Context: an optimization exercise on an open-source flow, tuned for small area and a short achievable clock period. The choices shown serve that exercise and are no tape-out recipe. At most, simulation tests tie the RTL to the original design; equivalence was not proved. Not every run is shown, and edits may drop behaviour that the tests do not exercise. Function not checked in runs 2, 3, 6 and 7: the RTL went through the layout flow alone. Power is estimated from default activity; no workload was simulated.

File: flow/design.v
module rv32i_top (
    input  wire        clk,
    input  wire        en,
    input  wire [31:0] inst,
    input  wire [31:0] pc,
    output wire        wen,
    output wire [31:0] waddr,
    output wire [31:0] wdata,
    output wire [31:0] next_pc);
  rv32i core (
    .clk(clk),
    .w_0(en),
    .w_1(inst),
    .w_2(pc),
    .w_1616(wen),
    .w_1617(waddr),
    .w_1618(wdata),
    .w_1619(next_pc));
endmodule

module g_aoi222 (input wire a1, a2, b1, b2, c1, c2, output wire y);
  assign y = ~((a1 & a2) | (b1 & b2) | (c1 & c2));
endmodule
module g_nand2 (input wire a, b, output wire y);
  assign y = ~(a & b);
endmodule
module g_nand3 (input wire a, b, c, output wire y);
  assign y = ~(a & b & c);
endmodule
module g_nand4 (input wire a, b, c, d, output wire y);
  assign y = ~(a & b & c & d);
endmodule
module g_or3 (input wire a, b, c, output wire y);
  assign y = a | b | c;
endmodule
module rd_bit (input wire [31:1] sel, input wire [31:1] d, output wire y);
  wire [10:0] n;
  genvar g;
  generate
    for (g = 0; g < 10; g = g + 1) begin : grp
      g_aoi222 u (.a1(sel[3*g+1]), .a2(d[3*g+1]), .b1(sel[3*g+2]), .b2(d[3*g+2]),
                  .c1(sel[3*g+3]), .c2(d[3*g+3]), .y(n[g]));
    end
  endgenerate
  g_nand2 u31 (.a(sel[31]), .b(d[31]), .y(n[10]));
  wire m0, m1, m2;
  g_nand4 ua (.a(n[0]), .b(n[1]), .c(n[2]), .d(n[3]), .y(m0));
  g_nand4 ub (.a(n[4]), .b(n[5]), .c(n[6]), .d(n[7]), .y(m1));
  g_nand3 uc (.a(n[8]), .b(n[9]), .c(n[10]), .y(m2));
  g_or3   ud (.a(m0), .b(m1), .c(m2), .y(y));
endmodule
module rv32i (
    input wire clk,
    input wire [0:0] w_0,
    input wire [31:0] w_1,
    input wire [31:0] w_2,
    output wire [0:0] w_1616,
    output wire [31:0] w_1617,
    output wire [31:0] w_1618,
    output wire [31:0] w_1619);
  wire        en   = w_0[0];
  wire [31:0] inst = w_1;
  wire [31:0] pc   = w_2;
  reg  [32*32-1:0] rf;         
  reg        stg2;
  reg        st_store;
  reg  [4:0] st_rd;
  reg  [2:0] st_f3;
  reg [31:0] st_rs2;
  reg [31:0] st_pc4;
  wire [6:0] op  = inst[6:0];
  wire [4:0] rd  = inst[11:7];
  wire [2:0] f3  = inst[14:12];
  wire [4:0] rs1 = inst[19:15];
  wire [4:0] rs2 = inst[24:20];
  wire f7_20 = (inst[31:25] == 7'b0100000);
  wire op_rr     = (op == 7'b0110011);
  wire op_ri     = (op == 7'b0010011);
  wire op_load   = (op == 7'b0000011);
  wire op_store  = (op == 7'b0100011);
  wire op_branch = (op == 7'b1100011);
  wire op_lui    = (op == 7'b0110111);
  wire op_auipc  = (op == 7'b0010111);
  wire op_jal    = (op == 7'b1101111);
  wire op_jalr   = (op == 7'b1100111);
  wire [31:0] imm_i = {{20{inst[31]}}, inst[31:20]};
  wire [31:0] imm_s = {{20{inst[31]}}, inst[31:25], inst[11:7]};
  wire [31:0] imm_b = {{20{inst[31]}}, inst[7], inst[30:25], inst[11:8], 1'b0};
  wire [31:0] imm_u = {inst[31:12], 12'b0};
  wire [31:0] imm_j = {{12{inst[31]}}, inst[19:12], inst[20], inst[30:21], 1'b0};
  wire [31:0] r1, r2;
  wire [31:1] sel1, sel2;
  genvar gi, gb;
  generate
    for (gi = 1; gi < 32; gi = gi + 1) begin : dec
      assign sel1[gi] = (rs1 == gi);
      assign sel2[gi] = (rs2 == gi);
    end
    for (gb = 0; gb < 32; gb = gb + 1) begin : rdp
      wire [31:1] d;
      for (gi = 1; gi < 32; gi = gi + 1) begin : col
        assign d[gi] = rf[32*gi + gb];
      end
      rd_bit p1 (.sel(sel1), .d(d), .y(r1[gb]));
      rd_bit p2 (.sel(sel2), .d(d), .y(r2[gb]));
    end
  endgenerate
  wire [31:0] addr_imm = op_store ? imm_s : imm_i;
  wire [31:0] addr     = r1 + addr_imm;                  
  wire [31:0] pc_imm_v = op_jal ? imm_j : (op_branch ? imm_b : imm_u);
  wire [31:0] pc_imm   = pc + pc_imm_v;                  
  wire [31:0] pc4      = pc + 32'd4;
  wire br_eq  = (r1 == r2);
  wire br_ltu = (r1 < r2);
  wire br_lt  = ($signed(r1) < $signed(r2));
  reg  br_taken;
  always @* begin
    case (f3)
      3'd0: br_taken = br_eq;
      3'd1: br_taken = ~br_eq;
      3'd4: br_taken = br_lt;
      3'd5: br_taken = ~br_lt;
      3'd6: br_taken = br_ltu;
      3'd7: br_taken = ~br_ltu;
      default: br_taken = 1'b0;
    endcase
  end
  wire [31:0] b     = op_rr ? r2 : imm_i;
  wire        do_sub = (op_rr & f7_20 & (f3 == 3'd0)) | (f3 == 3'd2) | (f3 == 3'd3);
  wire [32:0] sum   = {1'b0, r1} + {1'b0, b ^ {32{do_sub}}} + {32'd0, do_sub};
  wire        ltu   = ~sum[32];
  wire        lt    = (r1[31] ^ b[31]) ? r1[31] : sum[31];
  function [31:0] rev32(input [31:0] x);
    integer m;
    begin
      for (m = 0; m < 32; m = m + 1) rev32[m] = x[31-m];
    end
  endfunction
  wire [4:0]  shamt = b[4:0];
  wire        sh_left = (f3 == 3'd1);
  wire [31:0] sh_in = sh_left ? rev32(r1) : r1;
  wire        sh_fill = f7_20 & r1[31] & ~sh_left;
  wire [32:0] sh_ext = $signed({sh_fill, sh_in}) >>> shamt;
  wire [31:0] shr = sh_ext[31:0];
  wire [31:0] shl = rev32(shr);
  reg [31:0] alu;
  always @* begin
    case (f3)
      3'd0: alu = sum[31:0];
      3'd1: alu = shl;
      3'd2: alu = {31'd0, lt};
      3'd3: alu = {31'd0, ltu};
      3'd4: alu = r1 ^ b;
      3'd5: alu = shr;
      3'd6: alu = r1 | b;
      default: alu = r1 & b;
    endcase
  end
  reg [31:0] ld;
  always @* begin
    case (st_f3)
      3'd0: ld = {{24{inst[7]}}, inst[7:0]};
      3'd1: ld = {{16{inst[15]}}, inst[15:0]};
      3'd4: ld = {24'd0, inst[7:0]};
      3'd5: ld = {16'd0, inst[15:0]};
      default: ld = inst;
    endcase
  end
  wire        wr_op = op_lui | op_auipc | op_jal | op_jalr | op_rr | op_ri;
  wire        we    = en & (stg2 ? ~st_store : wr_op);
  wire [4:0]  wa    = stg2 ? st_rd : rd;
  reg  [31:0] wd;
  always @* begin
    if (stg2)                  wd = ld;
    else if (op_lui)           wd = imm_u;
    else if (op_auipc)         wd = pc_imm;
    else if (op_jal | op_jalr) wd = pc4;
    else                       wd = alu;
  end
  integer j;
  always @(posedge clk) begin
    for (j = 1; j < 32; j = j + 1)
      if (we && wa == j) rf[32*j +: 32] <= wd;
  end
  wire ls = op_load | op_store;
  always @(posedge clk) begin
    stg2     <= en & ~stg2 & ls;
    st_store <= op_store;
    st_rd    <= rd;
    st_f3    <= f3;
    st_rs2   <= r2;
    st_pc4   <= pc4;
  end
  reg [31:0] npc;
  always @* begin
    if (!en)                       npc = 32'd0;
    else if (stg2)                 npc = st_pc4;
    else if (ls)                   npc = addr;
    else if (op_jal)               npc = pc_imm;
    else if (op_jalr)              npc = {addr[31:1], 1'b0};
    else if (op_branch & br_taken) npc = pc_imm;
    else                           npc = pc4;
  end
  reg [31:0] wdata;
  always @* begin
    case (st_f3)
      3'd0:    wdata = {inst[31:8], st_rs2[7:0]};
      3'd1:    wdata = {inst[31:16], st_rs2[15:0]};
      default: wdata = st_rs2;
    endcase
  end
  assign w_1616 = en & stg2 & st_store;
  assign w_1617 = pc;
  assign w_1618 = wdata;
  assign w_1619 = npc;
endmodule
File: flow/run.sh
#!/bin/bash
# synth_recipe.tcl (not shown) runs the flow's synth.tcl, then flattens the netlist and writes it again
# the make line also repeats each setting of config.mk as NAME=value (left out here)
make -C /OpenROAD-flow-scripts/flow DESIGN_CONFIG=/design/flow/config.mk WORK_HOME=/design/flow/orfs CLKGATE_MAP_FILE= SYNTH_SCRIPT=/design/flow/synth_recipe.tcl finish
File: flow/config.mk
export PLATFORM = sky130hd
export DESIGN_NAME = rv32i_top
export DESIGN_NICKNAME = rv32i_top
export VERILOG_FILES = /design/flow/design.v
export SDC_FILE = /design/flow/constraint.sdc
export NUM_CORES = 4
export LEC_CHECK = 0
export CAP_MARGIN = 20
export CORE_MARGIN = 2
export CORE_UTILIZATION = 30
export SLEW_MARGIN = 20
export SYNTH_HIERARCHICAL = 1
export SYNTH_MINIMUM_KEEP_SIZE = 0
File: flow/constraint.sdc
create_clock -name core_clock -period 20.0 [get_ports {clk}]
set_input_delay 4.0000 -clock core_clock [delete_from_list [all_inputs] [get_ports {clk}]]
set_output_delay 4.0000 -clock core_clock [all_outputs]
set_load 0.01 [all_outputs]
**Run 1: clock distribution**

Bar = 100 um.
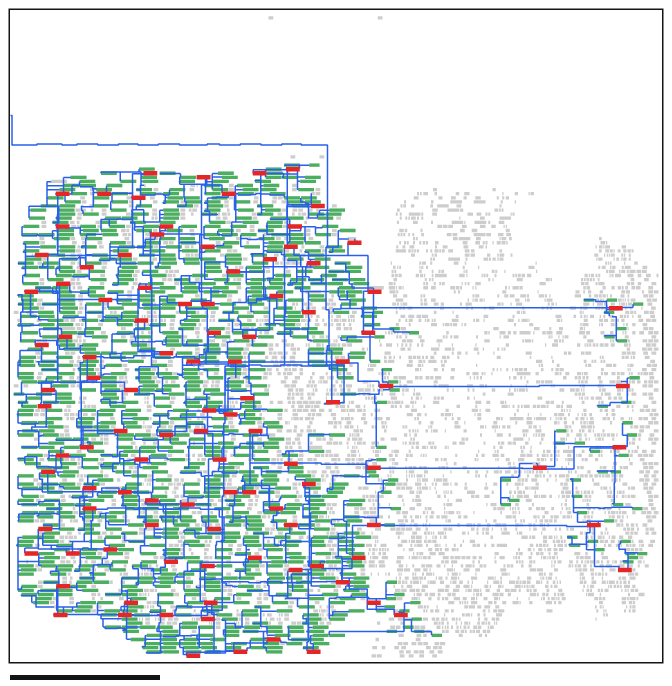
Green is flip-flops, count 1066. Blue is clock wires, length 13300 um. Red is cells driving clock nets, count 105.
There are 106 routed clock nets.
clock latency on the worst-skew pair: 0.77 ns
Clock Power Share: 0.355
clock skew: 0.0654 ns
Clk power: 2.09 mW

**Run 1: clock tree after CTS**

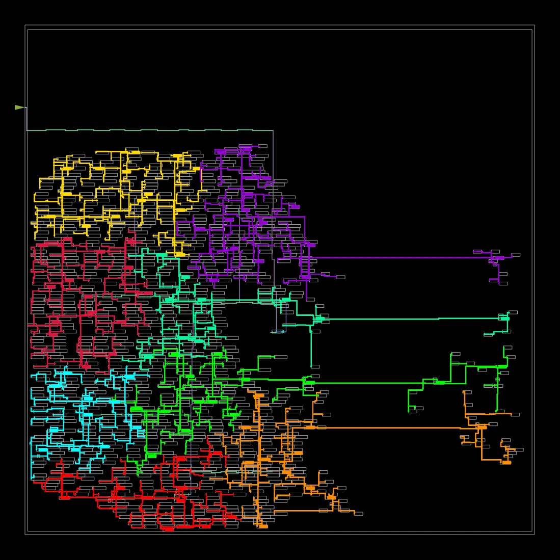
clock tree sinks: 1066
Root Driver: clkbuf_16
TritonCTS Buffers: 105

**Run 1: where the registers sit**

Other sequential cells in the stronger gray, the rest of the logic in the fainter gray.
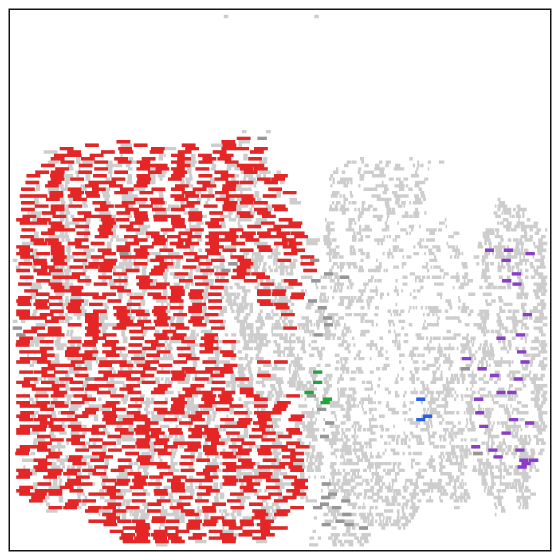
Red is core.rf, flops 992. Green is core.st_rd, flops 5. Purple is core.st_pc4, flops 32. Blue is core.st_f3, flops 3.
Seq/total area: 0.480
Final Util: 0.355
register area: 0.0313 mm2
P_seq: 2.55 mW

==> impl_metrics.ini, run 1 <==
[status]
status = timing/DRC/antenna clean

[routing]
top_layer = met5
drtPass1Iterations = 14
via_count = 49400
drt_iter0_drc = 11700
post-route-drc-count = 0

[placed_design]
dp_cells = 7117
dp_slack_ns = 3.59
place_area_mm2 = 0.0615

[sta]
maxSlewHeadroom = 0.212
hold_ws_ns = 0.667
rsz0062_at_grt = no
hold_violations = 0

[die]
rows = 157
start_util = 0.302

[worst_setup_path]
slowest_delay_ns = 1.09
cp-start-kind = input pin

[layout]
fillers = 17800
layout_common_cells = edfxtp_1, a222oi_1, nand2_1, a21oi_1, buf_4

[synth]
synthFlopType = edfxtp_1

[global_route]
grt_overflow = 0

[clock_tree]
cts_setup_buffers = 0
cts_tree = built

[run]
drv_cap = 0

[power_and_ir_drop]
vdd_drop_max_mv = 0.0883
-- run 1: final timing paths --
kind | start | endpoint | slack (ns)
setup / recovery | inst[24] | next_pc[27] | 3.22
hold / removal | core.rf[1021] | core.st_rs2[29] | 0.67
setup reg to reg | core.rf[512] | core.rf[734] | 12.30
hold reg to reg | core.rf[1021] | core.st_rs2[29] | 0.67
-- run 1: worst max-delay path, delay by kind of cell --
family,cells,cell delay (ns)
AOI/OAI and AO/OA,8,2.05
adders and majority gates,1,0.26
buffers and inverters,6,2.86
muxes,1,0.17
and+or+nand+nor,6,3.36
-- run 1: Yosys cell counts, drive strengths merged, types with 17 or more instances --
cell and number:
dfxtp 74, inv 149, xor2 39, clkbuf 122, o221ai 29, buf 65
a21oi 228, nor2b 27, a221oi 17, or3 82, ha 189, mux2 38
and3 38, nand2 267, a211oi 31, a222oi 642, a22oi 29, mux2i 61
nand2b 25, nand4 148, edfxtp 992, nor3 55, and2 38, a31oi 34
a21o 73, a22o 18, xnor2 90, o21ai 184, nor2 237, o211ai 39
nand3 176
-- run 1: report_power, final --
group          internal, mW  leakage, nW  total, mW  switching, mW
Combinational         0.359         10.5       1.24          0.885
Sequential             2.54         9.64       2.55         0.0117
Clock                  1.17         1.73       2.09          0.920
Total                  4.07         21.8       5.88           1.82
-- run 1: Yosys stat by module (local to each module, per instance), a selection --
module | copies in the design | cells inside | area (um2) | flops+latches
rv32i | 1 | 3515 | 47200 | 1066
g_aoi222 | 640 | 1 | 10.0 | 0
g_nand4 | 128 | 1 | 6.26 | 0
g_or3 | 64 | 1 | 6.26 | 0
g_nand3 | 64 | 1 | 5.00 | 0
g_nand2 | 64 | 1 | 3.75 | 0
-- run 1: sequential cells by signal, summed over array words and instances (netlist names) --
register and flops:
core.rf 992, core.st_pc4 32, core.st_rs2 32, core.st_rd 5, core.st_f3 3, core.st_store 1, core.stg2 1
-- run 1: cell type report --
cell class | count | area [um2] | share of cell area
clock inverter | 61 | 686 | 0.0105
inverter | 149 | 564 | 0.00866
clock buffer | 137 | 2880 | 0.0442
timing repair buffer | 366 | 3140 | 0.0482
tap | 2464 | 3080 | 0.0473
antenna | 17 | 42.5 | 0.000653
multi-input combinational | 3073 | 23500 | 0.360
sequential | 1066 | 31300 | 0.480
--- run 2 (changed files replaced; the others as in run 1) ---
removed: flow/run.sh
==> flow/design.v <==
module rv32i_top (
    input  wire        clk,
    input  wire        en,
    input  wire [31:0] inst,
    input  wire [31:0] pc,
    output wire        wen,
    output wire [31:0] waddr,
    output wire [31:0] wdata,
    output wire [31:0] next_pc);
  rv32i core (
    .clk(clk),
    .w_0(en),
    .w_1(inst),
    .w_2(pc),
    .w_1616(wen),
    .w_1617(waddr),
    .w_1618(wdata),
    .w_1619(next_pc));
endmodule

module g_aoi222 (input wire a1, a2, b1, b2, c1, c2, output wire y);
  assign y = ~((a1 & a2) | (b1 & b2) | (c1 & c2));
endmodule
module g_nand2 (input wire a, b, output wire y);
  assign y = ~(a & b);
endmodule
module g_nand3 (input wire a, b, c, output wire y);
  assign y = ~(a & b & c);
endmodule
module g_nand4 (input wire a, b, c, d, output wire y);
  assign y = ~(a & b & c & d);
endmodule
module g_or3 (input wire a, b, c, output wire y);
  assign y = a | b | c;
endmodule
module rd_bit (input wire [31:1] sel, input wire [31:1] d, output wire y);
  wire [10:0] n;
  genvar g;
  generate
    for (g = 0; g < 10; g = g + 1) begin : grp
      g_aoi222 u (.a1(sel[3*g+1]), .a2(d[3*g+1]), .b1(sel[3*g+2]), .b2(d[3*g+2]),
                  .c1(sel[3*g+3]), .c2(d[3*g+3]), .y(n[g]));
    end
  endgenerate
  g_nand2 u31 (.a(sel[31]), .b(d[31]), .y(n[10]));
  wire m0, m1, m2;
  g_nand4 ua (.a(n[0]), .b(n[1]), .c(n[2]), .d(n[3]), .y(m0));
  g_nand4 ub (.a(n[4]), .b(n[5]), .c(n[6]), .d(n[7]), .y(m1));
  g_nand3 uc (.a(n[8]), .b(n[9]), .c(n[10]), .y(m2));
  g_or3   ud (.a(m0), .b(m1), .c(m2), .y(y));
endmodule
module add_sk32 (input wire [31:0] a, b, input wire ci,
                 output wire [31:0] y, output wire co,
                 output wire [31:0] p, output wire [31:0] g);
  assign g = a & b;
  assign p = a ^ b;
  wire [31:0] g0 = {g[31:1], g[0] | (p[0] & ci)};
  wire [31:0] p0 = p;
  wire [31:0] g1, p1;
  assign g1 = g0 | (p0 & {g0[30], 1'b0, g0[28], 1'b0, g0[26], 1'b0, g0[24], 1'b0, g0[22], 1'b0, g0[20], 1'b0, g0[18], 1'b0, g0[16], 1'b0, g0[14], 1'b0, g0[12], 1'b0, g0[10], 1'b0, g0[8], 1'b0, g0[6], 1'b0, g0[4], 1'b0, g0[2], 1'b0, g0[0], 1'b0});
  assign p1 = p0 & {p0[30], 1'b1, p0[28], 1'b1, p0[26], 1'b1, p0[24], 1'b1, p0[22], 1'b1, p0[20], 1'b1, p0[18], 1'b1, p0[16], 1'b1, p0[14], 1'b1, p0[12], 1'b1, p0[10], 1'b1, p0[8], 1'b1, p0[6], 1'b1, p0[4], 1'b1, p0[2], 1'b1, p0[0], 1'b1};
  wire [31:0] g2, p2;
  assign g2 = g1 | (p1 & {g1[29], g1[29], 1'b0, 1'b0, g1[25], g1[25], 1'b0, 1'b0, g1[21], g1[21], 1'b0, 1'b0, g1[17], g1[17], 1'b0, 1'b0, g1[13], g1[13], 1'b0, 1'b0, g1[9], g1[9], 1'b0, 1'b0, g1[5], g1[5], 1'b0, 1'b0, g1[1], g1[1], 1'b0, 1'b0});
  assign p2 = p1 & {p1[29], p1[29], 1'b1, 1'b1, p1[25], p1[25], 1'b1, 1'b1, p1[21], p1[21], 1'b1, 1'b1, p1[17], p1[17], 1'b1, 1'b1, p1[13], p1[13], 1'b1, 1'b1, p1[9], p1[9], 1'b1, 1'b1, p1[5], p1[5], 1'b1, 1'b1, p1[1], p1[1], 1'b1, 1'b1};
  wire [31:0] g3, p3;
  assign g3 = g2 | (p2 & {g2[27], g2[27], g2[27], g2[27], 1'b0, 1'b0, 1'b0, 1'b0, g2[19], g2[19], g2[19], g2[19], 1'b0, 1'b0, 1'b0, 1'b0, g2[11], g2[11], g2[11], g2[11], 1'b0, 1'b0, 1'b0, 1'b0, g2[3], g2[3], g2[3], g2[3], 1'b0, 1'b0, 1'b0, 1'b0});
  assign p3 = p2 & {p2[27], p2[27], p2[27], p2[27], 1'b1, 1'b1, 1'b1, 1'b1, p2[19], p2[19], p2[19], p2[19], 1'b1, 1'b1, 1'b1, 1'b1, p2[11], p2[11], p2[11], p2[11], 1'b1, 1'b1, 1'b1, 1'b1, p2[3], p2[3], p2[3], p2[3], 1'b1, 1'b1, 1'b1, 1'b1};
  wire [31:0] g4, p4;
  assign g4 = g3 | (p3 & {g3[23], g3[23], g3[23], g3[23], g3[23], g3[23], g3[23], g3[23], 1'b0, 1'b0, 1'b0, 1'b0, 1'b0, 1'b0, 1'b0, 1'b0, g3[7], g3[7], g3[7], g3[7], g3[7], g3[7], g3[7], g3[7], 1'b0, 1'b0, 1'b0, 1'b0, 1'b0, 1'b0, 1'b0, 1'b0});
  assign p4 = p3 & {p3[23], p3[23], p3[23], p3[23], p3[23], p3[23], p3[23], p3[23], 1'b1, 1'b1, 1'b1, 1'b1, 1'b1, 1'b1, 1'b1, 1'b1, p3[7], p3[7], p3[7], p3[7], p3[7], p3[7], p3[7], p3[7], 1'b1, 1'b1, 1'b1, 1'b1, 1'b1, 1'b1, 1'b1, 1'b1};
  wire [31:0] g5, p5;
  assign g5 = g4 | (p4 & {g4[15], g4[15], g4[15], g4[15], g4[15], g4[15], g4[15], g4[15], g4[15], g4[15], g4[15], g4[15], g4[15], g4[15], g4[15], g4[15], 1'b0, 1'b0, 1'b0, 1'b0, 1'b0, 1'b0, 1'b0, 1'b0, 1'b0, 1'b0, 1'b0, 1'b0, 1'b0, 1'b0, 1'b0, 1'b0});
  assign p5 = p4 & {p4[15], p4[15], p4[15], p4[15], p4[15], p4[15], p4[15], p4[15], p4[15], p4[15], p4[15], p4[15], p4[15], p4[15], p4[15], p4[15], 1'b1, 1'b1, 1'b1, 1'b1, 1'b1, 1'b1, 1'b1, 1'b1, 1'b1, 1'b1, 1'b1, 1'b1, 1'b1, 1'b1, 1'b1, 1'b1};
  assign y  = p ^ {g5[30:0], ci};
  assign co = g5[31];
endmodule
module inc4 (input wire [31:0] a, output wire [31:0] y);
  assign y = a + 32'd4;
endmodule
module br_cmp (input wire [31:0] a, b, input wire [2:0] f3, output reg taken);
  wire eq  = (a == b);
  wire ltu = (a < b);
  wire lt  = ($signed(a) < $signed(b));
  always @* begin
    case (f3)
      3'd0: taken = eq;
      3'd1: taken = ~eq;
      3'd4: taken = lt;
      3'd5: taken = ~lt;
      3'd6: taken = ltu;
      3'd7: taken = ~ltu;
      default: taken = 1'b0;
    endcase
  end
endmodule
module shifter (input wire [31:0] a, input wire [4:0] sh, input wire left, input wire arith,
                output wire [31:0] shr);
  function [31:0] rev32(input [31:0] x);
    integer m;
    begin
      for (m = 0; m < 32; m = m + 1) rev32[m] = x[31-m];
    end
  endfunction
  wire [31:0] s0 = left ? rev32(a) : a;
  wire        f  = arith & a[31] & ~left;
  wire [31:0] s1 = sh[0] ? {f, s0[31:1]} : s0;
  wire [31:0] s2 = sh[1] ? {{2{f}}, s1[31:2]} : s1;
  wire [31:0] s3 = sh[2] ? {{4{f}}, s2[31:4]} : s2;
  wire [31:0] s4 = sh[3] ? {{8{f}}, s3[31:8]} : s3;
  assign shr     = sh[4] ? {{16{f}}, s4[31:16]} : s4;
endmodule
module rv32i (
    input wire clk,
    input wire [0:0] w_0,
    input wire [31:0] w_1,
    input wire [31:0] w_2,
    output wire [0:0] w_1616,
    output wire [31:0] w_1617,
    output wire [31:0] w_1618,
    output wire [31:0] w_1619);
  wire        en   = w_0[0];
  wire [31:0] inst = w_1;
  wire [31:0] pc   = w_2;
  reg  [32*32-1:0] rf;         
  reg        stg2;
  reg        st_store;
  reg  [4:0] st_rd;
  reg  [2:0] st_f3;
  reg [31:0] st_rs2;
  reg [31:0] st_pc4;
  wire [6:0] op  = inst[6:0];
  wire [4:0] rd  = inst[11:7];
  wire [2:0] f3  = inst[14:12];
  wire [4:0] rs1 = inst[19:15];
  wire [4:0] rs2 = inst[24:20];
  wire f7_20 = (inst[31:25] == 7'b0100000);
  wire op_rr     = (op == 7'b0110011);
  wire op_ri     = (op == 7'b0010011);
  wire op_load   = (op == 7'b0000011);
  wire op_store  = (op == 7'b0100011);
  wire op_branch = (op == 7'b1100011);
  wire op_lui    = (op == 7'b0110111);
  wire op_auipc  = (op == 7'b0010111);
  wire op_jal    = (op == 7'b1101111);
  wire op_jalr   = (op == 7'b1100111);
  wire [31:0] imm_i = {{20{inst[31]}}, inst[31:20]};
  wire [31:0] imm_s = {{20{inst[31]}}, inst[31:25], inst[11:7]};
  wire [31:0] imm_b = {{20{inst[31]}}, inst[7], inst[30:25], inst[11:8], 1'b0};
  wire [31:0] imm_u = {inst[31:12], 12'b0};
  wire [31:0] imm_j = {{12{inst[31]}}, inst[19:12], inst[20], inst[30:21], 1'b0};
  wire [31:0] r1, r2;
  wire [31:1] sel1, sel2;
  genvar gi, gb;
  generate
    for (gi = 1; gi < 32; gi = gi + 1) begin : dec
      assign sel1[gi] = (rs1 == gi);
      assign sel2[gi] = (rs2 == gi);
    end
    for (gb = 0; gb < 32; gb = gb + 1) begin : rdp
      wire [31:1] d;
      for (gi = 1; gi < 32; gi = gi + 1) begin : col
        assign d[gi] = rf[32*gi + gb];
      end
      rd_bit p1 (.sel(sel1), .d(d), .y(r1[gb]));
      rd_bit p2 (.sel(sel2), .d(d), .y(r2[gb]));
    end
  endgenerate
  wire [31:0] addr, pc_imm, pc4;
  wire [31:0] addr_imm = op_store ? imm_s : imm_i;
  wire [31:0] pc_imm_v = op_jal ? imm_j : (op_branch ? imm_b : imm_u);
  wire        unused_co0, unused_co1;
  wire [31:0] unused_p0, unused_g0, unused_p1, unused_g1;
  add_sk32 u_addr (.a(r1), .b(addr_imm), .ci(1'b0), .y(addr), .co(unused_co0),
                   .p(unused_p0), .g(unused_g0));                   
  add_sk32 u_pcimm (.a(pc), .b(pc_imm_v), .ci(1'b0), .y(pc_imm), .co(unused_co1),
                    .p(unused_p1), .g(unused_g1));                  
  inc4 u_pc4 (.a(pc), .y(pc4));
  wire br_taken;
  br_cmp u_br (.a(r1), .b(r2), .f3(f3), .taken(br_taken));
  wire [31:0] b      = op_rr ? r2 : imm_i;
  wire        do_sub = (op_rr & f7_20 & (f3 == 3'd0)) | (f3 == 3'd2) | (f3 == 3'd3);
  wire [31:0] sum, ap, ag;
  wire        co;
  add_sk32 u_alu (.a(r1), .b(b ^ {32{do_sub}}), .ci(do_sub), .y(sum), .co(co),
                  .p(ap), .g(ag));
  wire        ltu = ~co;
  wire        lt  = (r1[31] ^ b[31]) ? r1[31] : sum[31];
  wire [31:0] shr;
  shifter u_sh (.a(r1), .sh(b[4:0]), .left(f3 == 3'd1), .arith(f7_20), .shr(shr));
  wire [31:0] shl;
  generate
    for (gb = 0; gb < 32; gb = gb + 1) begin : rv
      assign shl[gb] = shr[31-gb];
    end
  endgenerate
  reg [31:0] ld;
  always @* begin
    case (st_f3)
      3'd0: ld = {{24{inst[7]}}, inst[7:0]};
      3'd1: ld = {{16{inst[15]}}, inst[15:0]};
      3'd4: ld = {24'd0, inst[7:0]};
      3'd5: ld = {16'd0, inst[15:0]};
      default: ld = inst;
    endcase
  end
  wire alu_v  = ~stg2 & (op_rr | op_ri);
  wire s_sum  = alu_v & (f3 == 3'd0);
  wire s_shl  = alu_v & (f3 == 3'd1);
  wire s_slt  = alu_v & (f3 == 3'd2);
  wire s_sltu = alu_v & (f3 == 3'd3);
  wire s_xor  = alu_v & (f3 == 3'd4);
  wire s_shr  = alu_v & (f3 == 3'd5);
  wire s_or   = alu_v & (f3 == 3'd6);
  wire s_and  = alu_v & (f3 == 3'd7);
  wire s_lui  = ~stg2 & op_lui;
  wire s_aui  = ~stg2 & op_auipc;
  wire s_link = ~stg2 & (op_jal | op_jalr);
  wire [31:0] wd = ({32{s_sum}} & sum)
                 | ({32{s_shl}} & shl)
                 | ({32{s_shr}} & shr)
                 | ({32{s_xor | s_or}} & ap)
                 | ({32{s_and | s_or}} & ag)
                 | {31'd0, (s_slt & lt) | (s_sltu & ltu)}
                 | ({32{stg2}} & ld)
                 | ({32{s_lui}} & imm_u)
                 | ({32{s_aui}} & pc_imm)
                 | ({32{s_link}} & pc4);
  wire        wr_op = op_lui | op_auipc | op_jal | op_jalr | op_rr | op_ri;
  wire        we    = en & (stg2 ? ~st_store : wr_op);
  wire [4:0]  wa    = stg2 ? st_rd : rd;
  integer j;
  always @(posedge clk) begin
    for (j = 1; j < 32; j = j + 1)
      if (we && wa == j) rf[32*j +: 32] <= wd;
  end
  wire ls = op_load | op_store;
  always @(posedge clk) begin
    stg2     <= en & ~stg2 & ls;
    st_store <= op_store;
    st_rd    <= rd;
    st_f3    <= f3;
    st_rs2   <= r2;
    st_pc4   <= pc4;
  end
  wire act   = en & ~stg2;
  wire jump  = op_jal | (op_branch & br_taken);
  wire s_adr = act & (ls | op_jalr);
  wire s_pci = act & jump;
  wire s_pc4 = act & ~(ls | op_jalr | jump);
  wire s_spc = en & stg2;
  wire [31:0] npc = ({32{s_adr}} & {addr[31:1], addr[0] & ~op_jalr})
                  | ({32{s_pci}} & pc_imm)
                  | ({32{s_pc4}} & pc4)
                  | ({32{s_spc}} & st_pc4);
  reg [31:0] wdata;
  always @* begin
    case (st_f3)
      3'd0:    wdata = {inst[31:8], st_rs2[7:0]};
      3'd1:    wdata = {inst[31:16], st_rs2[15:0]};
      default: wdata = st_rs2;
    endcase
  end
  assign w_1616 = en & stg2 & st_store;
  assign w_1617 = pc;
  assign w_1618 = wdata;
  assign w_1619 = npc;
endmodule
==> flow/flow/run.sh <==
#!/bin/bash
# Layout: the standard ORFS flow (standard.sh), with the port buffers made
# of sky130_fd_sc_hd__buf_2 instead of the delay buffer ORFS picks by default.
set -euo pipefail
export BUFFER_PORTS_ARGS="-buffer_cell sky130_fd_sc_hd__buf_2"
bash standard.sh finish > standard_finish.log 2>&1
==> flow/standard.sh <==
#!/bin/bash
# synth_recipe.tcl (not shown) runs the flow's synth.tcl, then flattens the netlist and writes it again
# the make line also repeats each setting of config.mk as NAME=value (left out here)
make -C /OpenROAD-flow-scripts/flow DESIGN_CONFIG=/design/flow/config.mk WORK_HOME=/design/flow/orfs CLKGATE_MAP_FILE= SYNTH_SCRIPT=/design/flow/synth_recipe.tcl "${@:-finish}"
**Run 2: clock tree after CTS**

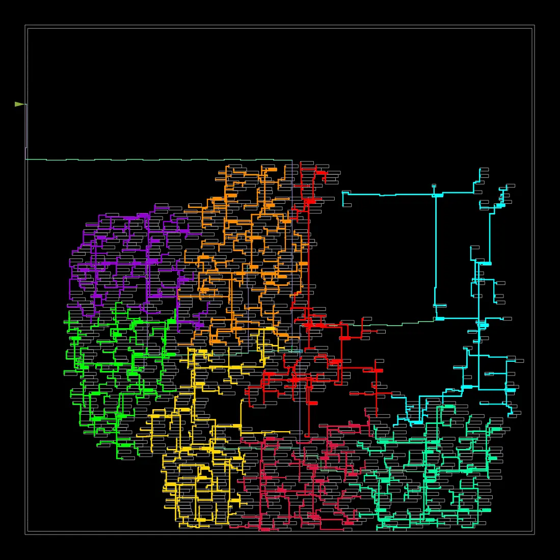
TritonCTS Buffers: 106
seq_cells: 1066
H-Tree Depth: 3

**Run 2: clock distribution**

Bar = 100 um.
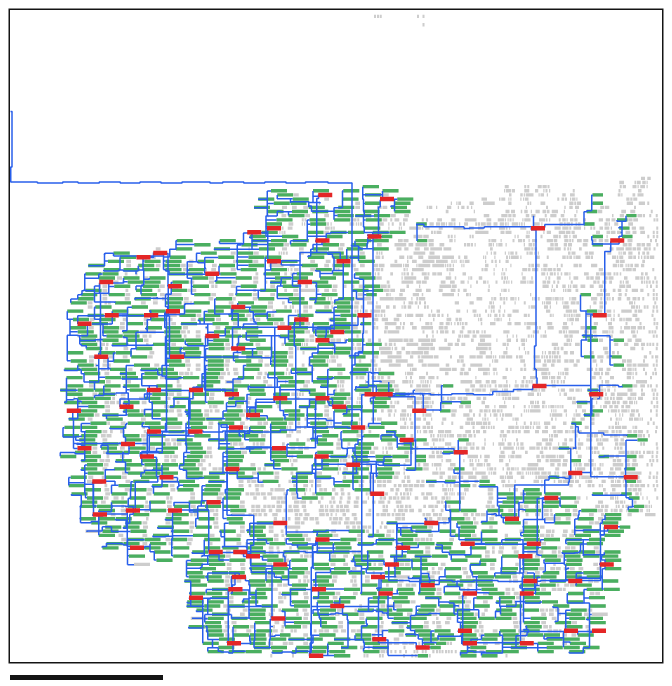
Blue is clock wires, length 13100 um. Red is cells driving clock nets, count 106. Green is flip-flops, count 1066.
There are 107 routed clock nets.

==> run 2 against run 1 <==
  * Sequential share of layout area rose by 2.3 points
  * Final cell count fell by 8.2%
  * Cell area fell by 4.6%
  * Sequential cell count did not move
  * Power fell by 6.8%
  * Sequential power fell by 4%
  * Hold slack improved by 0.050 ns
  * Largest cell class unchanged
  * Utilization fell by 0.66 points
  * Global-route usage fell by 3.7 points
  * Critical path depth fell by 1
==> impl_metrics.ini, run 2 <==
[routing]
post-route-drc-count = 0
via_count = 44800
via_per_inst = 6.66
drt_iter0_drc = 10400
drtPass1Iterations = 10
ant_nets = 0

[sta]
rsz0062_at_grt = no
timing.setup.tns_ns = 0
maxSlewHeadroom = 0.224
fin_skew_ns = 0.0446
drv_slew = 0
hold_violations = 0

[layout]
reg.largest.list = core.rf x992, core.st_pc4 x32, core.st_rs2 x32
fillers = 17200
multi_input_area_mm2 = 0.0216
register_area_mm2 = 0.0313
largest_reg_flops = 992
areaGrowthSynthToFinish_pct = 15.7
largest-register = core.rf
layout_common_cells = edfxtp_1, a222oi_1, nand2_1, inv_1, buf_2

[placed_design]
hpwl_um = 153000
place_area_mm2 = 0.0584
port_buffers = 162
gp_congestion = 1.03

[power_and_ir_drop]
vdd_drop_max_mv = 0.0868
pwr_density_cell_mw_per_mm2 = 88.2

[die]
rows = 155
start_util = 0.301

[worst_setup_path]
slowest_delay_ns = 0.79
crit_arrival_ns = 10.86
path_max_fanout = 32
cp-start-kind = input pin
path_cells = buf_2 -> inv_1 -> nand3_1 -> nor2_4 -> buf_4 -> a222oi_1 -> nand4_1 -> or3_1 -> inv_1 -> ha_1 -> nand4_1 -> nor3_1 -> a221o_1 -> or4_1 -> a31o_1 -> o211ai_1 -> a21oi_1 -> nor3b_2 -> buf_4 -> a221o_1 -> buf_2

[status]
status = timing/DRC/antenna clean

[run]
drv_cap = 0

[synth]
synth.cell_area_mm2 = 0.0537
post_synth_inst_count = 4021
syn_area_per_cell_um2 = 13.4
yosysWarnings = 9

[clock_tree]
cts_setup_buffers = 0
cts_tree = built
clk_latency_ns = 0.77
cts-root-buf = clkbuf_16
cts.sinks = 1066

[global_route]
grt_overflow = 0
**Run 2: logic cells by family**

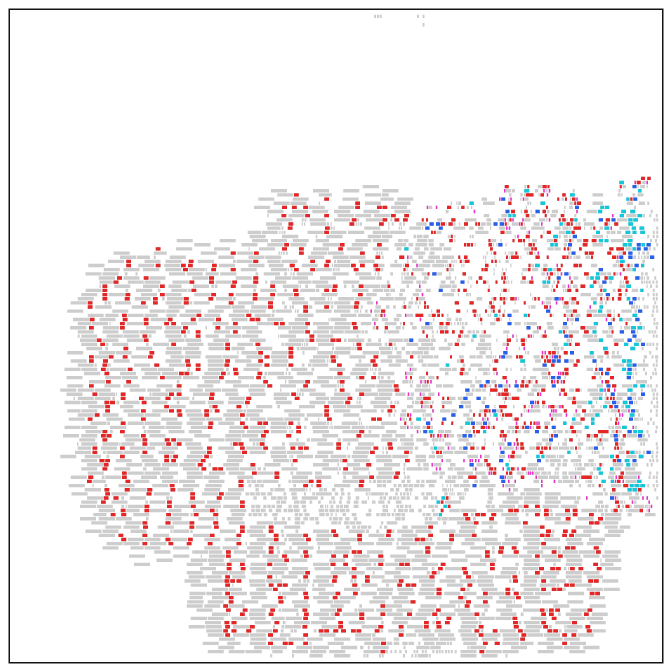
Magenta is inverters, cells 166, most used inv_1. Blue is XOR/XNOR gates, cells 124, most used xnor2_1, where east. Cyan is AND-OR and OR-AND gates, cells 133, most used a21o_1, where east. Red is inverting AOI/OAI gates, cells 1058, most used a222oi_1.
fraction of area in multi-input gates: 0.348
fin cells: 6730
leading cell type in the layout, fill and taps excluded: edfxtp_1

## run 2: area by class of cell
class / count / share of cell area
inverter: 166 / 0.0100
clock inverter: 68 / 0.0141
clock buffer: 130 / 0.0448
multi-input combinational: 2616 / 0.348
sequential: 1066 / 0.503
tap: 2355 / 0.0474
timing repair buffer: 311 / 0.0319
antenna: 18 / 0.000725
## run 2: final timing paths
path	start	end	slack, ns	depth (start not counted)
worst max register to register	core.rf[33]	core.rf[81]	12.47	18
worst max-delay path	inst[24]	next_pc[29]	5.14	21
worst min register to register	core.rf[1017]	core.st_rs2[25]	0.72	3
worst min-delay path	core.rf[1017]	core.st_rs2[25]	0.72	3
## run 2: through the flow
stage	hold slack [ns]	util	worst slack [ns]	power (mW)	std cells
after floorplan	0.569	-	6.02	3.02	4023
after global placement	0.684	0.327	5.44	3.36	6511
after detailed placement	0.680	0.327	5.42	3.37	6511
after CTS	0.719	0.348	5.40	5.46	6709
after global routing	0.783	0.348	5.05	5.62	6715
final	0.717	0.349	5.14	5.48	6730
## run 2: worst max-delay path, delay by kind of cell
| family | cells | cell delay (ns) |
|---|---|---|
| AO/OA/AOI/OAI | 6 | 1.68 |
| adder cells (fa/ha/maj) | 1 | 0.25 |
| AND/OR/NAND/NOR | 8 | 2.88 |
| buffers and inverters | 6 | 1.96 |
## run 2: power breakdown
| group | switching, mW | internal [mW] | leakage (nW) | total (mW) |
|---|---|---|---|---|
| clock network | 0.908 | 1.22 | 1.77 | 2.12 |
| registers | 0.00802 | 2.43 | 9.93 | 2.44 |
| logic | 0.619 | 0.302 | 9.51 | 0.921 |
| total | 1.53 | 3.95 | 21.2 | 5.48 |
## run 2: per-layer routing
| layer | vias to the layer above | share of wire | track usage |
|---|---|---|---|
| met3 | 623 | 0.16 | 0.0862 |
| met5 | - | 0.00077 | 0.000265 |
| met2 | 3784 | 0.42 | 0.353 |
| li1 | 18100 | - | - |
| met1 | 22300 | 0.36 | 0.322 |
| met4 | 26 | 0.064 | 0.136 |
==> run 3, diff against run 2 <==
==> flow/flow/run.sh (replaced) <==
#!/bin/bash
# Layout: the standard ORFS flow (standard.sh), with the port buffers made
# of sky130_fd_sc_hd__buf_2 instead of the delay buffer ORFS picks by default,
# and ORFS's repair_timing steps aiming at a larger setup slack.
set -euo pipefail
export BUFFER_PORTS_ARGS="-buffer_cell sky130_fd_sc_hd__buf_2"
export SETUP_SLACK_MARGIN=9
bash standard.sh finish > standard_finish.log 2>&1
**Run 3: clock distribution**

Bar = 100 um.
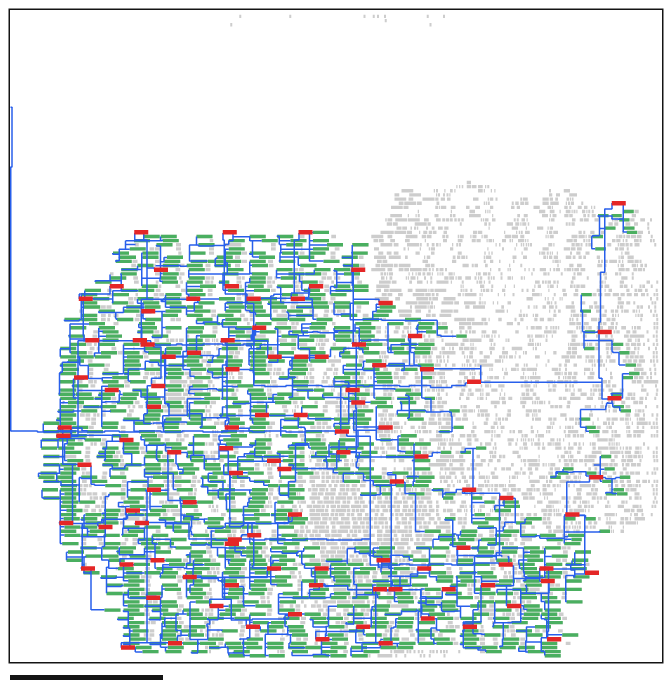
Blue is clock wires, length 12700 um. Red is cells driving clock nets, count 102. Green is flip-flops, count 1066.
There are 103 routed clock nets.

**Run 3: where the registers sit**

Other sequential cells in the stronger gray, the rest of the logic in the fainter gray.
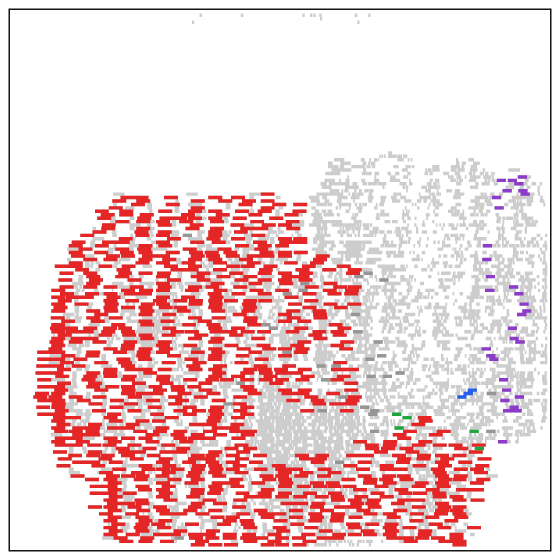
Purple is core.st_pc4, flops 32. Blue is core.st_f3, flops 3. Green is core.st_rd, flops 5, where south-east. Red is core.rf, flops 992.
Another 34 sequential cells are not colored.
Seq/total area: 0.478
P_seq: 2.44 mW
Final Util: 0.367
register area: 0.0313 mm2

==> run 3 against run 2 <==
  * Count of clock-buffer cells in the layout up 2
  * Final cell count increased by 2.7%
  * Power shrank 0.70%
  * Setup slack gained 1.4 ns
  * Utilization grew 1.8 points
  * Hold slack lost 0.082 ns
  * Fmax up 11%
  * Critical path type unchanged
  * Synthesized cell count did not move
  * Sequential share of layout area fell by 2.5 points
  * Sequential power about the same
  * Wire length rose by 9.1%
==> impl_metrics.ini, run 3 <==
[status]
status = timing/DRC/antenna clean

[worst_setup_path]
regToRegSetupSlack_ns = 12.82
timing.rr.start = core.rf[514]
r2r-end = core.rf[497]
crit_arrival_ns = 9.43
crit_path_end_kind = output port
ff2ff_path_depth = 17
path_max_fanout = 32
path_cells = buf_12 -> nand2b_4 -> buf_4 -> nor3_4 -> buf_8 -> a222oi_1 -> nand4_1 -> or3_4 -> buf_12 -> ha_4 -> a21oi_2 -> o21ai_1 -> a221oi_4 -> o22ai_2 -> or4_1 -> a31o_4 -> o211ai_1 -> a21oi_4 -> nor3b_4 -> buf_12 -> buf_12 -> a221o_1 -> buf_2
slowest_delay_ns = 0.62

[placed_design]
hpwl_um = 153000
gp_congestion = 0.992
port_buffers = 162

[layout]
largest_reg_flops = 992
final_common_cell = edfxtp_1
multi_input_area_mm2 = 0.0226
largest-register = core.rf
layout_common_cells = edfxtp_1, a222oi_1, nand2_1, buf_4, inv_1
reg.largest.list = core.rf x992, core.st_pc4 x32, core.st_rs2 x32
areaGrowthSynthToFinish_pct = 21.8
fillers = 16900

[clock_tree]
htree_levels = 3
clk_latency_ns = 0.74
cts.sinks = 1066
cts_buffers = 102
cts-root-buf = clkbuf_16

[routing]
drt_iter0_drc = 11100
drtPass1Iterations = 13
ant_nets = 0
post-route-drc-count = 0
via_count = 47000

[synth]
syn_area_per_cell_um2 = 13.4
synth.cell_area_mm2 = 0.0537
yosysWarnings = 9
post_synth_inst_count = 4021

[min_path]
hold_path.class = reg -> reg
hold_path_end = core.st_rs2[12]
worstHoldStart = core.rf[1004]
hold_depth = 3

[power_and_ir_drop]
comb_power_share = 0.189
p_int_mw = 3.89
seq_power_share = 0.448
clockPowerShare = 0.363
pwr_density_cell_mw_per_mm2 = 83.2
p_sw_frac = 0.286
vdd_drop_max_mv = 0.0704

[sta]
drv_slew = 0
rsz0062_at_grt = yes
maxSlewHeadroom = 0.162
fin_skew_ns = 0.0509
timing.setup.tns_ns = 0
hold_violations = 0

[global_route]
grt_overflow = 0

[die]
die_area_mm2 = 0.182
start_util = 0.301
**Run 3: logic cells by family**

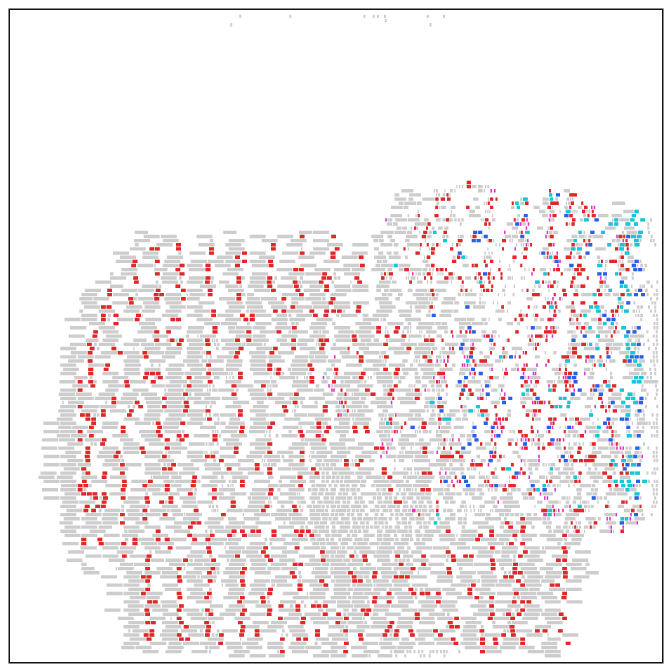
Cyan is AND-OR and OR-AND gates, cells 133, most used a21o_1, where east. Red is inverting AOI/OAI gates, cells 1058, most used a222oi_1. Blue is XOR/XNOR gates, cells 124, most used xnor2_1. Magenta is inverters, cells 166, most used inv_1.
fraction of area in multi-input gates: 0.345
fin cells: 6909

run 3: repair_timing:
action | 4_1_cts | 5_1_grt
hold buffers | 0 | 0
cloned | 25 | 6
setup buffers | 122 | 57
setup endpoints to repair | 728 | 195
hold endpoints to repair | 0 | 0
pin swaps | 87 | 63
gates resized for setup | 204 | 42
run 3: routing by layer:
| metal | up-vias | share of wire | global-route usage |
|---|---|---|---|
| met3 | 894 | 0.16 | 0.0953 |
| met1 | 23100 | 0.35 | 0.338 |
| met2 | 4463 | 0.41 | 0.377 |
| li1 | 18500 | - | - |
| met5 | - | 0.00043 | 0.000794 |
| met4 | 18 | 0.082 | 0.170 |
run 3: worst max-delay path, delay by kind of cell:
| family | cells | cell delay [ns] |
|---|---|---|
| AOI/OAI and AO/OA | 9 | 1.85 |
| buffers and inverters | 7 | 1.05 |
| adders and majority gates | 1 | 0.15 |
| and+or+nand+nor | 6 | 2.31 |
run 3: per-stage QoR:
stage / total power [mW] / setup WS (ns) / util / instance area (um2) / hold slack (ns)
final: 5.44 / 6.57 / 0.367 / 65400 / 0.635
after global routing: 5.58 / 6.54 / 0.367 / 65400 / 0.654
after detailed placement: 3.39 / 4.85 / 0.330 / 58700 / 0.614
after CTS: 5.39 / 6.81 / 0.362 / 64500 / 0.619
after global placement: 3.39 / 5.01 / 0.330 / 58700 / 0.617
after floorplan: 3.04 / 7.88 / - / 54600 / 0.569
run 3: how the worst max path moves through the flow:
| stage | from | to | slack (ns) |
|---|---|---|---|
| 6_report | inst[18] | next_pc[22] | 6.57 |
| 5_1_grt | inst[15] | next_pc[30] | 6.54 |
| 4_1_cts | inst[16] | next_pc[30] | 6.81 |
| 3_5_place_dp | inst[24] | next_pc[30] | 4.85 |
| 3_3_place_gp | inst[24] | next_pc[21] | 5.01 |
| 2_1_floorplan | inst[18] | next_pc[30] | 7.88 |
run 3: power by group through the flow:
stage                     Combinational, mW  Sequential [mW]  Clock [mW]
after global placement                0.898             2.49           0
after detailed placement              0.903             2.49           0
final                                  1.03             2.44        1.98
after global routing                   1.07             2.44        2.07
after CTS                             0.968             2.44        1.98
after floorplan                       0.561             2.48           0
run 3: cell type report:
type                    instances  area share
diodes                          8    0.000306
clock buffers                 132      0.0420
clock inverters                54     0.00912
inverters                     166     0.00964
multi-input cells            2629       0.345
flip-flops and latches       1066       0.478
well taps                    2355      0.0450
repair buffers                499      0.0710
==> run 4, diff against run 3 <==
--- a/flow/design.v
+++ b/flow/design.v
@@ -31,2 +31,5 @@
   assign y = ~(a & b & c & d);
+endmodule
+module g_mux2i (input wire a0, a1, s, output wire y);
+  assign y = ~(s ? a1 : a0);
 endmodule
@@ -97,15 +100,56 @@
                 output wire [31:0] shr);
-  function [31:0] rev32(input [31:0] x);
-    integer m;
-    begin
-      for (m = 0; m < 32; m = m + 1) rev32[m] = x[31-m];
-    end
-  endfunction
-  wire [31:0] s0 = left ? rev32(a) : a;
-  wire        f  = arith & a[31] & ~left;
-  wire [31:0] s1 = sh[0] ? {f, s0[31:1]} : s0;
-  wire [31:0] s2 = sh[1] ? {{2{f}}, s1[31:2]} : s1;
-  wire [31:0] s3 = sh[2] ? {{4{f}}, s2[31:4]} : s2;
-  wire [31:0] s4 = sh[3] ? {{8{f}}, s3[31:8]} : s3;
-  assign shr     = sh[4] ? {{16{f}}, s4[31:16]} : s4;
+  wire fl = arith & a[31] & ~left;    
+  wire fn = ~fl;
+  wire [31:0] v0, v1, v2, v3, v4;
+  genvar i;
+  generate
+    for (i = 0; i < 32; i = i + 1) begin : l0
+      g_mux2i m (.a0(a[i]), .a1(a[31-i]), .s(left), .y(v0[i]));
+    end
+  endgenerate
+  generate
+    for (i = 0; i < 32; i = i + 1) begin : l1
+      if (i + 1 < 32) begin : s
+        g_mux2i m (.a0(v0[i]), .a1(v0[i+1]), .s(sh[0]), .y(v1[i]));
+      end else begin : e
+        g_mux2i m (.a0(v0[i]), .a1(fn), .s(sh[0]), .y(v1[i]));
+      end
+    end
+  endgenerate
+  generate
+    for (i = 0; i < 32; i = i + 1) begin : l2
+      if (i + 2 < 32) begin : s
+        g_mux2i m (.a0(v1[i]), .a1(v1[i+2]), .s(sh[1]), .y(v2[i]));
+      end else begin : e
+        g_mux2i m (.a0(v1[i]), .a1(fl), .s(sh[1]), .y(v2[i]));
+      end
+    end
+  endgenerate
+  generate
+    for (i = 0; i < 32; i = i + 1) begin : l3
+      if (i + 4 < 32) begin : s
+        g_mux2i m (.a0(v2[i]), .a1(v2[i+4]), .s(sh[2]), .y(v3[i]));
+      end else begin : e
+        g_mux2i m (.a0(v2[i]), .a1(fn), .s(sh[2]), .y(v3[i]));
+      end
+    end
+  endgenerate
+  generate
+    for (i = 0; i < 32; i = i + 1) begin : l4
+      if (i + 8 < 32) begin : s
+        g_mux2i m (.a0(v3[i]), .a1(v3[i+8]), .s(sh[3]), .y(v4[i]));
+      end else begin : e
+        g_mux2i m (.a0(v3[i]), .a1(fl), .s(sh[3]), .y(v4[i]));
+      end
+    end
+  endgenerate
+  generate
+    for (i = 0; i < 32; i = i + 1) begin : l5
+      if (i + 16 < 32) begin : s
+        g_mux2i m (.a0(v4[i]), .a1(v4[i+16]), .s(sh[4]), .y(shr[i]));
+      end else begin : e
+        g_mux2i m (.a0(v4[i]), .a1(fn), .s(sh[4]), .y(shr[i]));
+      end
+    end
+  endgenerate
 endmodule
**Run 4: logic cells by family**

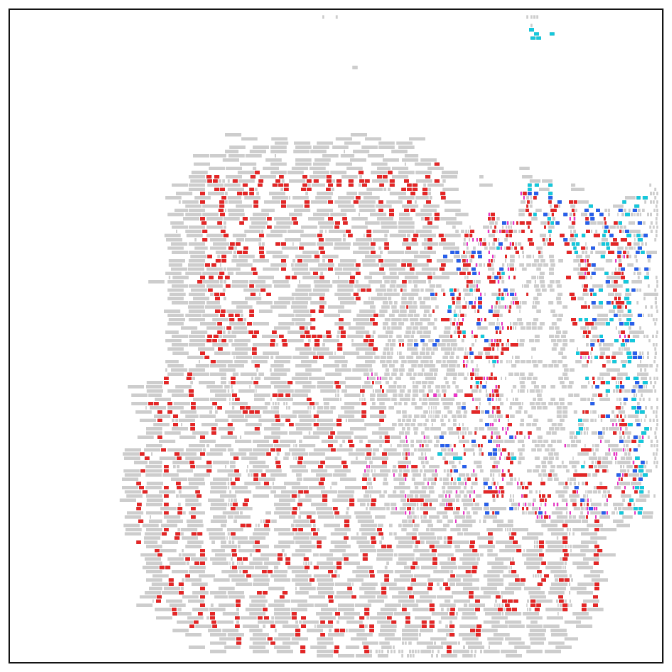
Magenta is inverters, cells 156, most used inv_1. Cyan is AND-OR and OR-AND gates, cells 112, most used a21o_1, where east. Red is inverting AOI/OAI gates, cells 966, most used a222oi_1. Blue is XOR/XNOR gates, cells 123, most used xnor2_1, where east.

**Run 4: where the registers sit**

Other sequential cells in the stronger gray, the rest of the logic in the fainter gray.
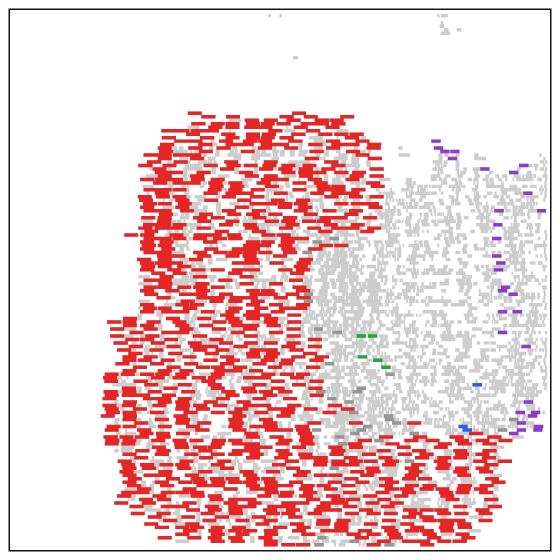
Green is core.st_rd, flops 5. Blue is core.st_f3, flops 3. Red is core.rf, flops 992. Purple is core.st_pc4, flops 32.
Another 34 sequential cells are not colored.

==> run 4 against run 3 <==
  * Count of clock-buffer cells in the layout shrank 4
  * Critical path depth down 2
  * First-iteration DRC count fell by 9.9%
  * Cell area fell by 3.5%
  * Largest power group unchanged
  * Sequential share of layout area up 1.7 points
  * Register-to-register slack improved by 0.09 ns
  * Utilization decreased by 0.40 points
  * Hold slack improved by 0.045 ns
==> impl_metrics.ini, run 4 <==
[status]
status = timing/DRC/antenna clean

[clock_tree]
cts_tree = built
cts_buffers = 110
cts.sinks = 1066
clk_latency_ns = 0.75
postCtsHoldBufs = 0
cts-root-buf = clkbuf_16
htree_levels = 3

[layout]
layout_common_cells = edfxtp_1, a222oi_1, nand2_1, mux2i_1, buf_4
fillers = 16600
layoutNonFillerInstCount = 6649
areaGrowthSynthToFinish_pct = 20.4
reg.largest.list = core.rf x992, core.st_pc4 x32, core.st_rs2 x32
largest_reg_flops = 992
final_common_cell = edfxtp_1
largest-register = core.rf
design_area_mm2 = 0.0631

[placed_design]
dp_slack_ns = 5.70
place_area_mm2 = 0.0576
gp_congestion = 1.04
hpwl_um = 154000

[power_and_ir_drop]
total_power_mw = 5.49
p_leak_nw = 21.8
pwr_density_cell_mw_per_mm2 = 87.0
vdd_drop_max_mv = 0.0717

[synth]
post_synth_inst_count = 3831
yosysWarnings = 8
syn_area_per_cell_um2 = 13.7
synth.cell_area_mm2 = 0.0524

[worst_setup_path]
r2r-end = core.rf[337]
ff2ff_path_depth = 23
cp_num_buf_inv = 6
path_cells = buf_12 -> or3b_4 -> nor2_4 -> buf_4 -> a222oi_1 -> nand4_1 -> or3_4 -> ha_1 -> nand4_1 -> buf_4 -> or4b_4 -> o22ai_2 -> o31ai_1 -> a31o_4 -> o211ai_1 -> a21oi_2 -> nor3b_4 -> buf_6 -> buf_12 -> a221o_1 -> buf_2
slowest_delay_ns = 0.59
path_depth = 21
crit_arrival_ns = 9.40
critPathCapture = next_pc[29]
crit_family = simple AND/OR/NAND/NOR gates
timing.rr.start = core.rf[132]
path_max_fanout = 32
regToRegSetupSlack_ns = 12.91
crit_path_end_kind = output port

[routing]
drtPass1Iterations = 11
post-route-drc-count = 0
drt_iter0_drc = 10000
ant_nets = 0

[die]
start_util = 0.302
die_area_mm2 = 0.178
rows = 153

[sta]
hold_violations = 0
tightest_slew_ns = 1.25
drv_slew = 0
timing.setup.tns_ns = 0
maxSlewHeadroom = 0.166
fin_skew_ns = 0.0488
setup_ws_ns = 6.60

[min_path]
hold_path.class = reg -> reg

[global_route]
grt_overflow = 0
grt_pass1_vias = 41500
**Run 4: met2 routing**

Cells faint in the background.
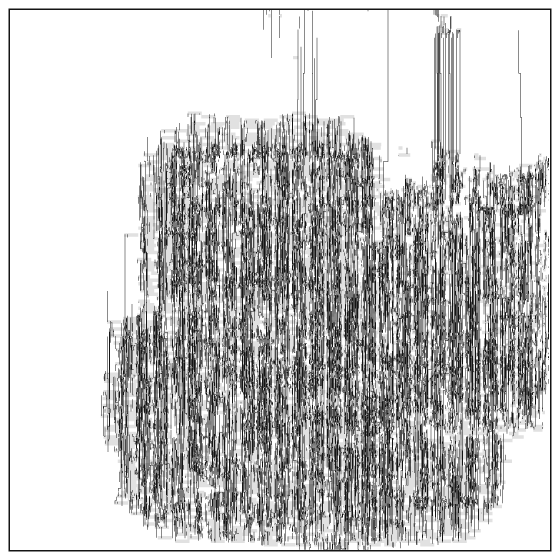
3929 nets have wire on it. The longest straight run is 147 um. The layer carries 103 mm of wire. The wires run mostly vertical.
routed vias: 44200
met2 Use GR: 0.387
final wirelength: 238000 um

## run 4: timing repair
action,4_1_cts,5_1_grt
gates resized for setup,166,27
pin swaps,103,57
endpoints found under the setup margin,537,187
buffers inserted,64,22
cloned,5,0
## run 4: area by class of cell
cell class / count / area [um2] / area share
Tap cell: 2325 / 2910 / 0.0461
Antenna cell: 16 / 40.0 / 0.000634
Clock inverter: 77 / 853 / 0.0135
Multi-Input combinational cell: 2479 / 21400 / 0.339
Clock buffer: 128 / 2830 / 0.0448
Timing Repair Buffer: 402 / 3240 / 0.0514
Sequential cell: 1066 / 31300 / 0.495
Inverter: 156 / 593 / 0.00940
## run 4: metrics by stage
step,utilization,hold WS (ns)
floorplan,-,0.569
global placement,0.332,0.670
detailed placement,0.332,0.688
CTS,0.361,0.679
global route,0.363,0.719
finish,0.363,0.680
## run 4: worst min path at each step
stage | from | endpoint | slack (ns) | depth (start not counted)
5_1_grt | core.rf[1021] | core.st_rs2[29] | 0.72 | 3
3_5_place_dp | core.rf[1009] | core.st_rs2[17] | 0.69 | 3
4_1_cts | core.rf[1021] | core.st_rs2[29] | 0.68 | 3
6_report | core.rf[849] | core.st_rs2[17] | 0.68 | 3
2_1_floorplan | core.rf[994] | core.st_rs2[2] | 0.57 | 3
3_3_place_gp | core.rf[1009] | core.st_rs2[17] | 0.67 | 3
## run 4: power by group
group	total (mW)	switching, mW	leakage [nW]	internal [mW]
logic	0.931	0.609	10.1	0.322
clock network	2.12	0.901	1.79	1.22
registers	2.44	0.00690	9.94	2.43
## run 4: worst register-to-register path: stages (launching register included)
cell and delay, ns:
edfxtp_1 0.40, a222oi_1 0.44, nand4_1 0.80, or3_4 0.72, buf_4 0.17, nand3_1 0.13
o21ai_4 0.07, buf_4 0.31, xor2_1 0.33, ha_1 0.32, nand3_1 0.10, nand2_1 0.10
o2111ai_4 0.37, a41oi_1 0.21, o21ai_0 0.19, nand2b_1 0.11, a21o_1 0.20, fa_1 0.37
xor2_1 0.15, inv_1 0.05, o21ai_0 0.15, a222oi_1 0.62, nand3_1 0.19, buf_4 0.29
## run 4: layer usage
| metal | vias to the layer above | share of wire | global-route usage |
|---|---|---|---|
| met5 | - | 0.00034 | 0 |
| met4 | 12 | 0.091 | 0.190 |
| met1 | 21700 | 0.33 | 0.309 |
| li1 | 17600 | - | - |
| met3 | 880 | 0.14 | 0.0758 |
| met2 | 4002 | 0.43 | 0.387 |
==> run 5, diff against run 4 <==
==> flow/flow/run.sh (replaced) <==
#!/bin/bash
# Layout: the standard ORFS flow (standard.sh) with three changes to how the
# layout is optimised (the design, clock and constraints are unchanged):
#  - the port buffers are sky130_fd_sc_hd__buf_2 instead of the delay buffer
#    ORFS picks by default;
#  - ORFS's repair_timing steps aim at a larger setup slack;
#  - gate sizing may change a cell's footprint.
# ORFS writes each step's log under orfs/logs; make's own output goes to
# standard_finish.log.
set -euo pipefail
export BUFFER_PORTS_ARGS="-buffer_cell sky130_fd_sc_hd__buf_2"
export SETUP_SLACK_MARGIN=10
bash standard.sh MATCH_CELL_FOOTPRINT=0 finish > standard_finish.log 2>&1
--- a/flow/config.mk
+++ b/flow/config.mk
@@ -9,3 +9,3 @@
 export CORE_MARGIN = 2
-export CORE_UTILIZATION = 30
+export CORE_UTILIZATION = 45
 export SLEW_MARGIN = 20
**Run 5: logic cells by family**

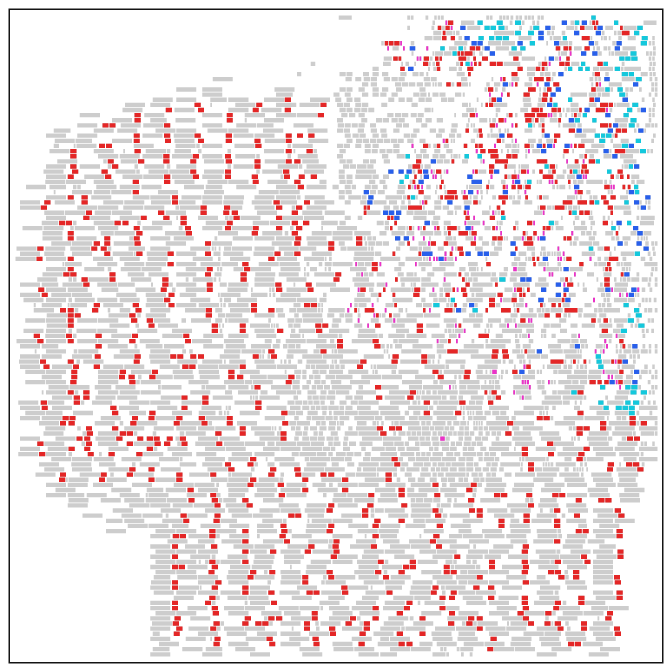
Magenta is inverters, cells 156, most used inv_1. Red is inverting AOI/OAI gates, cells 966, most used a222oi_1, where spread over the die. Cyan is AND-OR and OR-AND gates, cells 112, most used a21o_1. Blue is XOR/XNOR gates, cells 123, most used xnor2_1.
fraction of area in multi-input gates: 0.341
fin cells: 5891

**Run 5: where the registers sit**

Other sequential cells in the stronger gray, the rest of the logic in the fainter gray.
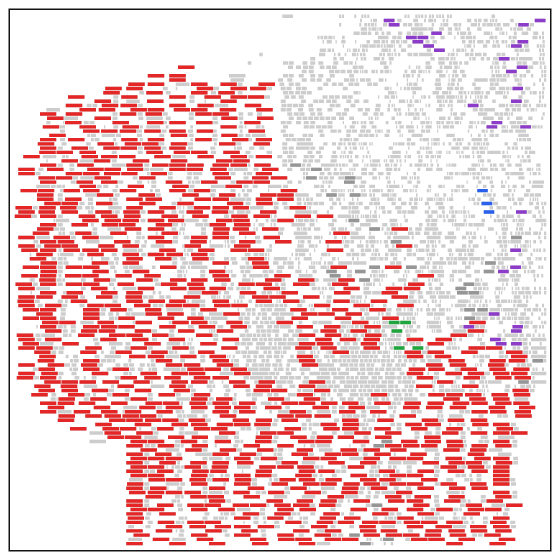
Purple is core.st_pc4, flops 32. Green is core.st_rd, flops 5, where east. Blue is core.st_f3, flops 3. Red is core.rf, flops 992, where spread over the die.
Another 34 sequential cells are not colored.

==> run 5 against run 4 <==
  * Critical path depth increased by 2
  * Combinational power about the same
  * Register-to-register slack improved by 0.85 ns
  * Global-route usage increased by 11 points
  * Synthesized cell count unchanged
  * Highest routed layer unchanged
==> impl_metrics.ini, run 5 <==
[sta]
timing.setup.tns_ns = 0
hold_ws_ns = 0.652
drv_slew = 0
hold_violations = 0
maxSlewHeadroom = 0.159
fin_skew_ns = 0.0584
fin_crit_ns = 13.41
tightest_slew_ns = 1.26
setup_ws_ns = 6.59

[power_and_ir_drop]
pwr_density_cell_mw_per_mm2 = 88.0
total_power_mw = 5.54
vdd_drop_max_mv = 0.0706
comb_power_share = 0.168
seq_power_share = 0.441
p_leak_nw = 22.2
p_int_mw = 4.00
power.switching_mw = 1.53
p_sw_frac = 0.277
clockPowerShare = 0.391

[run]
drv_cap = 0

[clock_tree]
cts-root-buf = clkbuf_16
cts.sinks = 1066
htree_levels = 3
postCtsHoldBufs = 0
cts_tree = built
clk_latency_ns = 0.75
cts_buffers = 111

[routing]
drtPass1Iterations = 12
via_count = 44200
ant_nets = 0
routed_wl_um = 232000
post-route-drc-count = 0

[worst_setup_path]
crit_arrival_ns = 9.41
crit_path_end_kind = output port

[synth]
yosysWarnings = 8
syn_area_per_cell_um2 = 13.7
post_synth_inst_count = 3831
synth.cell_area_mm2 = 0.0524

[layout]
layout_common_cells = edfxtp_1, a222oi_1, nand2_1, buf_4, mux2i_1
reg.largest.list = core.rf x992, core.st_pc4 x32, core.st_rs2 x32
final_util = 0.543
drive_gt1_frac = 0.216
design_area_mm2 = 0.0629
final_common_cell = edfxtp_1
largest-register = core.rf
areaGrowthSynthToFinish_pct = 19.9

[placed_design]
port_buffers = 162
place_area_mm2 = 0.0566
dp_slack_ns = 5.53
gp_congestion = 0.997
hpwl_um = 143000

[global_route]
antenna_found_initial = 12
grt_pass1_vias = 40800
grt_overflow = 0

[die]
rows = 125
start_util = 0.453
die_area_mm2 = 0.119

[min_path]
hold_path.class = reg -> reg

[status]
status = timing/DRC/antenna clean
**Run 5: met2 routing**

Cells faint in the background.
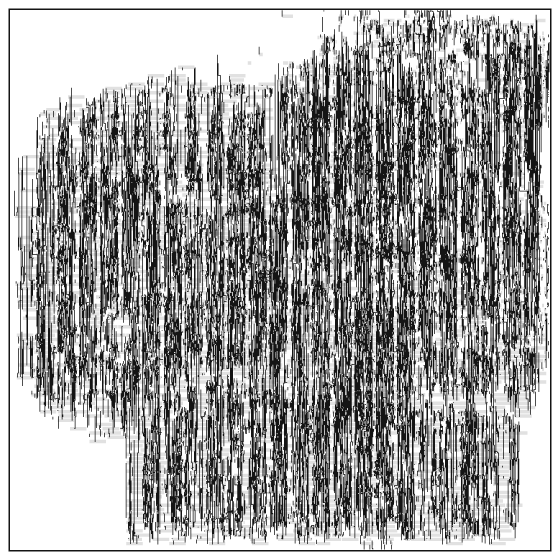
3981 nets have wire on it. The layer carries 96.3 mm of wire. The layer holds 42% of the routed length.

## run 5: metal layers
metal  wire length, um  share of wire  global-route usage
met1             81700           0.35               0.493
met5                44        0.00019            0.000800
met2             96300           0.42               0.533
met3             36300           0.16               0.109
met4             17600          0.076               0.231
## run 5: worst paths after layout
check / startpoint / to / slack [ns] / cells after the start
worst max-delay path: inst[21] / next_pc[3] / 6.59 / 23
worst min-delay path: core.rf[1017] / core.st_rs2[25] / 0.65 / 3
worst max register to register: core.rf[225] / core.rf[567] / 13.76 / 21
worst min register to register: core.rf[1017] / core.st_rs2[25] / 0.65 / 3
## run 5: power by group through the flow
stage / Clock, mW / Combinational, mW / Sequential [mW]
finish: 2.17 / 0.930 / 2.44
global route: 2.26 / 0.966 / 2.44
CTS: 2.17 / 0.865 / 2.44
detailed placement: 0 / 0.818 / 2.49
global placement: 0 / 0.820 / 2.49
floorplan: 0 / 0.514 / 2.48
## run 5: worst max-delay path, cell delays in order
cell	delay, ns
buf_16	0.12
clkinvlp_4	0.17
buf_4	0.19
nand3_4	0.11
nor2_4	0.06
buf_8	0.19
a222oi_1	0.38
nand4_1	0.63
or3_4	0.62
inv_1	0.10
ha_4	0.20
and4_4	0.18
a221oi_2	0.31
o22ai_2	0.11
or4_1	0.48
a31o_1	0.27
o211ai_1	0.21
a21oi_2	0.10
nor3b_4	0.22
buf_6	0.18
buf_12	0.16
a221o_1	0.17
buf_2	0.15
## run 5: timing repair
| action | in CTS | in global routing |
|---|---|---|
| cloned | 10 | 5 |
| pin swaps | 81 | 75 |
| resized for setup | 211 | 66 |
| endpoints found under the setup margin | 964 | 463 |
| setup buffers | 79 | 51 |
| endpoints found under the hold margin | 0 | 0 |
## run 5: area by class of cell
class	instances	area (um2)
Antenna cell	3	7.51
Clock buffer	138	2940
Clock inverter	71	858
Fill cell	9424	53000
Inverter	156	596
Multi-Input combinational cell	2484	21400
Sequential cell	1066	31300
Tap cell	1524	1910
Timing Repair Buffer	449	3870
==> run 6, diff against run 5 <==
--- a/flow/design.v
+++ b/flow/design.v
@@ -35,6 +35,6 @@
 endmodule
-module g_or3 (input wire a, b, c, output wire y);
-  assign y = a | b | c;
+module g_nor3 (input wire a, b, c, output wire y);
+  assign y = ~(a | b | c);
 endmodule
-module rd_bit (input wire [31:1] sel, input wire [31:1] d, output wire y);
+module rd_bit (input wire [31:1] sel, input wire [31:1] d, output wire yn);
   wire [10:0] n;
@@ -52,5 +52,6 @@
   g_nand3 uc (.a(n[8]), .b(n[9]), .c(n[10]), .y(m2));
-  g_or3   ud (.a(m0), .b(m1), .c(m2), .y(y));
+  g_nor3  ud (.a(m0), .b(m1), .c(m2), .y(yn));
 endmodule
-module add_sk32 (input wire [31:0] a, b, input wire ci,
+module add_sk32 #(parameter INV_Y = 0)
+                (input wire [31:0] a, b, input wire ci,
                  output wire [31:0] y, output wire co,
@@ -76,3 +77,3 @@
   assign p5 = p4 & {p4[15], p4[15], p4[15], p4[15], p4[15], p4[15], p4[15], p4[15], p4[15], p4[15], p4[15], p4[15], p4[15], p4[15], p4[15], p4[15], 1'b1, 1'b1, 1'b1, 1'b1, 1'b1, 1'b1, 1'b1, 1'b1, 1'b1, 1'b1, 1'b1, 1'b1, 1'b1, 1'b1, 1'b1, 1'b1};
-  assign y  = p ^ {g5[30:0], ci};
+  assign y  = p ^ {g5[30:0], ci} ^ {32{INV_Y[0]}};
   assign co = g5[31];
@@ -194,3 +195,3 @@
   wire [31:0] imm_j = {{12{inst[31]}}, inst[19:12], inst[20], inst[30:21], 1'b0};
-  wire [31:0] r1, r2;
+  wire [31:0] r1n, r2n;        
   wire [31:1] sel1, sel2;
@@ -207,6 +208,8 @@
       end
-      rd_bit p1 (.sel(sel1), .d(d), .y(r1[gb]));
-      rd_bit p2 (.sel(sel2), .d(d), .y(r2[gb]));
+      rd_bit p1 (.sel(sel1), .d(d), .yn(r1n[gb]));
+      rd_bit p2 (.sel(sel2), .d(d), .yn(r2n[gb]));
     end
   endgenerate
+  wire [31:0] r1 = ~r1n;
+  wire [31:0] r2 = ~r2n;
   wire [31:0] addr, pc_imm, pc4;
@@ -216,3 +219,3 @@
   wire [31:0] unused_p0, unused_g0, unused_p1, unused_g1;
-  add_sk32 u_addr (.a(r1), .b(addr_imm), .ci(1'b0), .y(addr), .co(unused_co0),
+  add_sk32 #(.INV_Y(1)) u_addr (.a(r1n), .b(~addr_imm), .ci(1'b1), .y(addr), .co(unused_co0),
                    .p(unused_p0), .g(unused_g0));                   
@@ -222,10 +225,11 @@
   wire br_taken;
-  br_cmp u_br (.a(r1), .b(r2), .f3(f3), .taken(br_taken));
+  br_cmp u_br (.a(r2n), .b(r1n), .f3(f3), .taken(br_taken));
   wire [31:0] b      = op_rr ? r2 : imm_i;
   wire        do_sub = (op_rr & f7_20 & (f3 == 3'd0)) | (f3 == 3'd2) | (f3 == 3'd3);
-  wire [31:0] sum, ap, ag;
-  wire        co;
-  add_sk32 u_alu (.a(r1), .b(b ^ {32{do_sub}}), .ci(do_sub), .y(sum), .co(co),
-                  .p(ap), .g(ag));
-  wire        ltu = ~co;
+  wire [31:0] bx = b ^ {32{do_sub}};
+  wire [31:0] sum, ap, agn;
+  wire        con;
+  add_sk32 #(.INV_Y(1)) u_alu (.a(r1n), .b(~bx), .ci(~do_sub), .y(sum), .co(con),
+                  .p(ap), .g(agn));
+  wire        ltu = con;
   wire        lt  = (r1[31] ^ b[31]) ? r1[31] : sum[31];
@@ -264,4 +268,5 @@
                  | ({32{s_shr}} & shr)
-                 | ({32{s_xor | s_or}} & ap)
-                 | ({32{s_and | s_or}} & ag)
+                 | ({32{s_xor}} & ap)
+                 | ({32{s_or}} & ~agn)
+                 | ({32{s_and}} & ~ap & ~agn)
                  | {31'd0, (s_slt & lt) | (s_sltu & ltu)}
--- a/flow/flow/run.sh
+++ b/flow/flow/run.sh
@@ -1,3 +1,3 @@
 #!/bin/bash
-# Layout: the standard ORFS flow (standard.sh) with three changes to how the
+# Layout: the standard ORFS flow (standard.sh) with these changes to how the
 # layout is optimised (the design, clock and constraints are unchanged):
--- a/flow/config.mk
+++ b/flow/config.mk
@@ -9,3 +9,5 @@
 export CORE_MARGIN = 2
-export CORE_UTILIZATION = 45
+export CORE_UTILIZATION = 50
+export CTS_CLUSTER_DIAMETER = 100
+export CTS_CLUSTER_SIZE = 30
 export SLEW_MARGIN = 20
**Run 6: logic cells by family**

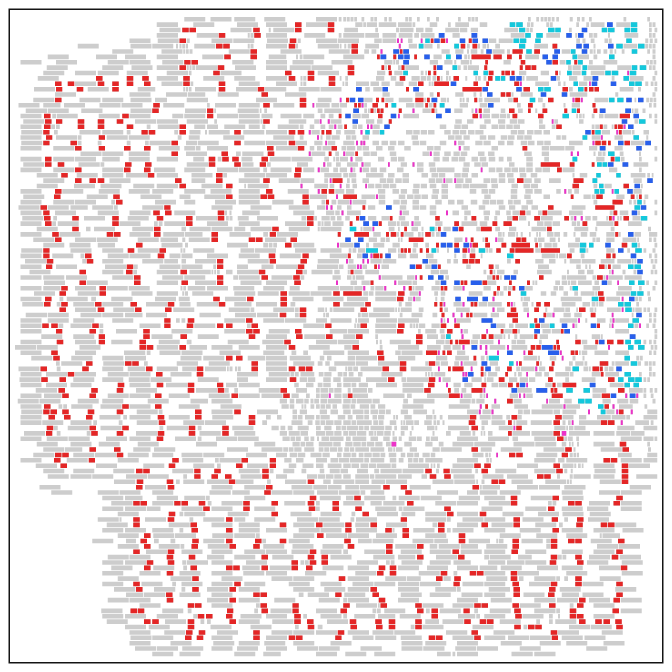
Blue is XOR/XNOR gates, cells 135, most used xor2_1. Red is inverting AOI/OAI gates, cells 953, most used a222oi_1, where spread over the die. Cyan is AND-OR and OR-AND gates, cells 128, most used a21o_1. Magenta is inverters, cells 168, most used inv_1.
fraction of area in multi-input gates: 0.362
fin cells: 5620

**Run 6: clock distribution**

Bar = 100 um.
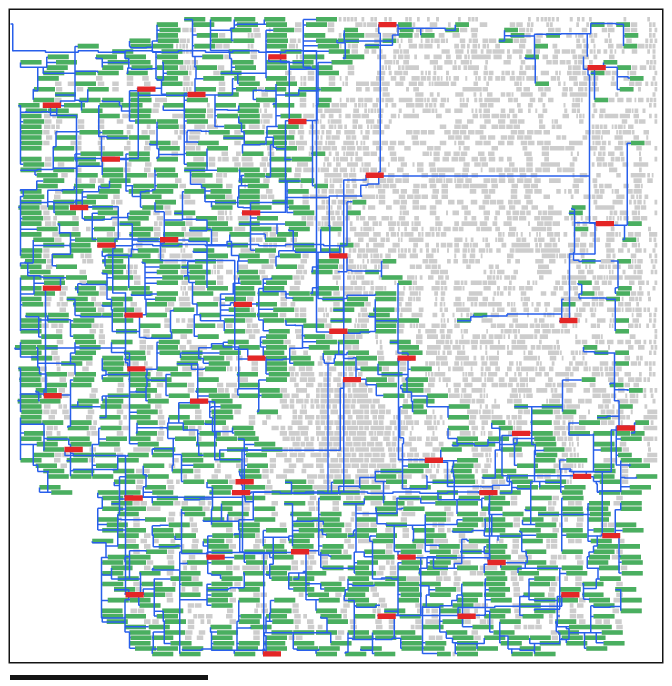
Red is cells driving clock nets, count 45. Blue is clock wires, length 11300 um. Green is flip-flops, count 1066.
There are 46 routed clock nets.

==> run 6 against run 5 <==
  * Utilization rose by 4.0 points
  * Cell area shrank 2.5%
  * Sequential share of layout area increased by 1.3 points
  * Global-route usage is 2.9 points higher
  * Critical endpoint is now next_pc[31]
  * Still clean
  * Count of clock-buffer cells in the layout is 83 lower
  * Hold slack worse by 0.017 ns
  * Critical path type unchanged
  * Synthesized cell count down 0.47%
==> impl_metrics.ini, run 6 <==
[sta]
drv_slew = 0
fin_skew_ns = 0.0364
hold_violations = 0
fin_crit_ns = 13.62

[layout]
largest-register = core.rf
design_area_mm2 = 0.0613
reg.largest.list = core.rf x992, core.st_pc4 x32, core.st_rs2 x32

[routing]
post-route-drc-count = 0

[power_and_ir_drop]
p_int_mw = 3.22
power.switching_mw = 1.35
p_sw_frac = 0.296

[status]
status = timing/DRC/antenna clean

[worst_setup_path]
cp_slowest_cell = nand4_1
r2r-end = core.rf[672]
crit_arrival_ns = 9.62
timing.rr.start = core.rf[49]

[synth]
post_synth_inst_count = 3813
yosysWarnings = 8
synth.cell_area_mm2 = 0.0530

[global_route]
antenna_found_initial = 9

[die]
rows = 119

[min_path]
worstHoldStart = core.rf[1005]
hold_path_end = core.st_rs2[13]

[clock_tree]
cts-root-buf = clkbuf_16

[placed_design]
place_area_mm2 = 0.0569
**Run 6: clock tree after CTS**

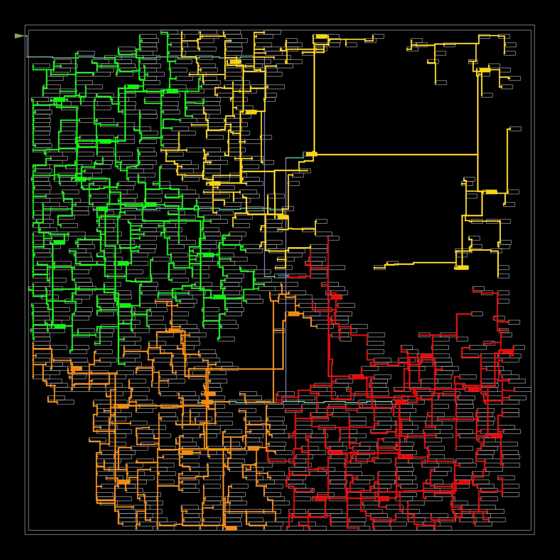
H-Tree Depth: 2
TritonCTS Buffers: 45

-- run 6: worst max-delay path by stage --
stage | from | cells after the start | end | slack [ns]
after detailed placement | inst[18] | 21 | next_pc[31] | 5.42
after global routing | inst[17] | 21 | next_pc[31] | 6.40
after global placement | inst[18] | 21 | next_pc[31] | 5.44
after CTS | inst[20] | 23 | next_pc[31] | 6.80
final | inst[17] | 21 | next_pc[31] | 6.38
after floorplan | inst[23] | 17 | next_pc[10] | 7.73
-- run 6: layer usage --
layer / global-route usage / routed length, um / vias up / part of all wire
met5: 0.00130 / 25 / - / 0.00011
met3: 0.125 / 35000 / 620 / 0.16
met1: 0.540 / 79900 / 21200 / 0.36
met2: 0.571 / 92600 / 3655 / 0.41
met4: 0.229 / 16300 / 4 / 0.073
li1: - / - / 17500 / -
-- run 6: power by group through the flow --
stage	Clock [mW]	Sequential (mW)	Combinational, mW
after floorplan	0	2.48	0.523
after CTS	1.18	2.43	0.902
after global routing	1.25	2.43	1.00
after global placement	0	2.48	0.829
final	1.17	2.43	0.962
after detailed placement	0	2.48	0.827
-- run 6: final cells by class --
class | count | share of cell area
Antenna cell | 3 | 0.000122
Clock buffer | 55 | 0.0193
Clock inverter | 12 | 0.00316
Inverter | 168 | 0.0104
Multi-Input combinational cell | 2456 | 0.362
Sequential cell | 1066 | 0.510
Tap cell | 1391 | 0.0284
Timing Repair Buffer | 469 | 0.0664
-- run 6: worst max-delay path: cells and delay by family --
family	cells	cell delay, ns
AND/OR/NAND/NOR	8	2.81
AO/OA/AOI/OAI	6	1.31
buffers and inverters	6	1.15
adder cells (fa/ha/maj)	1	0.29
-- run 6: what timing repair did --
item / in CTS / in global routing
pin swaps: 156 / 51
gates cloned: 14 / 6
hold endpoints to repair: 0 / 0
buffers inserted: 113 / 31
endpoints found under the setup margin: 855 / 413
gates resized for setup: 242 / 54
-- run 6: per-stage QoR --
step	worst slack [ns]	power [mW]	utilization
final	6.38	4.57	0.582
after global routing	6.40	4.69	0.582
after CTS	6.80	4.51	0.576
after detailed placement	5.42	3.31	0.541
after global placement	5.44	3.31	0.541
after floorplan	7.73	3.00	-
==> run 7, diff against run 6 <==
--- a/flow/design.v
+++ b/flow/design.v
@@ -35,2 +35,26 @@
 endmodule
+module g_nor2 (input wire a, b, output wire y);
+  assign y = ~(a | b);
+endmodule
+module g_nor2b (input wire a, bn, output wire y);
+  assign y = ~(a | ~bn);
+endmodule
+module g_xnor2 (input wire a, b, output wire y);
+  assign y = ~(a ^ b);
+endmodule
+module g_a21oi (input wire a1, a2, b1, output wire y);
+  assign y = ~((a1 & a2) | b1);
+endmodule
+module g_o21ai (input wire a1, a2, b1, output wire y);
+  assign y = ~((a1 | a2) & b1);
+endmodule
+module g_and2 (input wire a, b, output wire y);
+  assign y = a & b;
+endmodule
+module g_xor2 (input wire a, b, output wire y);
+  assign y = a ^ b;
+endmodule
+module g_inv (input wire a, output wire y);
+  assign y = ~a;
+endmodule
 module g_nor3 (input wire a, b, c, output wire y);
@@ -58,4 +82,9 @@
                  output wire [31:0] p, output wire [31:0] g);
-  assign g = a & b;
-  assign p = a ^ b;
+  genvar k;
+  generate
+    for (k = 0; k < 32; k = k + 1) begin : pg
+      g_and2 ug (.a(a[k]), .b(b[k]), .y(g[k]));
+      g_xor2 up (.a(a[k]), .b(b[k]), .y(p[k]));
+    end
+  endgenerate
   wire [31:0] g0 = {g[31:1], g[0] | (p[0] & ci)};
@@ -77,3 +106,12 @@
   assign p5 = p4 & {p4[15], p4[15], p4[15], p4[15], p4[15], p4[15], p4[15], p4[15], p4[15], p4[15], p4[15], p4[15], p4[15], p4[15], p4[15], p4[15], 1'b1, 1'b1, 1'b1, 1'b1, 1'b1, 1'b1, 1'b1, 1'b1, 1'b1, 1'b1, 1'b1, 1'b1, 1'b1, 1'b1, 1'b1, 1'b1};
-  assign y  = p ^ {g5[30:0], ci} ^ {32{INV_Y[0]}};
+  wire [31:0] c = {g5[30:0], ci};
+  generate
+    for (k = 0; k < 32; k = k + 1) begin : sm
+      if (INV_Y) begin : n
+        g_xnor2 us (.a(p[k]), .b(c[k]), .y(y[k]));
+      end else begin : t
+        g_xor2 us (.a(p[k]), .b(c[k]), .y(y[k]));
+      end
+    end
+  endgenerate
   assign co = g5[31];
@@ -83,17 +121,110 @@
 endmodule
-module br_cmp (input wire [31:0] a, b, input wire [2:0] f3, output reg taken);
-  wire eq  = (a == b);
-  wire ltu = (a < b);
-  wire lt  = ($signed(a) < $signed(b));
-  always @* begin
-    case (f3)
-      3'd0: taken = eq;
-      3'd1: taken = ~eq;
-      3'd4: taken = lt;
-      3'd5: taken = ~lt;
-      3'd6: taken = ltu;
-      3'd7: taken = ~ltu;
-      default: taken = 1'b0;
-    endcase
-  end
+module cmp32 (input wire [31:0] a, b, output wire ltu, output wire lts, output wire eq);
+  wire [30:0] l0, e0;
+  genvar i;
+  generate
+    for (i = 0; i < 31; i = i + 1) begin : b0
+      g_nor2b ul (.a(a[i]), .bn(b[i]), .y(l0[i]));
+      g_xnor2 ue (.a(a[i]), .b(b[i]), .y(e0[i]));
+    end
+  endgenerate
+  wire l1_0, e1_0;
+  g_a21oi ua1_0 (.a1(e0[1]), .a2(l0[0]), .b1(l0[1]), .y(l1_0));
+  g_nand2 ue1_0 (.a(e0[1]), .b(e0[0]), .y(e1_0));
+  wire l1_1, e1_1;
+  g_a21oi ua1_1 (.a1(e0[3]), .a2(l0[2]), .b1(l0[3]), .y(l1_1));
+  g_nand2 ue1_1 (.a(e0[3]), .b(e0[2]), .y(e1_1));
+  wire l1_2, e1_2;
+  g_a21oi ua1_2 (.a1(e0[5]), .a2(l0[4]), .b1(l0[5]), .y(l1_2));
+  g_nand2 ue1_2 (.a(e0[5]), .b(e0[4]), .y(e1_2));
+  wire l1_3, e1_3;
+  g_a21oi ua1_3 (.a1(e0[7]), .a2(l0[6]), .b1(l0[7]), .y(l1_3));
+  g_nand2 ue1_3 (.a(e0[7]), .b(e0[6]), .y(e1_3));
+  wire l1_4, e1_4;
+  g_a21oi ua1_4 (.a1(e0[9]), .a2(l0[8]), .b1(l0[9]), .y(l1_4));
+  g_nand2 ue1_4 (.a(e0[9]), .b(e0[8]), .y(e1_4));
+  wire l1_5, e1_5;
+  g_a21oi ua1_5 (.a1(e0[11]), .a2(l0[10]), .b1(l0[11]), .y(l1_5));
+  g_nand2 ue1_5 (.a(e0[11]), .b(e0[10]), .y(e1_5));
+  wire l1_6, e1_6;
+  g_a21oi ua1_6 (.a1(e0[13]), .a2(l0[12]), .b1(l0[13]), .y(l1_6));
+  g_nand2 ue1_6 (.a(e0[13]), .b(e0[12]), .y(e1_6));
+  wire l1_7, e1_7;
+  g_a21oi ua1_7 (.a1(e0[15]), .a2(l0[14]), .b1(l0[15]), .y(l1_7));
+  g_nand2 ue1_7 (.a(e0[15]), .b(e0[14]), .y(e1_7));
+  wire l1_8, e1_8;
+  g_a21oi ua1_8 (.a1(e0[17]), .a2(l0[16]), .b1(l0[17]), .y(l1_8));
+  g_nand2 ue1_8 (.a(e0[17]), .b(e0[16]), .y(e1_8));
+  wire l1_9, e1_9;
+  g_a21oi ua1_9 (.a1(e0[19]), .a2(l0[18]), .b1(l0[19]), .y(l1_9));
+  g_nand2 ue1_9 (.a(e0[19]), .b(e0[18]), .y(e1_9));
+  wire l1_10, e1_10;
+  g_a21oi ua1_10 (.a1(e0[21]), .a2(l0[20]), .b1(l0[21]), .y(l1_10));
+  g_nand2 ue1_10 (.a(e0[21]), .b(e0[20]), .y(e1_10));
+  wire l1_11, e1_11;
+  g_a21oi ua1_11 (.a1(e0[23]), .a2(l0[22]), .b1(l0[23]), .y(l1_11));
+  g_nand2 ue1_11 (.a(e0[23]), .b(e0[22]), .y(e1_11));
+  wire l1_12, e1_12;
+  g_a21oi ua1_12 (.a1(e0[25]), .a2(l0[24]), .b1(l0[25]), .y(l1_12));
+  g_nand2 ue1_12 (.a(e0[25]), .b(e0[24]), .y(e1_12));
+  wire l1_13, e1_13;
+  g_a21oi ua1_13 (.a1(e0[27]), .a2(l0[26]), .b1(l0[27]), .y(l1_13));
+  g_nand2 ue1_13 (.a(e0[27]), .b(e0[26]), .y(e1_13));
+  wire l1_14, e1_14;
+  g_a21oi ua1_14 (.a1(e0[29]), .a2(l0[28]), .b1(l0[29]), .y(l1_14));
+  g_nand2 ue1_14 (.a(e0[29]), .b(e0[28]), .y(e1_14));
+  wire l1_15, e1_15;
+  g_inv ui1l (.a(l0[30]), .y(l1_15));
+  g_inv ui1e (.a(e0[30]), .y(e1_15));
+  wire l2_0, e2_0;
+  g_o21ai ua2_0 (.a1(e1_1), .a2(l1_0), .b1(l1_1), .y(l2_0));
+  g_nor2 ue2_0 (.a(e1_1), .b(e1_0), .y(e2_0));
+  wire l2_1, e2_1;
+  g_o21ai ua2_1 (.a1(e1_3), .a2(l1_2), .b1(l1_3), .y(l2_1));
+  g_nor2 ue2_1 (.a(e1_3), .b(e1_2), .y(e2_1));
+  wire l2_2, e2_2;
+  g_o21ai ua2_2 (.a1(e1_5), .a2(l1_4), .b1(l1_5), .y(l2_2));
+  g_nor2 ue2_2 (.a(e1_5), .b(e1_4), .y(e2_2));
+  wire l2_3, e2_3;
+  g_o21ai ua2_3 (.a1(e1_7), .a2(l1_6), .b1(l1_7), .y(l2_3));
+  g_nor2 ue2_3 (.a(e1_7), .b(e1_6), .y(e2_3));
+  wire l2_4, e2_4;
+  g_o21ai ua2_4 (.a1(e1_9), .a2(l1_8), .b1(l1_9), .y(l2_4));
+  g_nor2 ue2_4 (.a(e1_9), .b(e1_8), .y(e2_4));
+  wire l2_5, e2_5;
+  g_o21ai ua2_5 (.a1(e1_11), .a2(l1_10), .b1(l1_11), .y(l2_5));
+  g_nor2 ue2_5 (.a(e1_11), .b(e1_10), .y(e2_5));
+  wire l2_6, e2_6;
+  g_o21ai ua2_6 (.a1(e1_13), .a2(l1_12), .b1(l1_13), .y(l2_6));
+  g_nor2 ue2_6 (.a(e1_13), .b(e1_12), .y(e2_6));
+  wire l2_7, e2_7;
+  g_o21ai ua2_7 (.a1(e1_15), .a2(l1_14), .b1(l1_15), .y(l2_7));
+  g_nor2 ue2_7 (.a(e1_15), .b(e1_14), .y(e2_7));
+  wire l3_0, e3_0;
+  g_a21oi ua3_0 (.a1(e2_1), .a2(l2_0), .b1(l2_1), .y(l3_0));
+  g_nand2 ue3_0 (.a(e2_1), .b(e2_0), .y(e3_0));
+  wire l3_1, e3_1;
+  g_a21oi ua3_1 (.a1(e2_3), .a2(l2_2), .b1(l2_3), .y(l3_1));
+  g_nand2 ue3_1 (.a(e2_3), .b(e2_2), .y(e3_1));
+  wire l3_2, e3_2;
+  g_a21oi ua3_2 (.a1(e2_5), .a2(l2_4), .b1(l2_5), .y(l3_2));
+  g_nand2 ue3_2 (.a(e2_5), .b(e2_4), .y(e3_2));
+  wire l3_3, e3_3;
+  g_a21oi ua3_3 (.a1(e2_7), .a2(l2_6), .b1(l2_7), .y(l3_3));
+  g_nand2 ue3_3 (.a(e2_7), .b(e2_6), .y(e3_3));
+  wire l4_0, e4_0;
+  g_o21ai ua4_0 (.a1(e3_1), .a2(l3_0), .b1(l3_1), .y(l4_0));
+  g_nor2 ue4_0 (.a(e3_1), .b(e3_0), .y(e4_0));
+  wire l4_1, e4_1;
+  g_o21ai ua4_1 (.a1(e3_3), .a2(l3_2), .b1(l3_3), .y(l4_1));
+  g_nor2 ue4_1 (.a(e3_3), .b(e3_2), .y(e4_1));
+  wire l5_0, e5_0;
+  g_a21oi ua5_0 (.a1(e4_1), .a2(l4_0), .b1(l4_1), .y(l5_0));
+  g_nand2 ue5_0 (.a(e4_1), .b(e4_0), .y(e5_0));
+  wire lo_lt = ~l5_0;
+  wire lo_eq = ~e5_0;
+  wire e31 = ~(a[31] ^ b[31]);
+  assign ltu = (~a[31] & b[31]) | (e31 & lo_lt);
+  assign lts = (a[31] & ~b[31]) | (e31 & lo_lt);
+  assign eq  = e31 & lo_eq;
 endmodule
@@ -224,4 +355,16 @@
   inc4 u_pc4 (.a(pc), .y(pc4));
-  wire br_taken;
-  br_cmp u_br (.a(r2n), .b(r1n), .f3(f3), .taken(br_taken));
+  wire br_ltu, br_lt, br_eq;
+  cmp32 u_br (.a(r2n), .b(r1n), .ltu(br_ltu), .lts(br_lt), .eq(br_eq));
+  reg  br_taken;
+  always @* begin
+    case (f3)
+      3'd0: br_taken = br_eq;
+      3'd1: br_taken = ~br_eq;
+      3'd4: br_taken = br_lt;
+      3'd5: br_taken = ~br_lt;
+      3'd6: br_taken = br_ltu;
+      3'd7: br_taken = ~br_ltu;
+      default: br_taken = 1'b0;
+    endcase
+  end
   wire [31:0] b      = op_rr ? r2 : imm_i;
--- a/flow/config.mk
+++ b/flow/config.mk
@@ -10,4 +10,4 @@
 export CORE_UTILIZATION = 50
-export CTS_CLUSTER_DIAMETER = 100
-export CTS_CLUSTER_SIZE = 30
+export CTS_CLUSTER_DIAMETER = 80
+export CTS_CLUSTER_SIZE = 22
 export SLEW_MARGIN = 20
**Run 7: clock tree after CTS**

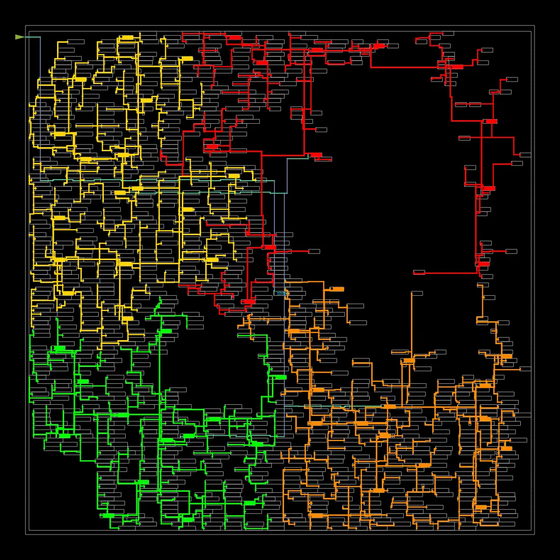
TritonCTS Buffers: 60

**Run 7: met2 routing**

Cells faint in the background.
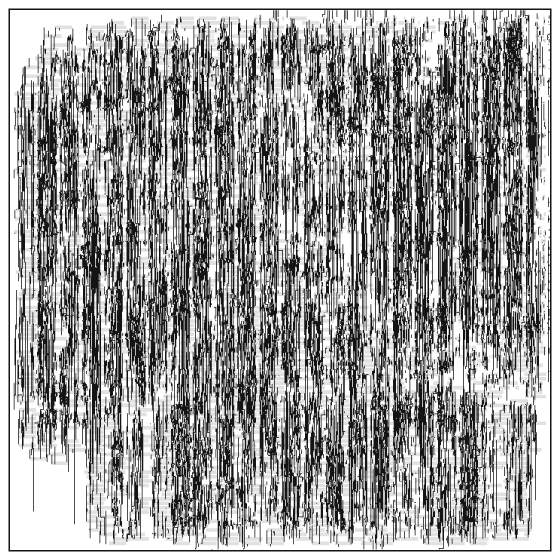
The longest straight run is 221 um. The layer carries 95.2 mm of wire. The layer holds 42% of the routed length.

==> run 7 against run 6 <==
  * The layout now fails its checks (slew limit)
  * Sequential cell count unchanged
  * Wire length increased by 1.6%
  * First-iteration DRC count increased by 1.1%
  * Combinational power is 8% higher
  * Fmax grew 5.9%
  * Synthesized cell count increased by 3.1%
  * Power increased by 5.5%
  * Hold slack better by 0.050 ns
  * Critical endpoint is now next_pc[11]
  * Largest power group unchanged
==> impl_metrics.ini, run 7 <==
[status]
status = complete, but fails checks
so_faults = slew limit

[sta]
rsz0062_at_grt = yes
timing.setup.tns_ns = 0
drv_slew = 3
fin_crit_sh = 0.643
maxSlewHeadroom = -0.178
fin_skew_ns = 0.0348
finalSetupViolCount = 0
setup_ws_ns = 7.14
fin_crit_ns = 12.86
hold_violations = 0

[die]
die_area_mm2 = 0.109
io-pin-count = 163
rows = 119
start_util = 0.505
die_y_um = 330
die_w_um = 330
coreArea_mm2 = 0.105

[routing]
post-route-drc-count = 0
drtPass1Iterations = 20
drt_iter0_drc = 10000

[clock_tree]
htree_levels = 2
cts-root-buf = clkbuf_16
cts.sinks = 1066
clk_path_buf_depth = 3
cts_tree = built
clk_latency_ns = 0.73
postCtsHoldBufs = 0

[layout]
drive_gt1_frac = 0.228
final_util = 0.595
fillers = 8393
largest-register = core.rf
reg.largest.list = core.rf x992, core.st_pc4 x32, core.st_rs2 x32
largest_reg_flops = 992

[worst_setup_path]
crit_path_end_kind = output port
slowest_delay_ns = 0.80
cp.required_ns = 16.00
path_cells = buf_12 -> clkbuf_16 -> nand2b_4 -> nor4_4 -> clkbuf_16 -> a222oi_1 -> nand4_1 -> nor3_4 -> buf_6 -> xnor2_4 -> a21oi_2 -> o21ai_1 -> a21oi_2 -> o21ai_4 -> a21oi_2 -> nand2b_4 -> nand2b_1 -> xnor2_1 -> o22ai_1 -> o21ai_2 -> and3_4 -> clkbuf_16 -> a221o_1 -> buf_2
path_max_fanout = 8
critPathKind = in -> out
crit_arrival_ns = 8.86
cp_slowest_cell = a222oi_1

[power_and_ir_drop]
p_leak_nw = 22.1
vdd_drop_max_mv = 0.0738

[placed_design]
port_buffers = 162
dp_slack_ns = 5.98
hpwl_um = 143000

[synth]
post_synth_inst_count = 3932
yosysWarnings = 7
synth.cell_area_mm2 = 0.0532

[global_route]
grt_overflow = 0
grt_pass1_vias = 39900
grt_usage = 0.402
antenna_found_initial = 6

[run]
drv_cap = 1

[min_path]
hold_path.class = reg -> reg
**Run 7: clock distribution**

Bar = 100 um.
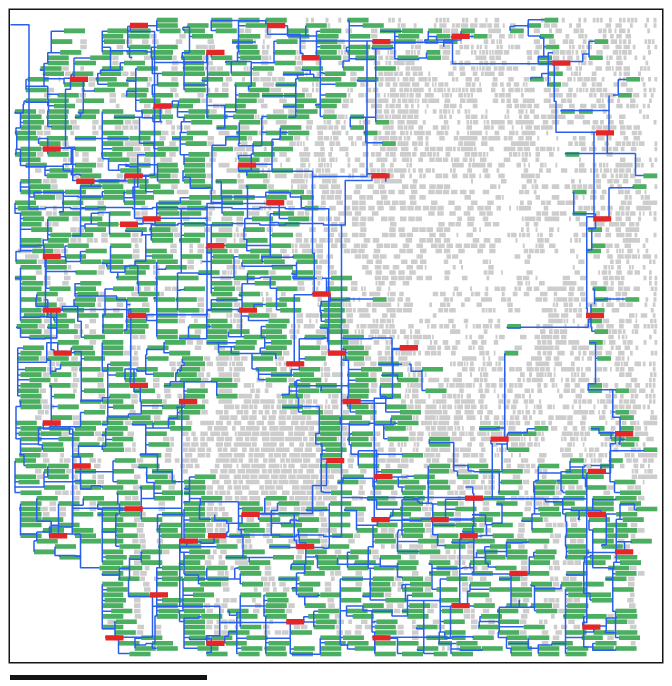
Green is flip-flops, count 1066. Blue is clock wires, length 11400 um. Red is cells driving clock nets, count 60.
Position of the flops: spread over the die. There are 61 routed clock nets.

==> run 7: worst paths after layout <==
path	startpoint	to	slack, ns	depth (start not counted)
worst min-delay path	core.rf[1008]	core.st_rs2[16]	0.69	4
worst max register to register	core.rf[416]	core.rf[52]	13.80	18
worst max-delay path	inst[15]	next_pc[11]	7.14	24
worst min register to register	core.rf[1008]	core.st_rs2[16]	0.69	4
==> run 7: cell type report <==
type	instances	area (um2)	share of cell area
antenna	1	2.50	0.0000399
clock buffer	91	1640	0.0261
clock inverter	14	206	0.00329
inverter	106	402	0.00640
multi-input combinational	2606	22700	0.361
sequential	1066	31300	0.499
tap	1391	1740	0.0278
timing repair buffer	523	4790	0.0763
==> run 7: what timing repair did <==
action	in CTS	in global routing
buffers inserted	156	40
pin swaps	133	51
resized for setup	279	67
setup endpoints to repair	683	501
gates cloned	13	5
==> run 7: critical path, delay by kind of cell <==
kind                      cells  cell delay (ns)
AOI/OAI and AO/OA             9             2.18
and+or+nand+nor               7             1.49
buffers and inverters         6             0.95
xor gates and xnor gates      2             0.21
==> run 7: stage by stage <==
step                      hold slack, ns  power (mW)  instances  cell area, um2
final                              0.686        4.82       5798           62700
after global routing               0.735        4.94       5797           62700
after global placement             0.626        3.35       5475           57000
after CTS                          0.677        4.77       5752           61900
after detailed placement           0.639        3.35       5478           57100
after floorplan                    0.571        3.06       3936           54000
==> run 7: where the power goes <==
group,internal (mW),total (mW),switching [mW]
Combinational,0.387,1.04,0.649
Clock,0.587,1.35,0.766
Sequential,2.43,2.43,0.00532
==> run 7: routing by layer <==
layer / wire [um] / GRT usage / vias to the layer above / share of wire
li1: - / - / 17800 / -
met1: 83500 / 0.555 / 21600 / 0.37
met2: 95200 / 0.581 / 3773 / 0.42
met3: 33600 / 0.104 / 564 / 0.15
met4: 15000 / 0.220 / 2 / 0.066
met5: 13 / 0 / - / 0.000057
==> run 8, diff against run 7 <==
--- a/flow/design.v
+++ b/flow/design.v
@@ -50,2 +50,5 @@
 endmodule
+module g_a22oi (input wire a1, a2, b1, b2, output wire y);
+  assign y = ~((a1 & a2) | (b1 & b2));
+endmodule
 module g_and2 (input wire a, b, output wire y);
@@ -121,3 +124,3 @@
 endmodule
-module cmp32 (input wire [31:0] a, b, output wire ltu, output wire lts, output wire eq);
+module cmp32 (input wire [31:0] a, b, output wire lo_ltn, output wire lo_eqn);
   wire [30:0] l0, e0;
@@ -223,8 +226,26 @@
   g_nand2 ue5_0 (.a(e4_1), .b(e4_0), .y(e5_0));
-  wire lo_lt = ~l5_0;
-  wire lo_eq = ~e5_0;
-  wire e31 = ~(a[31] ^ b[31]);
-  assign ltu = (~a[31] & b[31]) | (e31 & lo_lt);
-  assign lts = (a[31] & ~b[31]) | (e31 & lo_lt);
-  assign eq  = e31 & lo_eq;
+  assign lo_ltn = l5_0;
+  assign lo_eqn = e5_0;
+endmodule
+module br_jump (input wire lo_ltn, lo_eqn, a31, b31, input wire [2:0] f3,
+                input wire br, jal, output wire jump);
+  wire e31 = ~(a31 ^ b31);
+  wire sa  = a31 & ~b31;
+  wire ua  = ~a31 & b31;
+  wire br0 = br & (f3 == 3'd0);
+  wire br1 = br & (f3 == 3'd1);
+  wire br4 = br & (f3 == 3'd4);
+  wire br5 = br & (f3 == 3'd5);
+  wire br6 = br & (f3 == 3'd6);
+  wire br7 = br & (f3 == 3'd7);
+  wire pn  = ~(jal | (br1 & ~e31) | (br4 & sa) | (br5 & ~sa & ~e31)
+                   | (br6 & ua) | (br7 & ~ua & ~e31));
+  wire q   = (br4 | br6) & e31;            
+  wire r   = (br5 & ~sa) | (br7 & ~ua);    
+  wire s   = br0 & e31;                    
+  wire t   = br1;                          
+  wire ml, me;
+  g_mux2i u_l (.a0(q), .a1(r), .s(lo_ltn), .y(ml));
+  g_mux2i u_e (.a0(s), .a1(t), .s(lo_eqn), .y(me));
+  g_nand3 u_j (.a(pn), .b(ml), .c(me), .y(jump));
 endmodule
@@ -355,16 +376,12 @@
   inc4 u_pc4 (.a(pc), .y(pc4));
-  wire br_ltu, br_lt, br_eq;
-  cmp32 u_br (.a(r2n), .b(r1n), .ltu(br_ltu), .lts(br_lt), .eq(br_eq));
-  reg  br_taken;
-  always @* begin
-    case (f3)
-      3'd0: br_taken = br_eq;
-      3'd1: br_taken = ~br_eq;
-      3'd4: br_taken = br_lt;
-      3'd5: br_taken = ~br_lt;
-      3'd6: br_taken = br_ltu;
-      3'd7: br_taken = ~br_ltu;
-      default: br_taken = 1'b0;
-    endcase
-  end
+  wire br_ltn, br_eqn;
+  cmp32 u_br (.a(r2n), .b(r1n), .lo_ltn(br_ltn), .lo_eqn(br_eqn));
+  wire [3:0] jump;
+  genvar gj;
+  generate
+    for (gj = 0; gj < 4; gj = gj + 1) begin : jp
+      br_jump u_j (.lo_ltn(br_ltn), .lo_eqn(br_eqn), .a31(r2n[31]), .b31(r1n[31]),
+                   .f3(f3), .br(op_branch), .jal(op_jal), .jump(jump[gj]));
+    end
+  endgenerate
   wire [31:0] b      = op_rr ? r2 : imm_i;
@@ -437,11 +454,16 @@
   wire act   = en & ~stg2;
-  wire jump  = op_jal | (op_branch & br_taken);
   wire s_adr = act & (ls | op_jalr);
-  wire s_pci = act & jump;
-  wire s_pc4 = act & ~(ls | op_jalr | jump);
+  wire s_b   = act & ~(ls | op_jalr);
   wire s_spc = en & stg2;
-  wire [31:0] npc = ({32{s_adr}} & {addr[31:1], addr[0] & ~op_jalr})
-                  | ({32{s_pci}} & pc_imm)
-                  | ({32{s_pc4}} & pc4)
-                  | ({32{s_spc}} & st_pc4);
+  wire [31:0] addr_m = {addr[31:1], addr[0] & ~op_jalr};
+  wire [31:0] y1 = {32{s_b}} & pc_imm;
+  wire [31:0] y0 = {32{s_b}} & pc4;
+  wire [31:0] npc, xn, mn;
+  generate
+    for (gb = 0; gb < 32; gb = gb + 1) begin : np
+      g_a22oi u_x (.a1(s_adr), .a2(addr_m[gb]), .b1(s_spc), .b2(st_pc4[gb]), .y(xn[gb]));
+      g_mux2i u_m (.a0(y0[gb]), .a1(y1[gb]), .s(jump[gb/8]), .y(mn[gb]));
+      g_nand2 u_o (.a(xn[gb]), .b(mn[gb]), .y(npc[gb]));
+    end
+  endgenerate
   reg [31:0] wdata;
**Run 8: met2 routing**

Cells faint in the background.
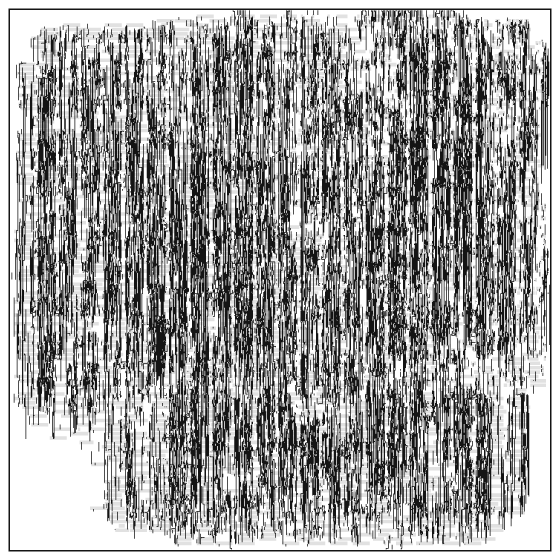
The layer holds 41% of the routed length. The wires run mostly vertical. The longest straight run is 179 um. 4063 nets have wire on it. The layer carries 95.2 mm of wire.
met2 Use GR: 0.568
final wirelength: 232000 um
routed vias: 44800

**Run 8: clock tree after CTS**

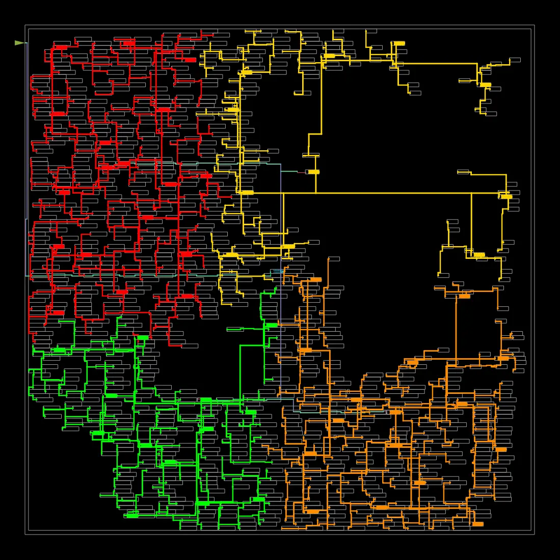
TritonCTS Buffers: 59

==> run 8 against run 7 <==
  * The run now finishes clean
  * Cell area rose by 1.8%
  * Wire length rose by 1.9%
  * Sequential power about the same
  * Final cell count grew 2.9%
  * Via count rose by 2.6%
  * Critical path depth is 2 lower
  * Clock power is 3% lower
  * Fmax increased by 1.4%
  * Die area is 2.6% higher
==> impl_metrics.ini, run 8 <==
[worst_setup_path]
regToRegSetupSlack_ns = 13.93
crit_family = simple AND/OR/NAND/NOR gates
path_depth = 22
cp_slowest_cell = nand4_1
cp.required_ns = 16.00
path_max_fanout = 8
crit_path_end_kind = output port
startpoint = inst[21]
cp_num_buf_inv = 7
ff2ff_path_depth = 23
timing.rr.start = core.rf[36]

[placed_design]
place_area_mm2 = 0.0586

[min_path]
hold_path.class = reg -> reg

[synth]
post_synth_inst_count = 4089
synth.cell_area_mm2 = 0.0546
yosysWarnings = 7

[clock_tree]
clk_latency_ns = 0.74
cts.sinks = 1066
clk_path_buf_depth = 3
htree_levels = 2
cts-root-buf = clkbuf_16

[die]
die_y_um = 334
die_area_mm2 = 0.112
io-pin-count = 163
coreArea_mm2 = 0.109

[sta]
fin_skew_ns = 0.0401
rsz0062_at_grt = yes
maxSlewHeadroom = 0.135
finalSetupViolCount = 0
fin_crit_ns = 12.68
timing.setup.tns_ns = 0
hold_violations = 0

[layout]
layoutNonFillerInstCount = 5967
design_area_mm2 = 0.0639
largest-register = core.rf
drive_gt1_frac = 0.236

[global_route]
grt_use_met1 = 0.542
antenna_found_initial = 4
grt_usage = 0.402

[status]
status = timing/DRC/antenna clean

[routing]
drtPass1Iterations = 14
drt_iter0_drc = 10000
**Run 8: where the registers sit**

Other sequential cells in the stronger gray, the rest of the logic in the fainter gray.
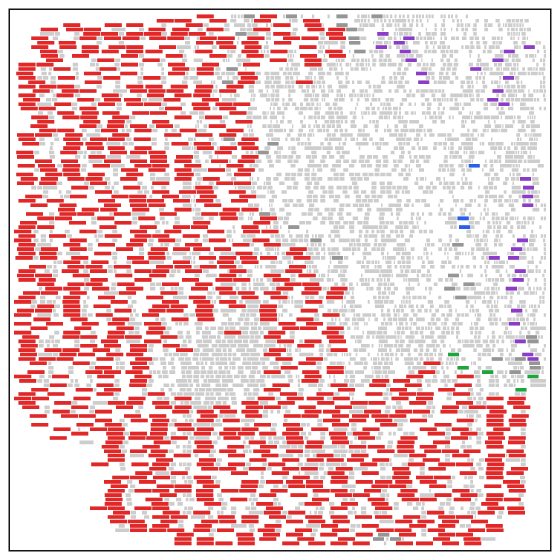
Blue is core.st_f3, flops 3. Purple is core.st_pc4, flops 32. Green is core.st_rd, flops 5. Red is core.rf, flops 992, where spread over the die.

==> run 8: cell types whose count changed in the layout (fill, tap and decap cells not counted), sizes merged, moves of 13 or more <==
cell,previous run,this run
a32o,32,1
mux2i,216,258
nand4,147,160
a221o,41,2
a221oi,41,17
a22oi,17,67
and2,102,169
buf,509,493
a21oi,132,113
o21ai,40,56
nand3,110,142
clkbuf,105,92
==> run 8: repair_timing <==
action,CTS,global route
endpoints found under the setup margin,757,561
setup buffers,144,22
pin swaps,147,33
gates cloned,24,2
resized for setup,314,43
==> run 8: where the power goes <==
group          switching, mW  internal [mW]  total (mW)
Clock                  0.757          0.557        1.31
Combinational          0.683          0.409        1.09
Sequential           0.00636           2.43        2.43
Total                   1.45           3.39        4.84
==> run 8: worst min path at each step <==
stage / endpoint / slack, ns / depth (start not counted)
2_1_floorplan: core.st_rs2[11] / 0.59 / 4
3_3_place_gp: core.st_rs2[15] / 0.62 / 4
3_5_place_dp: core.st_rs2[21] / 0.63 / 4
4_1_cts: core.st_rs2[16] / 0.68 / 4
5_1_grt: core.st_rs2[16] / 0.70 / 4
6_report: core.st_rs2[22] / 0.68 / 4
==> run 8: routing by layer <==
| metal | vias up | routed length, um |
|---|---|---|
| li1 | 18300 | - |
| met1 | 22300 | 84100 |
| met2 | 3682 | 95200 |
| met3 | 585 | 35000 |
| met4 | 2 | 17300 |
| met5 | - | 15 |
==> run 8: cell type report <==
type | count | area, um2
fill | 8703 | 44700
timing repair inverter | 1 | 5.00
tap | 1414 | 1770
clock inverter | 14 | 215
inverter | 119 | 473
timing repair buffer | 511 | 4540
multi-input combinational | 2764 | 24100
antenna | 4 | 10.0
clock buffer | 74 | 1530
sequential | 1066 | 31300
==> run 8: metrics by stage <==
stage / power, mW / utilization / setup WS [ns] / hold slack [ns]
global route: 4.96 / 0.588 / 7.33 / 0.699
global placement: 3.39 / 0.539 / 6.32 / 0.624
detailed placement: 3.40 / 0.540 / 6.25 / 0.633
CTS: 4.79 / 0.584 / 7.75 / 0.677
finish: 4.84 / 0.588 / 7.32 / 0.675
floorplan: 3.10 / - / 8.46 / 0.585
==> run 9, diff against run 8 <==
--- a/flow/design.v
+++ b/flow/design.v
@@ -62,2 +62,5 @@
 endmodule
+module g_or3 (input wire a, b, c, output wire y);
+  assign y = a | b | c;
+endmodule
 module g_nor3 (input wire a, b, c, output wire y);
@@ -65,3 +68,3 @@
 endmodule
-module rd_bit (input wire [31:1] sel, input wire [31:1] d, output wire yn);
+module rd_bit (input wire [31:1] sel, input wire [31:1] d, output wire yn, output wire y);
   wire [10:0] n;
@@ -80,2 +83,3 @@
   g_nor3  ud (.a(m0), .b(m1), .c(m2), .y(yn));
+  g_or3   ue (.a(m0), .b(m1), .c(m2), .y(y));
 endmodule
@@ -348,2 +352,3 @@
   wire [31:0] r1n, r2n;        
+  wire [31:0] r1, r2;          
   wire [31:1] sel1, sel2;
@@ -360,8 +365,6 @@
       end
-      rd_bit p1 (.sel(sel1), .d(d), .yn(r1n[gb]));
-      rd_bit p2 (.sel(sel2), .d(d), .yn(r2n[gb]));
+      rd_bit p1 (.sel(sel1), .d(d), .yn(r1n[gb]), .y(r1[gb]));
+      rd_bit p2 (.sel(sel2), .d(d), .yn(r2n[gb]), .y(r2[gb]));
     end
   endgenerate
-  wire [31:0] r1 = ~r1n;
-  wire [31:0] r2 = ~r2n;
   wire [31:0] addr, pc_imm, pc4;
@@ -391,3 +394,3 @@
   wire        con;
-  add_sk32 #(.INV_Y(1)) u_alu (.a(r1n), .b(~bx), .ci(~do_sub), .y(sum), .co(con),
+  add_sk32 #(.INV_Y(1)) u_alu (.a(~r1), .b(~bx), .ci(~do_sub), .y(sum), .co(con),
                   .p(ap), .g(agn));
--- a/flow/flow/run.sh
+++ b/flow/flow/run.sh
@@ -11,3 +11,3 @@
 export BUFFER_PORTS_ARGS="-buffer_cell sky130_fd_sc_hd__buf_2"
-export SETUP_SLACK_MARGIN=10
+export SETUP_SLACK_MARGIN=7.9
 bash standard.sh MATCH_CELL_FOOTPRINT=0 finish > standard_finish.log 2>&1
--- a/flow/config.mk
+++ b/flow/config.mk
@@ -7,3 +7,3 @@
 export LEC_CHECK = 0
-export CAP_MARGIN = 20
+export CAP_MARGIN = 30
 export CORE_MARGIN = 2
@@ -12,3 +12,3 @@
 export CTS_CLUSTER_SIZE = 22
-export SLEW_MARGIN = 20
+export SLEW_MARGIN = 30
 export SYNTH_HIERARCHICAL = 1
**Run 9: clock tree after CTS**

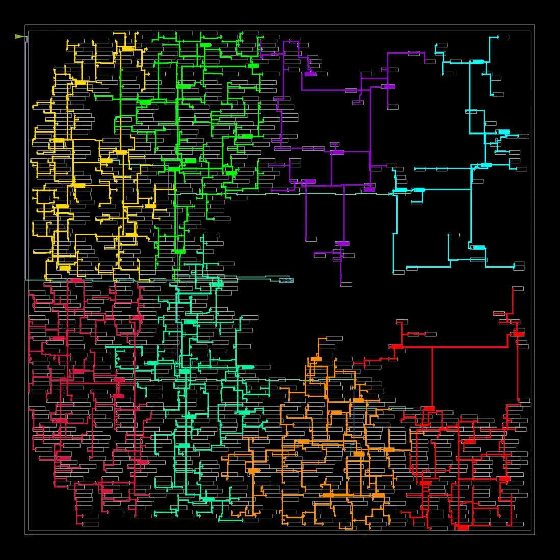
H-Tree Depth: 3
TritonCTS Buffers: 67

**Run 9: met2 routing**

Cells faint in the background.
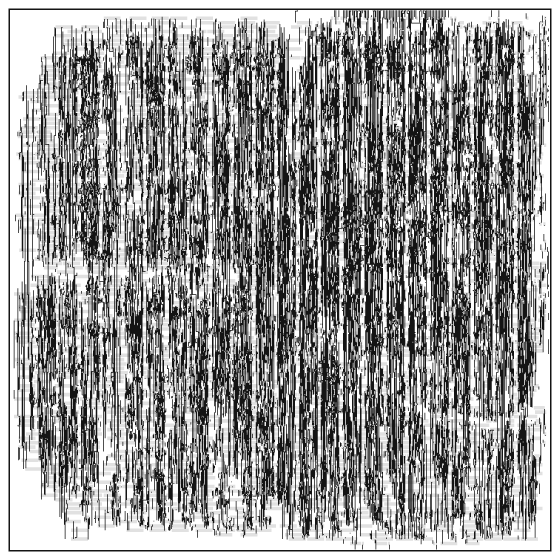
The wires run mostly vertical. 4230 nets have wire on it. The longest straight run is 120 um. The layer carries 104 mm of wire.

==> run 9 against run 8 <==
  * Still clean on timing, DRC and antenna
  * Sequential cell count is the same
  * Clock skew increased by 0.0096 ns
  * Via count rose by 2.7%
  * Cell area grew 1.0%
  * Combinational power increased by 6%
  * Critical path depth stayed put
  * Synthesized cell count is 1.3% higher
  * Largest cell class unchanged
  * Highest routed layer unchanged
==> impl_metrics.ini, run 9 <==
[clock_tree]
cts.sinks = 1066
cts-root-buf = clkbuf_16
clk_path_buf_depth = 3

[routing]
drt_iter0_drc = 10200
routed_wl_um = 245000
via_count = 46100
drtPass1Iterations = 14

[worst_setup_path]
path_max_fanout = 8
regToRegSetupSlack_ns = 13.29
crit_path_end_kind = output port
timing.rr.start = core.rf[416]
cp_slowest_cell = a222oi_1
cp_num_buf_inv = 7
crit_family = simple AND/OR/NAND/NOR gates
ff2ff_path_depth = 19
path_depth = 22

[die]
coreArea_mm2 = 0.109
die_y_um = 336

[layout]
drive_gt1_frac = 0.244
largest-register = core.rf
design_area_mm2 = 0.0645
layoutNonFillerInstCount = 6048

[sta]
fin_skew_ns = 0.0497
hold_ws_ns = 0.818
finalSetupViolCount = 0
maxSlewHeadroom = 0.338
fin_crit_ns = 12.06
hold_violations = 0

[min_path]
hold_path.class = reg -> reg

[synth]
post_synth_inst_count = 4141
yosysWarnings = 7

[placed_design]
place_area_mm2 = 0.0586

[global_route]
grt_usage = 0.420

[status]
status = timing/DRC/antenna clean
**Run 9: where the registers sit**

Other sequential cells in the stronger gray, the rest of the logic in the fainter gray.
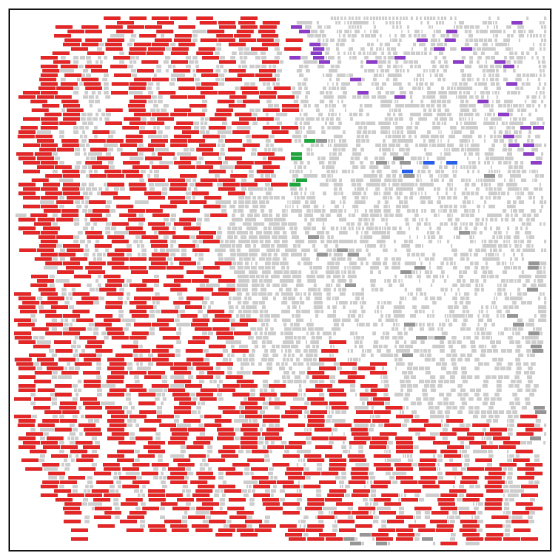
Green is core.st_rd, flops 5, where north. Purple is core.st_pc4, flops 32, where north-east. Red is core.rf, flops 992, where spread over the die. Blue is core.st_f3, flops 3.
P_seq: 2.43 mW
Seq/total area: 0.485
Final Util: 0.592

==> run 9: worst min-delay path, cell delays in order (launching register included) <==
cell      delay (ns)
edfxtp_1        0.34
nand2_1         0.05
nand3_1         0.15
or3_1           0.20
==> run 9: area by class of cell <==
| cell class | count | area, um2 | share of cell area |
|---|---|---|---|
| diodes | 4 | 10.0 | 0.000155 |
| clock buffers | 78 | 1780 | 0.0276 |
| clock inverters | 16 | 251 | 0.00390 |
| inverters | 81 | 309 | 0.00479 |
| multi-input cells | 2838 | 24500 | 0.379 |
| flip-flops and latches | 1066 | 31300 | 0.485 |
| well taps | 1414 | 1770 | 0.0274 |
| repair buffers | 551 | 4660 | 0.0722 |
==> run 9: worst min-delay path by stage <==
stage,startpoint,to,slack [ns],cells past startpoint
floorplan,core.rf[992],core.st_rs2[0],0.60,3
global placement,core.rf[1022],core.st_rs2[30],0.75,3
global route,core.rf[1010],core.st_rs2[18],0.88,3
finish,core.rf[1010],core.st_rs2[18],0.82,3
detailed placement,core.rf[1022],core.st_rs2[30],0.76,3
CTS,core.rf[1010],core.st_rs2[18],0.81,3
==> run 9: power by group <==
group          internal (mW)  switching [mW]
logic                  0.420           0.727
clock network          0.677           0.782
registers               2.43         0.00646
==> run 9: through the flow <==
stage	setup WS [ns]	utilization	total power, mW
6_report	7.94	0.592	5.04
5_1_grt	7.81	0.592	5.15
4_1_cts	7.90	0.580	4.95
3_5_place_dp	6.23	0.538	3.44
3_3_place_gp	6.26	0.537	3.44
2_1_floorplan	7.92	-	3.10
==> run 9: what timing repair did <==
action | 4_1_cts | 5_1_grt
endpoints found under the setup margin | 32 | 32
gates resized for setup | 235 | 132
cloned | 1 | 8
buffers inserted | 177 | 50
pin swaps | 177 | 128
endpoints found under the hold margin | 0 | 0
==> run 9: per-layer routing <==
layer  track usage  wire, um  share of wire
met5       0.00564        80        0.00033
met4         0.287     21100          0.086
met3         0.144     37100           0.15
met2         0.618    104000           0.42
met1         0.522     82600           0.34
==> run 10, diff against run 9 <==
--- a/flow/design.v
+++ b/flow/design.v
@@ -458,7 +458,5 @@
   wire s_adr = act & (ls | op_jalr);
-  wire s_b   = act & ~(ls | op_jalr);
+  wire s_bn  = ~(act & ~(ls | op_jalr));
   wire s_spc = en & stg2;
   wire [31:0] addr_m = {addr[31:1], addr[0] & ~op_jalr};
-  wire [31:0] y1 = {32{s_b}} & pc_imm;
-  wire [31:0] y0 = {32{s_b}} & pc4;
   wire [31:0] npc, xn, mn;
@@ -467,4 +465,4 @@
       g_a22oi u_x (.a1(s_adr), .a2(addr_m[gb]), .b1(s_spc), .b2(st_pc4[gb]), .y(xn[gb]));
-      g_mux2i u_m (.a0(y0[gb]), .a1(y1[gb]), .s(jump[gb/8]), .y(mn[gb]));
-      g_nand2 u_o (.a(xn[gb]), .b(mn[gb]), .y(npc[gb]));
+      g_mux2i u_m (.a0(pc4[gb]), .a1(pc_imm[gb]), .s(jump[gb/8]), .y(mn[gb]));
+      g_o21ai u_o (.a1(s_bn), .a2(mn[gb]), .b1(xn[gb]), .y(npc[gb]));
     end
--- a/flow/config.mk
+++ b/flow/config.mk
@@ -11,3 +11,3 @@
 export CTS_CLUSTER_DIAMETER = 80
-export CTS_CLUSTER_SIZE = 22
+export CTS_CLUSTER_SIZE = 25
 export SLEW_MARGIN = 30
**Run 10: clock distribution**

Bar = 100 um.
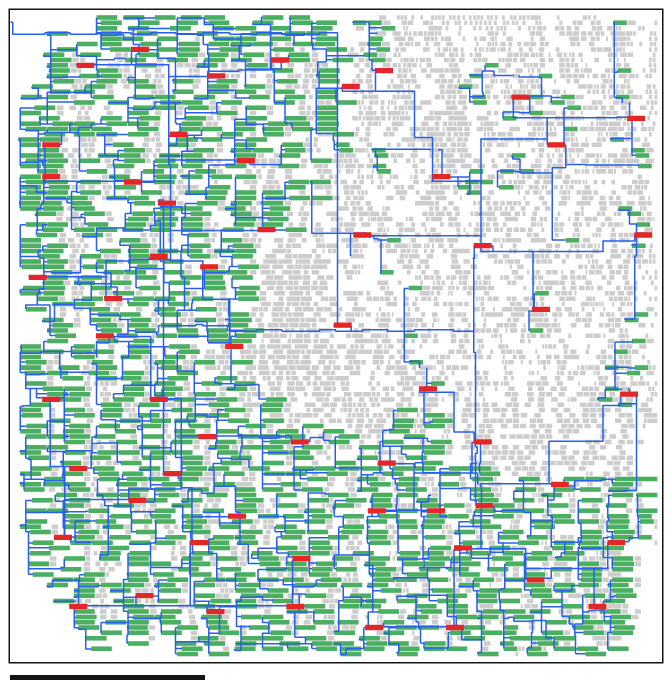
Red is cells driving clock nets, count 57. Green is flip-flops, count 1066. Blue is clock wires, length 11500 um.
Position of the flops: spread over the die.

**Run 10: where the registers sit**

Other sequential cells in the stronger gray, the rest of the logic in the fainter gray.
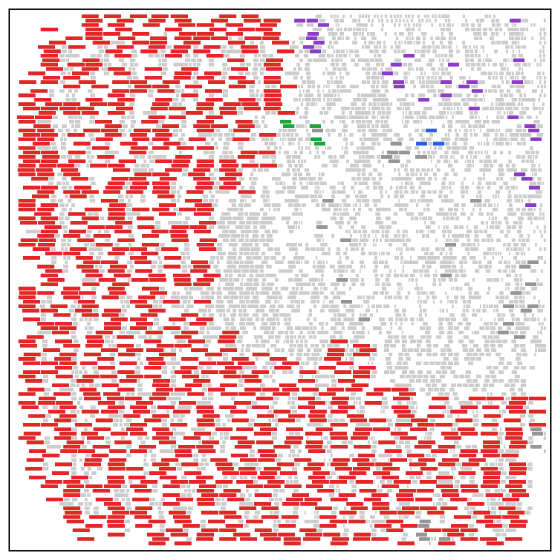
Blue is core.st_f3, flops 3. Purple is core.st_pc4, flops 32, where north-east. Red is core.rf, flops 992, where spread over the die. Green is core.st_rd, flops 5, where north.

==> run 10 against run 9 <==
  * Sequential cell count unchanged
  * Largest power group unchanged
  * Fmax fell by 1.2%
  * Via count is 1.7% lower
  * Final cell count fell by 1.5%
  * Clock power shrank 9%
  * Count of clock-buffer cells in the layout decreased by 12
  * Register-to-register slack got worse by 0.52 ns
  * Highest routed layer unchanged
  * Global-route usage grew 0.58 points
  * First-iteration DRC count down 3.8%
  * Combinational power about the same
  * Sequential power about the same
  * Die area shrank 0.77%
==> impl_metrics.ini, run 10 <==
[routing]
drt_iter0_drc = 9812
drtPass1Iterations = 13
routed_wl_um = 245000
via_per_inst = 7.60
via_count = 45300

[layout]
design_area_mm2 = 0.0642
largest-register = core.rf
final_common_cell = edfxtp_1
final_util = 0.591
reg.largest.list = core.rf x992, core.st_pc4 x32, core.st_rs2 x32
layout_common_cells = edfxtp_1, a222oi_1, buf_4, mux2i_1, buf_2
drive_gt1_frac = 0.251
nNetsFinal = 4587

[global_route]
antenna_found_initial = 12
grt_usage = 0.426
grt_pass1_vias = 41400

[clock_tree]
htree_levels = 2
clk_pin_slew_ns = 0.10
clk_path_buf_depth = 3
cts-root-buf = clkbuf_16
cts_buffers = 57
cts.sinks = 1066

[worst_setup_path]
path_depth = 21
crit_path_end_kind = output port
cp_slowest_cell = a222oi_1
cp-start-kind = input pin
path_max_fanout = 32
critPathKind = in -> out
path_cells = buf_8 -> nand2b_4 -> buf_4 -> nor3_4 -> buf_6 -> a222oi_1 -> nand4_1 -> nor3_4 -> xor2_2 -> a21o_1 -> a31o_4 -> a21oi_4 -> inv_2 -> a21oi_4 -> inv_2 -> a21o_1 -> a31o_1 -> xnor2_2 -> a22oi_2 -> o21ai_1 -> buf_2
crit_family = compound AO/OA/AOI/OAI gates
cp_num_buf_inv = 6
ff2ff_path_depth = 20

[status]
status = timing/DRC/antenna clean

[min_path]
hold_path.class = reg -> reg
hold_depth = 3

[die]
coreArea_mm2 = 0.109
die_w_um = 334
die_area_mm2 = 0.112
die_y_um = 334

[run]
drv_cap = 0

[power_and_ir_drop]
total_power_mw = 4.91
pwr_density_cell_mw_per_mm2 = 76.5

[sta]
fin_crit_ns = 12.21
finalSetupViolCount = 0
maxSlewHeadroom = 0.323
clock.fmax_mhz = 81.9
hold_violations = 0
fin_skew_ns = 0.0492

[placed_design]
hpwl_um = 159000
place_area_mm2 = 0.0583

[synth]
syn_area_per_cell_um2 = 13.5
yosysWarnings = 7
synth.cell_area_mm2 = 0.0546
post_synth_inst_count = 4045
**Run 10: logic cells by family**

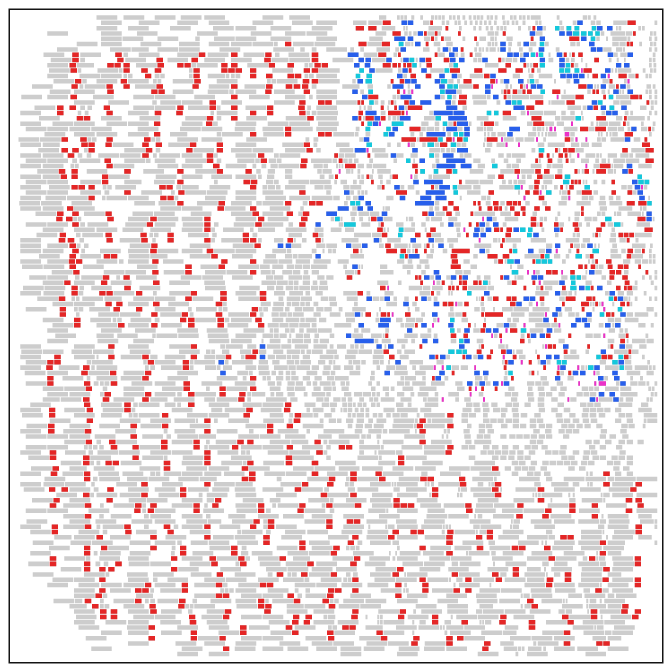
Red is inverting AOI/OAI gates, cells 1033, most used a222oi_1, where spread over the die. Magenta is inverters, cells 79, most used inv_1. Blue is XOR/XNOR gates, cells 283, most used xnor2_1. Cyan is AND-OR and OR-AND gates, cells 122, most used a21o_1.
fraction of area in multi-input gates: 0.379
fin cells: 5957

run 10: area by class of cell:
cell class	instances	area, um2	area share
clock inverter	18	273	0.00425
antenna	6	15.0	0.000234
multi-input combinational	2753	24300	0.379
sequential	1066	31300	0.487
tap	1414	1770	0.0276
timing repair inverter	1	5.00	0.0000780
timing repair buffer	555	4750	0.0740
clock buffer	66	1480	0.0231
inverter	78	304	0.00474
run 10: what timing repair did:
action                                 in CTS  in global routing
cloned                                      7                  1
gates resized for setup                   293                 83
setup buffers                             193                 33
endpoints found under the hold margin       0                  0
setup endpoints to repair                  32                 32
pin swaps                                 203                 78
run 10: worst register-to-register path, delay by kind of cell (launching register included):
kind                   cells  cell delay (ns)
XOR/XNOR                   3             0.70
AND/OR/NAND/NOR            4             1.94
buffers and inverters      3             0.91
multiplexers               2             0.83
flip-flops                 1             0.41
AO/OA/AOI/OAI              8             2.15
run 10: power by group:
group          internal [mW]  switching [mW]
clock                  0.553           0.774
sequential              2.43         0.00624
combinational          0.418           0.728
total                   3.40            1.51
run 10: routing by layer:
metal,global-route usage,vias to the layer above,routed length [um]
li1,-,18300,-
met1,0.537,22500,83600
met2,0.623,3697,103000
met3,0.148,799,37700
met4,0.279,2,20700
met5,0,-,12
run 10: worst paths after layout:
| path | start | end | slack, ns |
|---|---|---|---|
| hold / removal | core.rf[1000] | core.st_rs2[8] | 0.87 |
| setup reg to reg | core.rf[512] | core.rf[967] | 12.77 |
| setup / recovery | inst[15] | next_pc[11] | 7.79 |
| hold reg to reg | core.rf[1000] | core.st_rs2[8] | 0.87 |
run 10: per-stage QoR:
step / hold slack (ns) / worst slack (ns)
global placement: 0.814 / 6.15
detailed placement: 0.822 / 6.07
floorplan: 0.595 / 7.93
CTS: 0.861 / 7.90
global route: 0.869 / 7.70
finish: 0.866 / 7.79

## afterwards: timing with drivers on the ports
The flow's constraints put no driver on any port. The routed layouts listed below were extracted and timed again, unchanged, in two steps. Step 1 (the two cells are an assumption about what drives the block):
set clk [get_ports {clk}]
set_driving_cell -lib_cell sky130_fd_sc_hd__clkbuf_16 $clk
set_driving_cell -lib_cell sky130_fd_sc_hd__buf_2 [delete_from_list [all_inputs] $clk]
Step 2 also shifts input and output timing later by t, the mid clock arrival at the registers, as if the neighbouring blocks saw the same clock. Three values: ideal ports, drivers, drivers and shift; two values: the first two.
run | shift t [ns] | setup slack, ns | hold slack, ns | worst slew at a driven data input, ns
run 1 | 0.827 | 3.217 / 3.187 / 3.187 | 0.667 / 0.667 / 0.667 | 0.08
run 2 | 0.830 | 5.142 / 5.116 / 5.116 | 0.717 / 0.717 / 0.717 | 0.11
run 3 | 0.800 | 6.573 / 6.325 / 6.325 | 0.635 / 0.635 / 0.635 | 0.28
run 4 | 0.813 | 6.597 / 6.466 / 6.466 | 0.680 / 0.680 / 0.680 | 0.23
run 5 | 0.795 | 6.591 / 6.500 / 6.500 | 0.652 / 0.652 / 0.652 | 0.21
run 6 | 0.772 | 6.381 / 6.234 / 6.234 | 0.636 / 0.636 / 0.636 | 0.19
run 7 | 0.797 | 7.138 / 7.087 / 7.087 | 0.686 / 0.686 / 0.686 | 0.14
run 8 | 0.796 | 7.319 / 7.152 / 7.152 | 0.675 / 0.675 / 0.675 | 0.16
run 9 | 0.754 | 7.938 / 7.803 / 7.803 | 0.818 / 0.818 / 0.818 | 0.21
run 10 | 0.786 | 7.790 / 7.633 / 7.633 | 0.866 / 0.866 / 0.866 | 0.18
The setup slack of run 3, which loses most, moves by -0.248 ns with the drivers and by -0.248 ns with both steps.
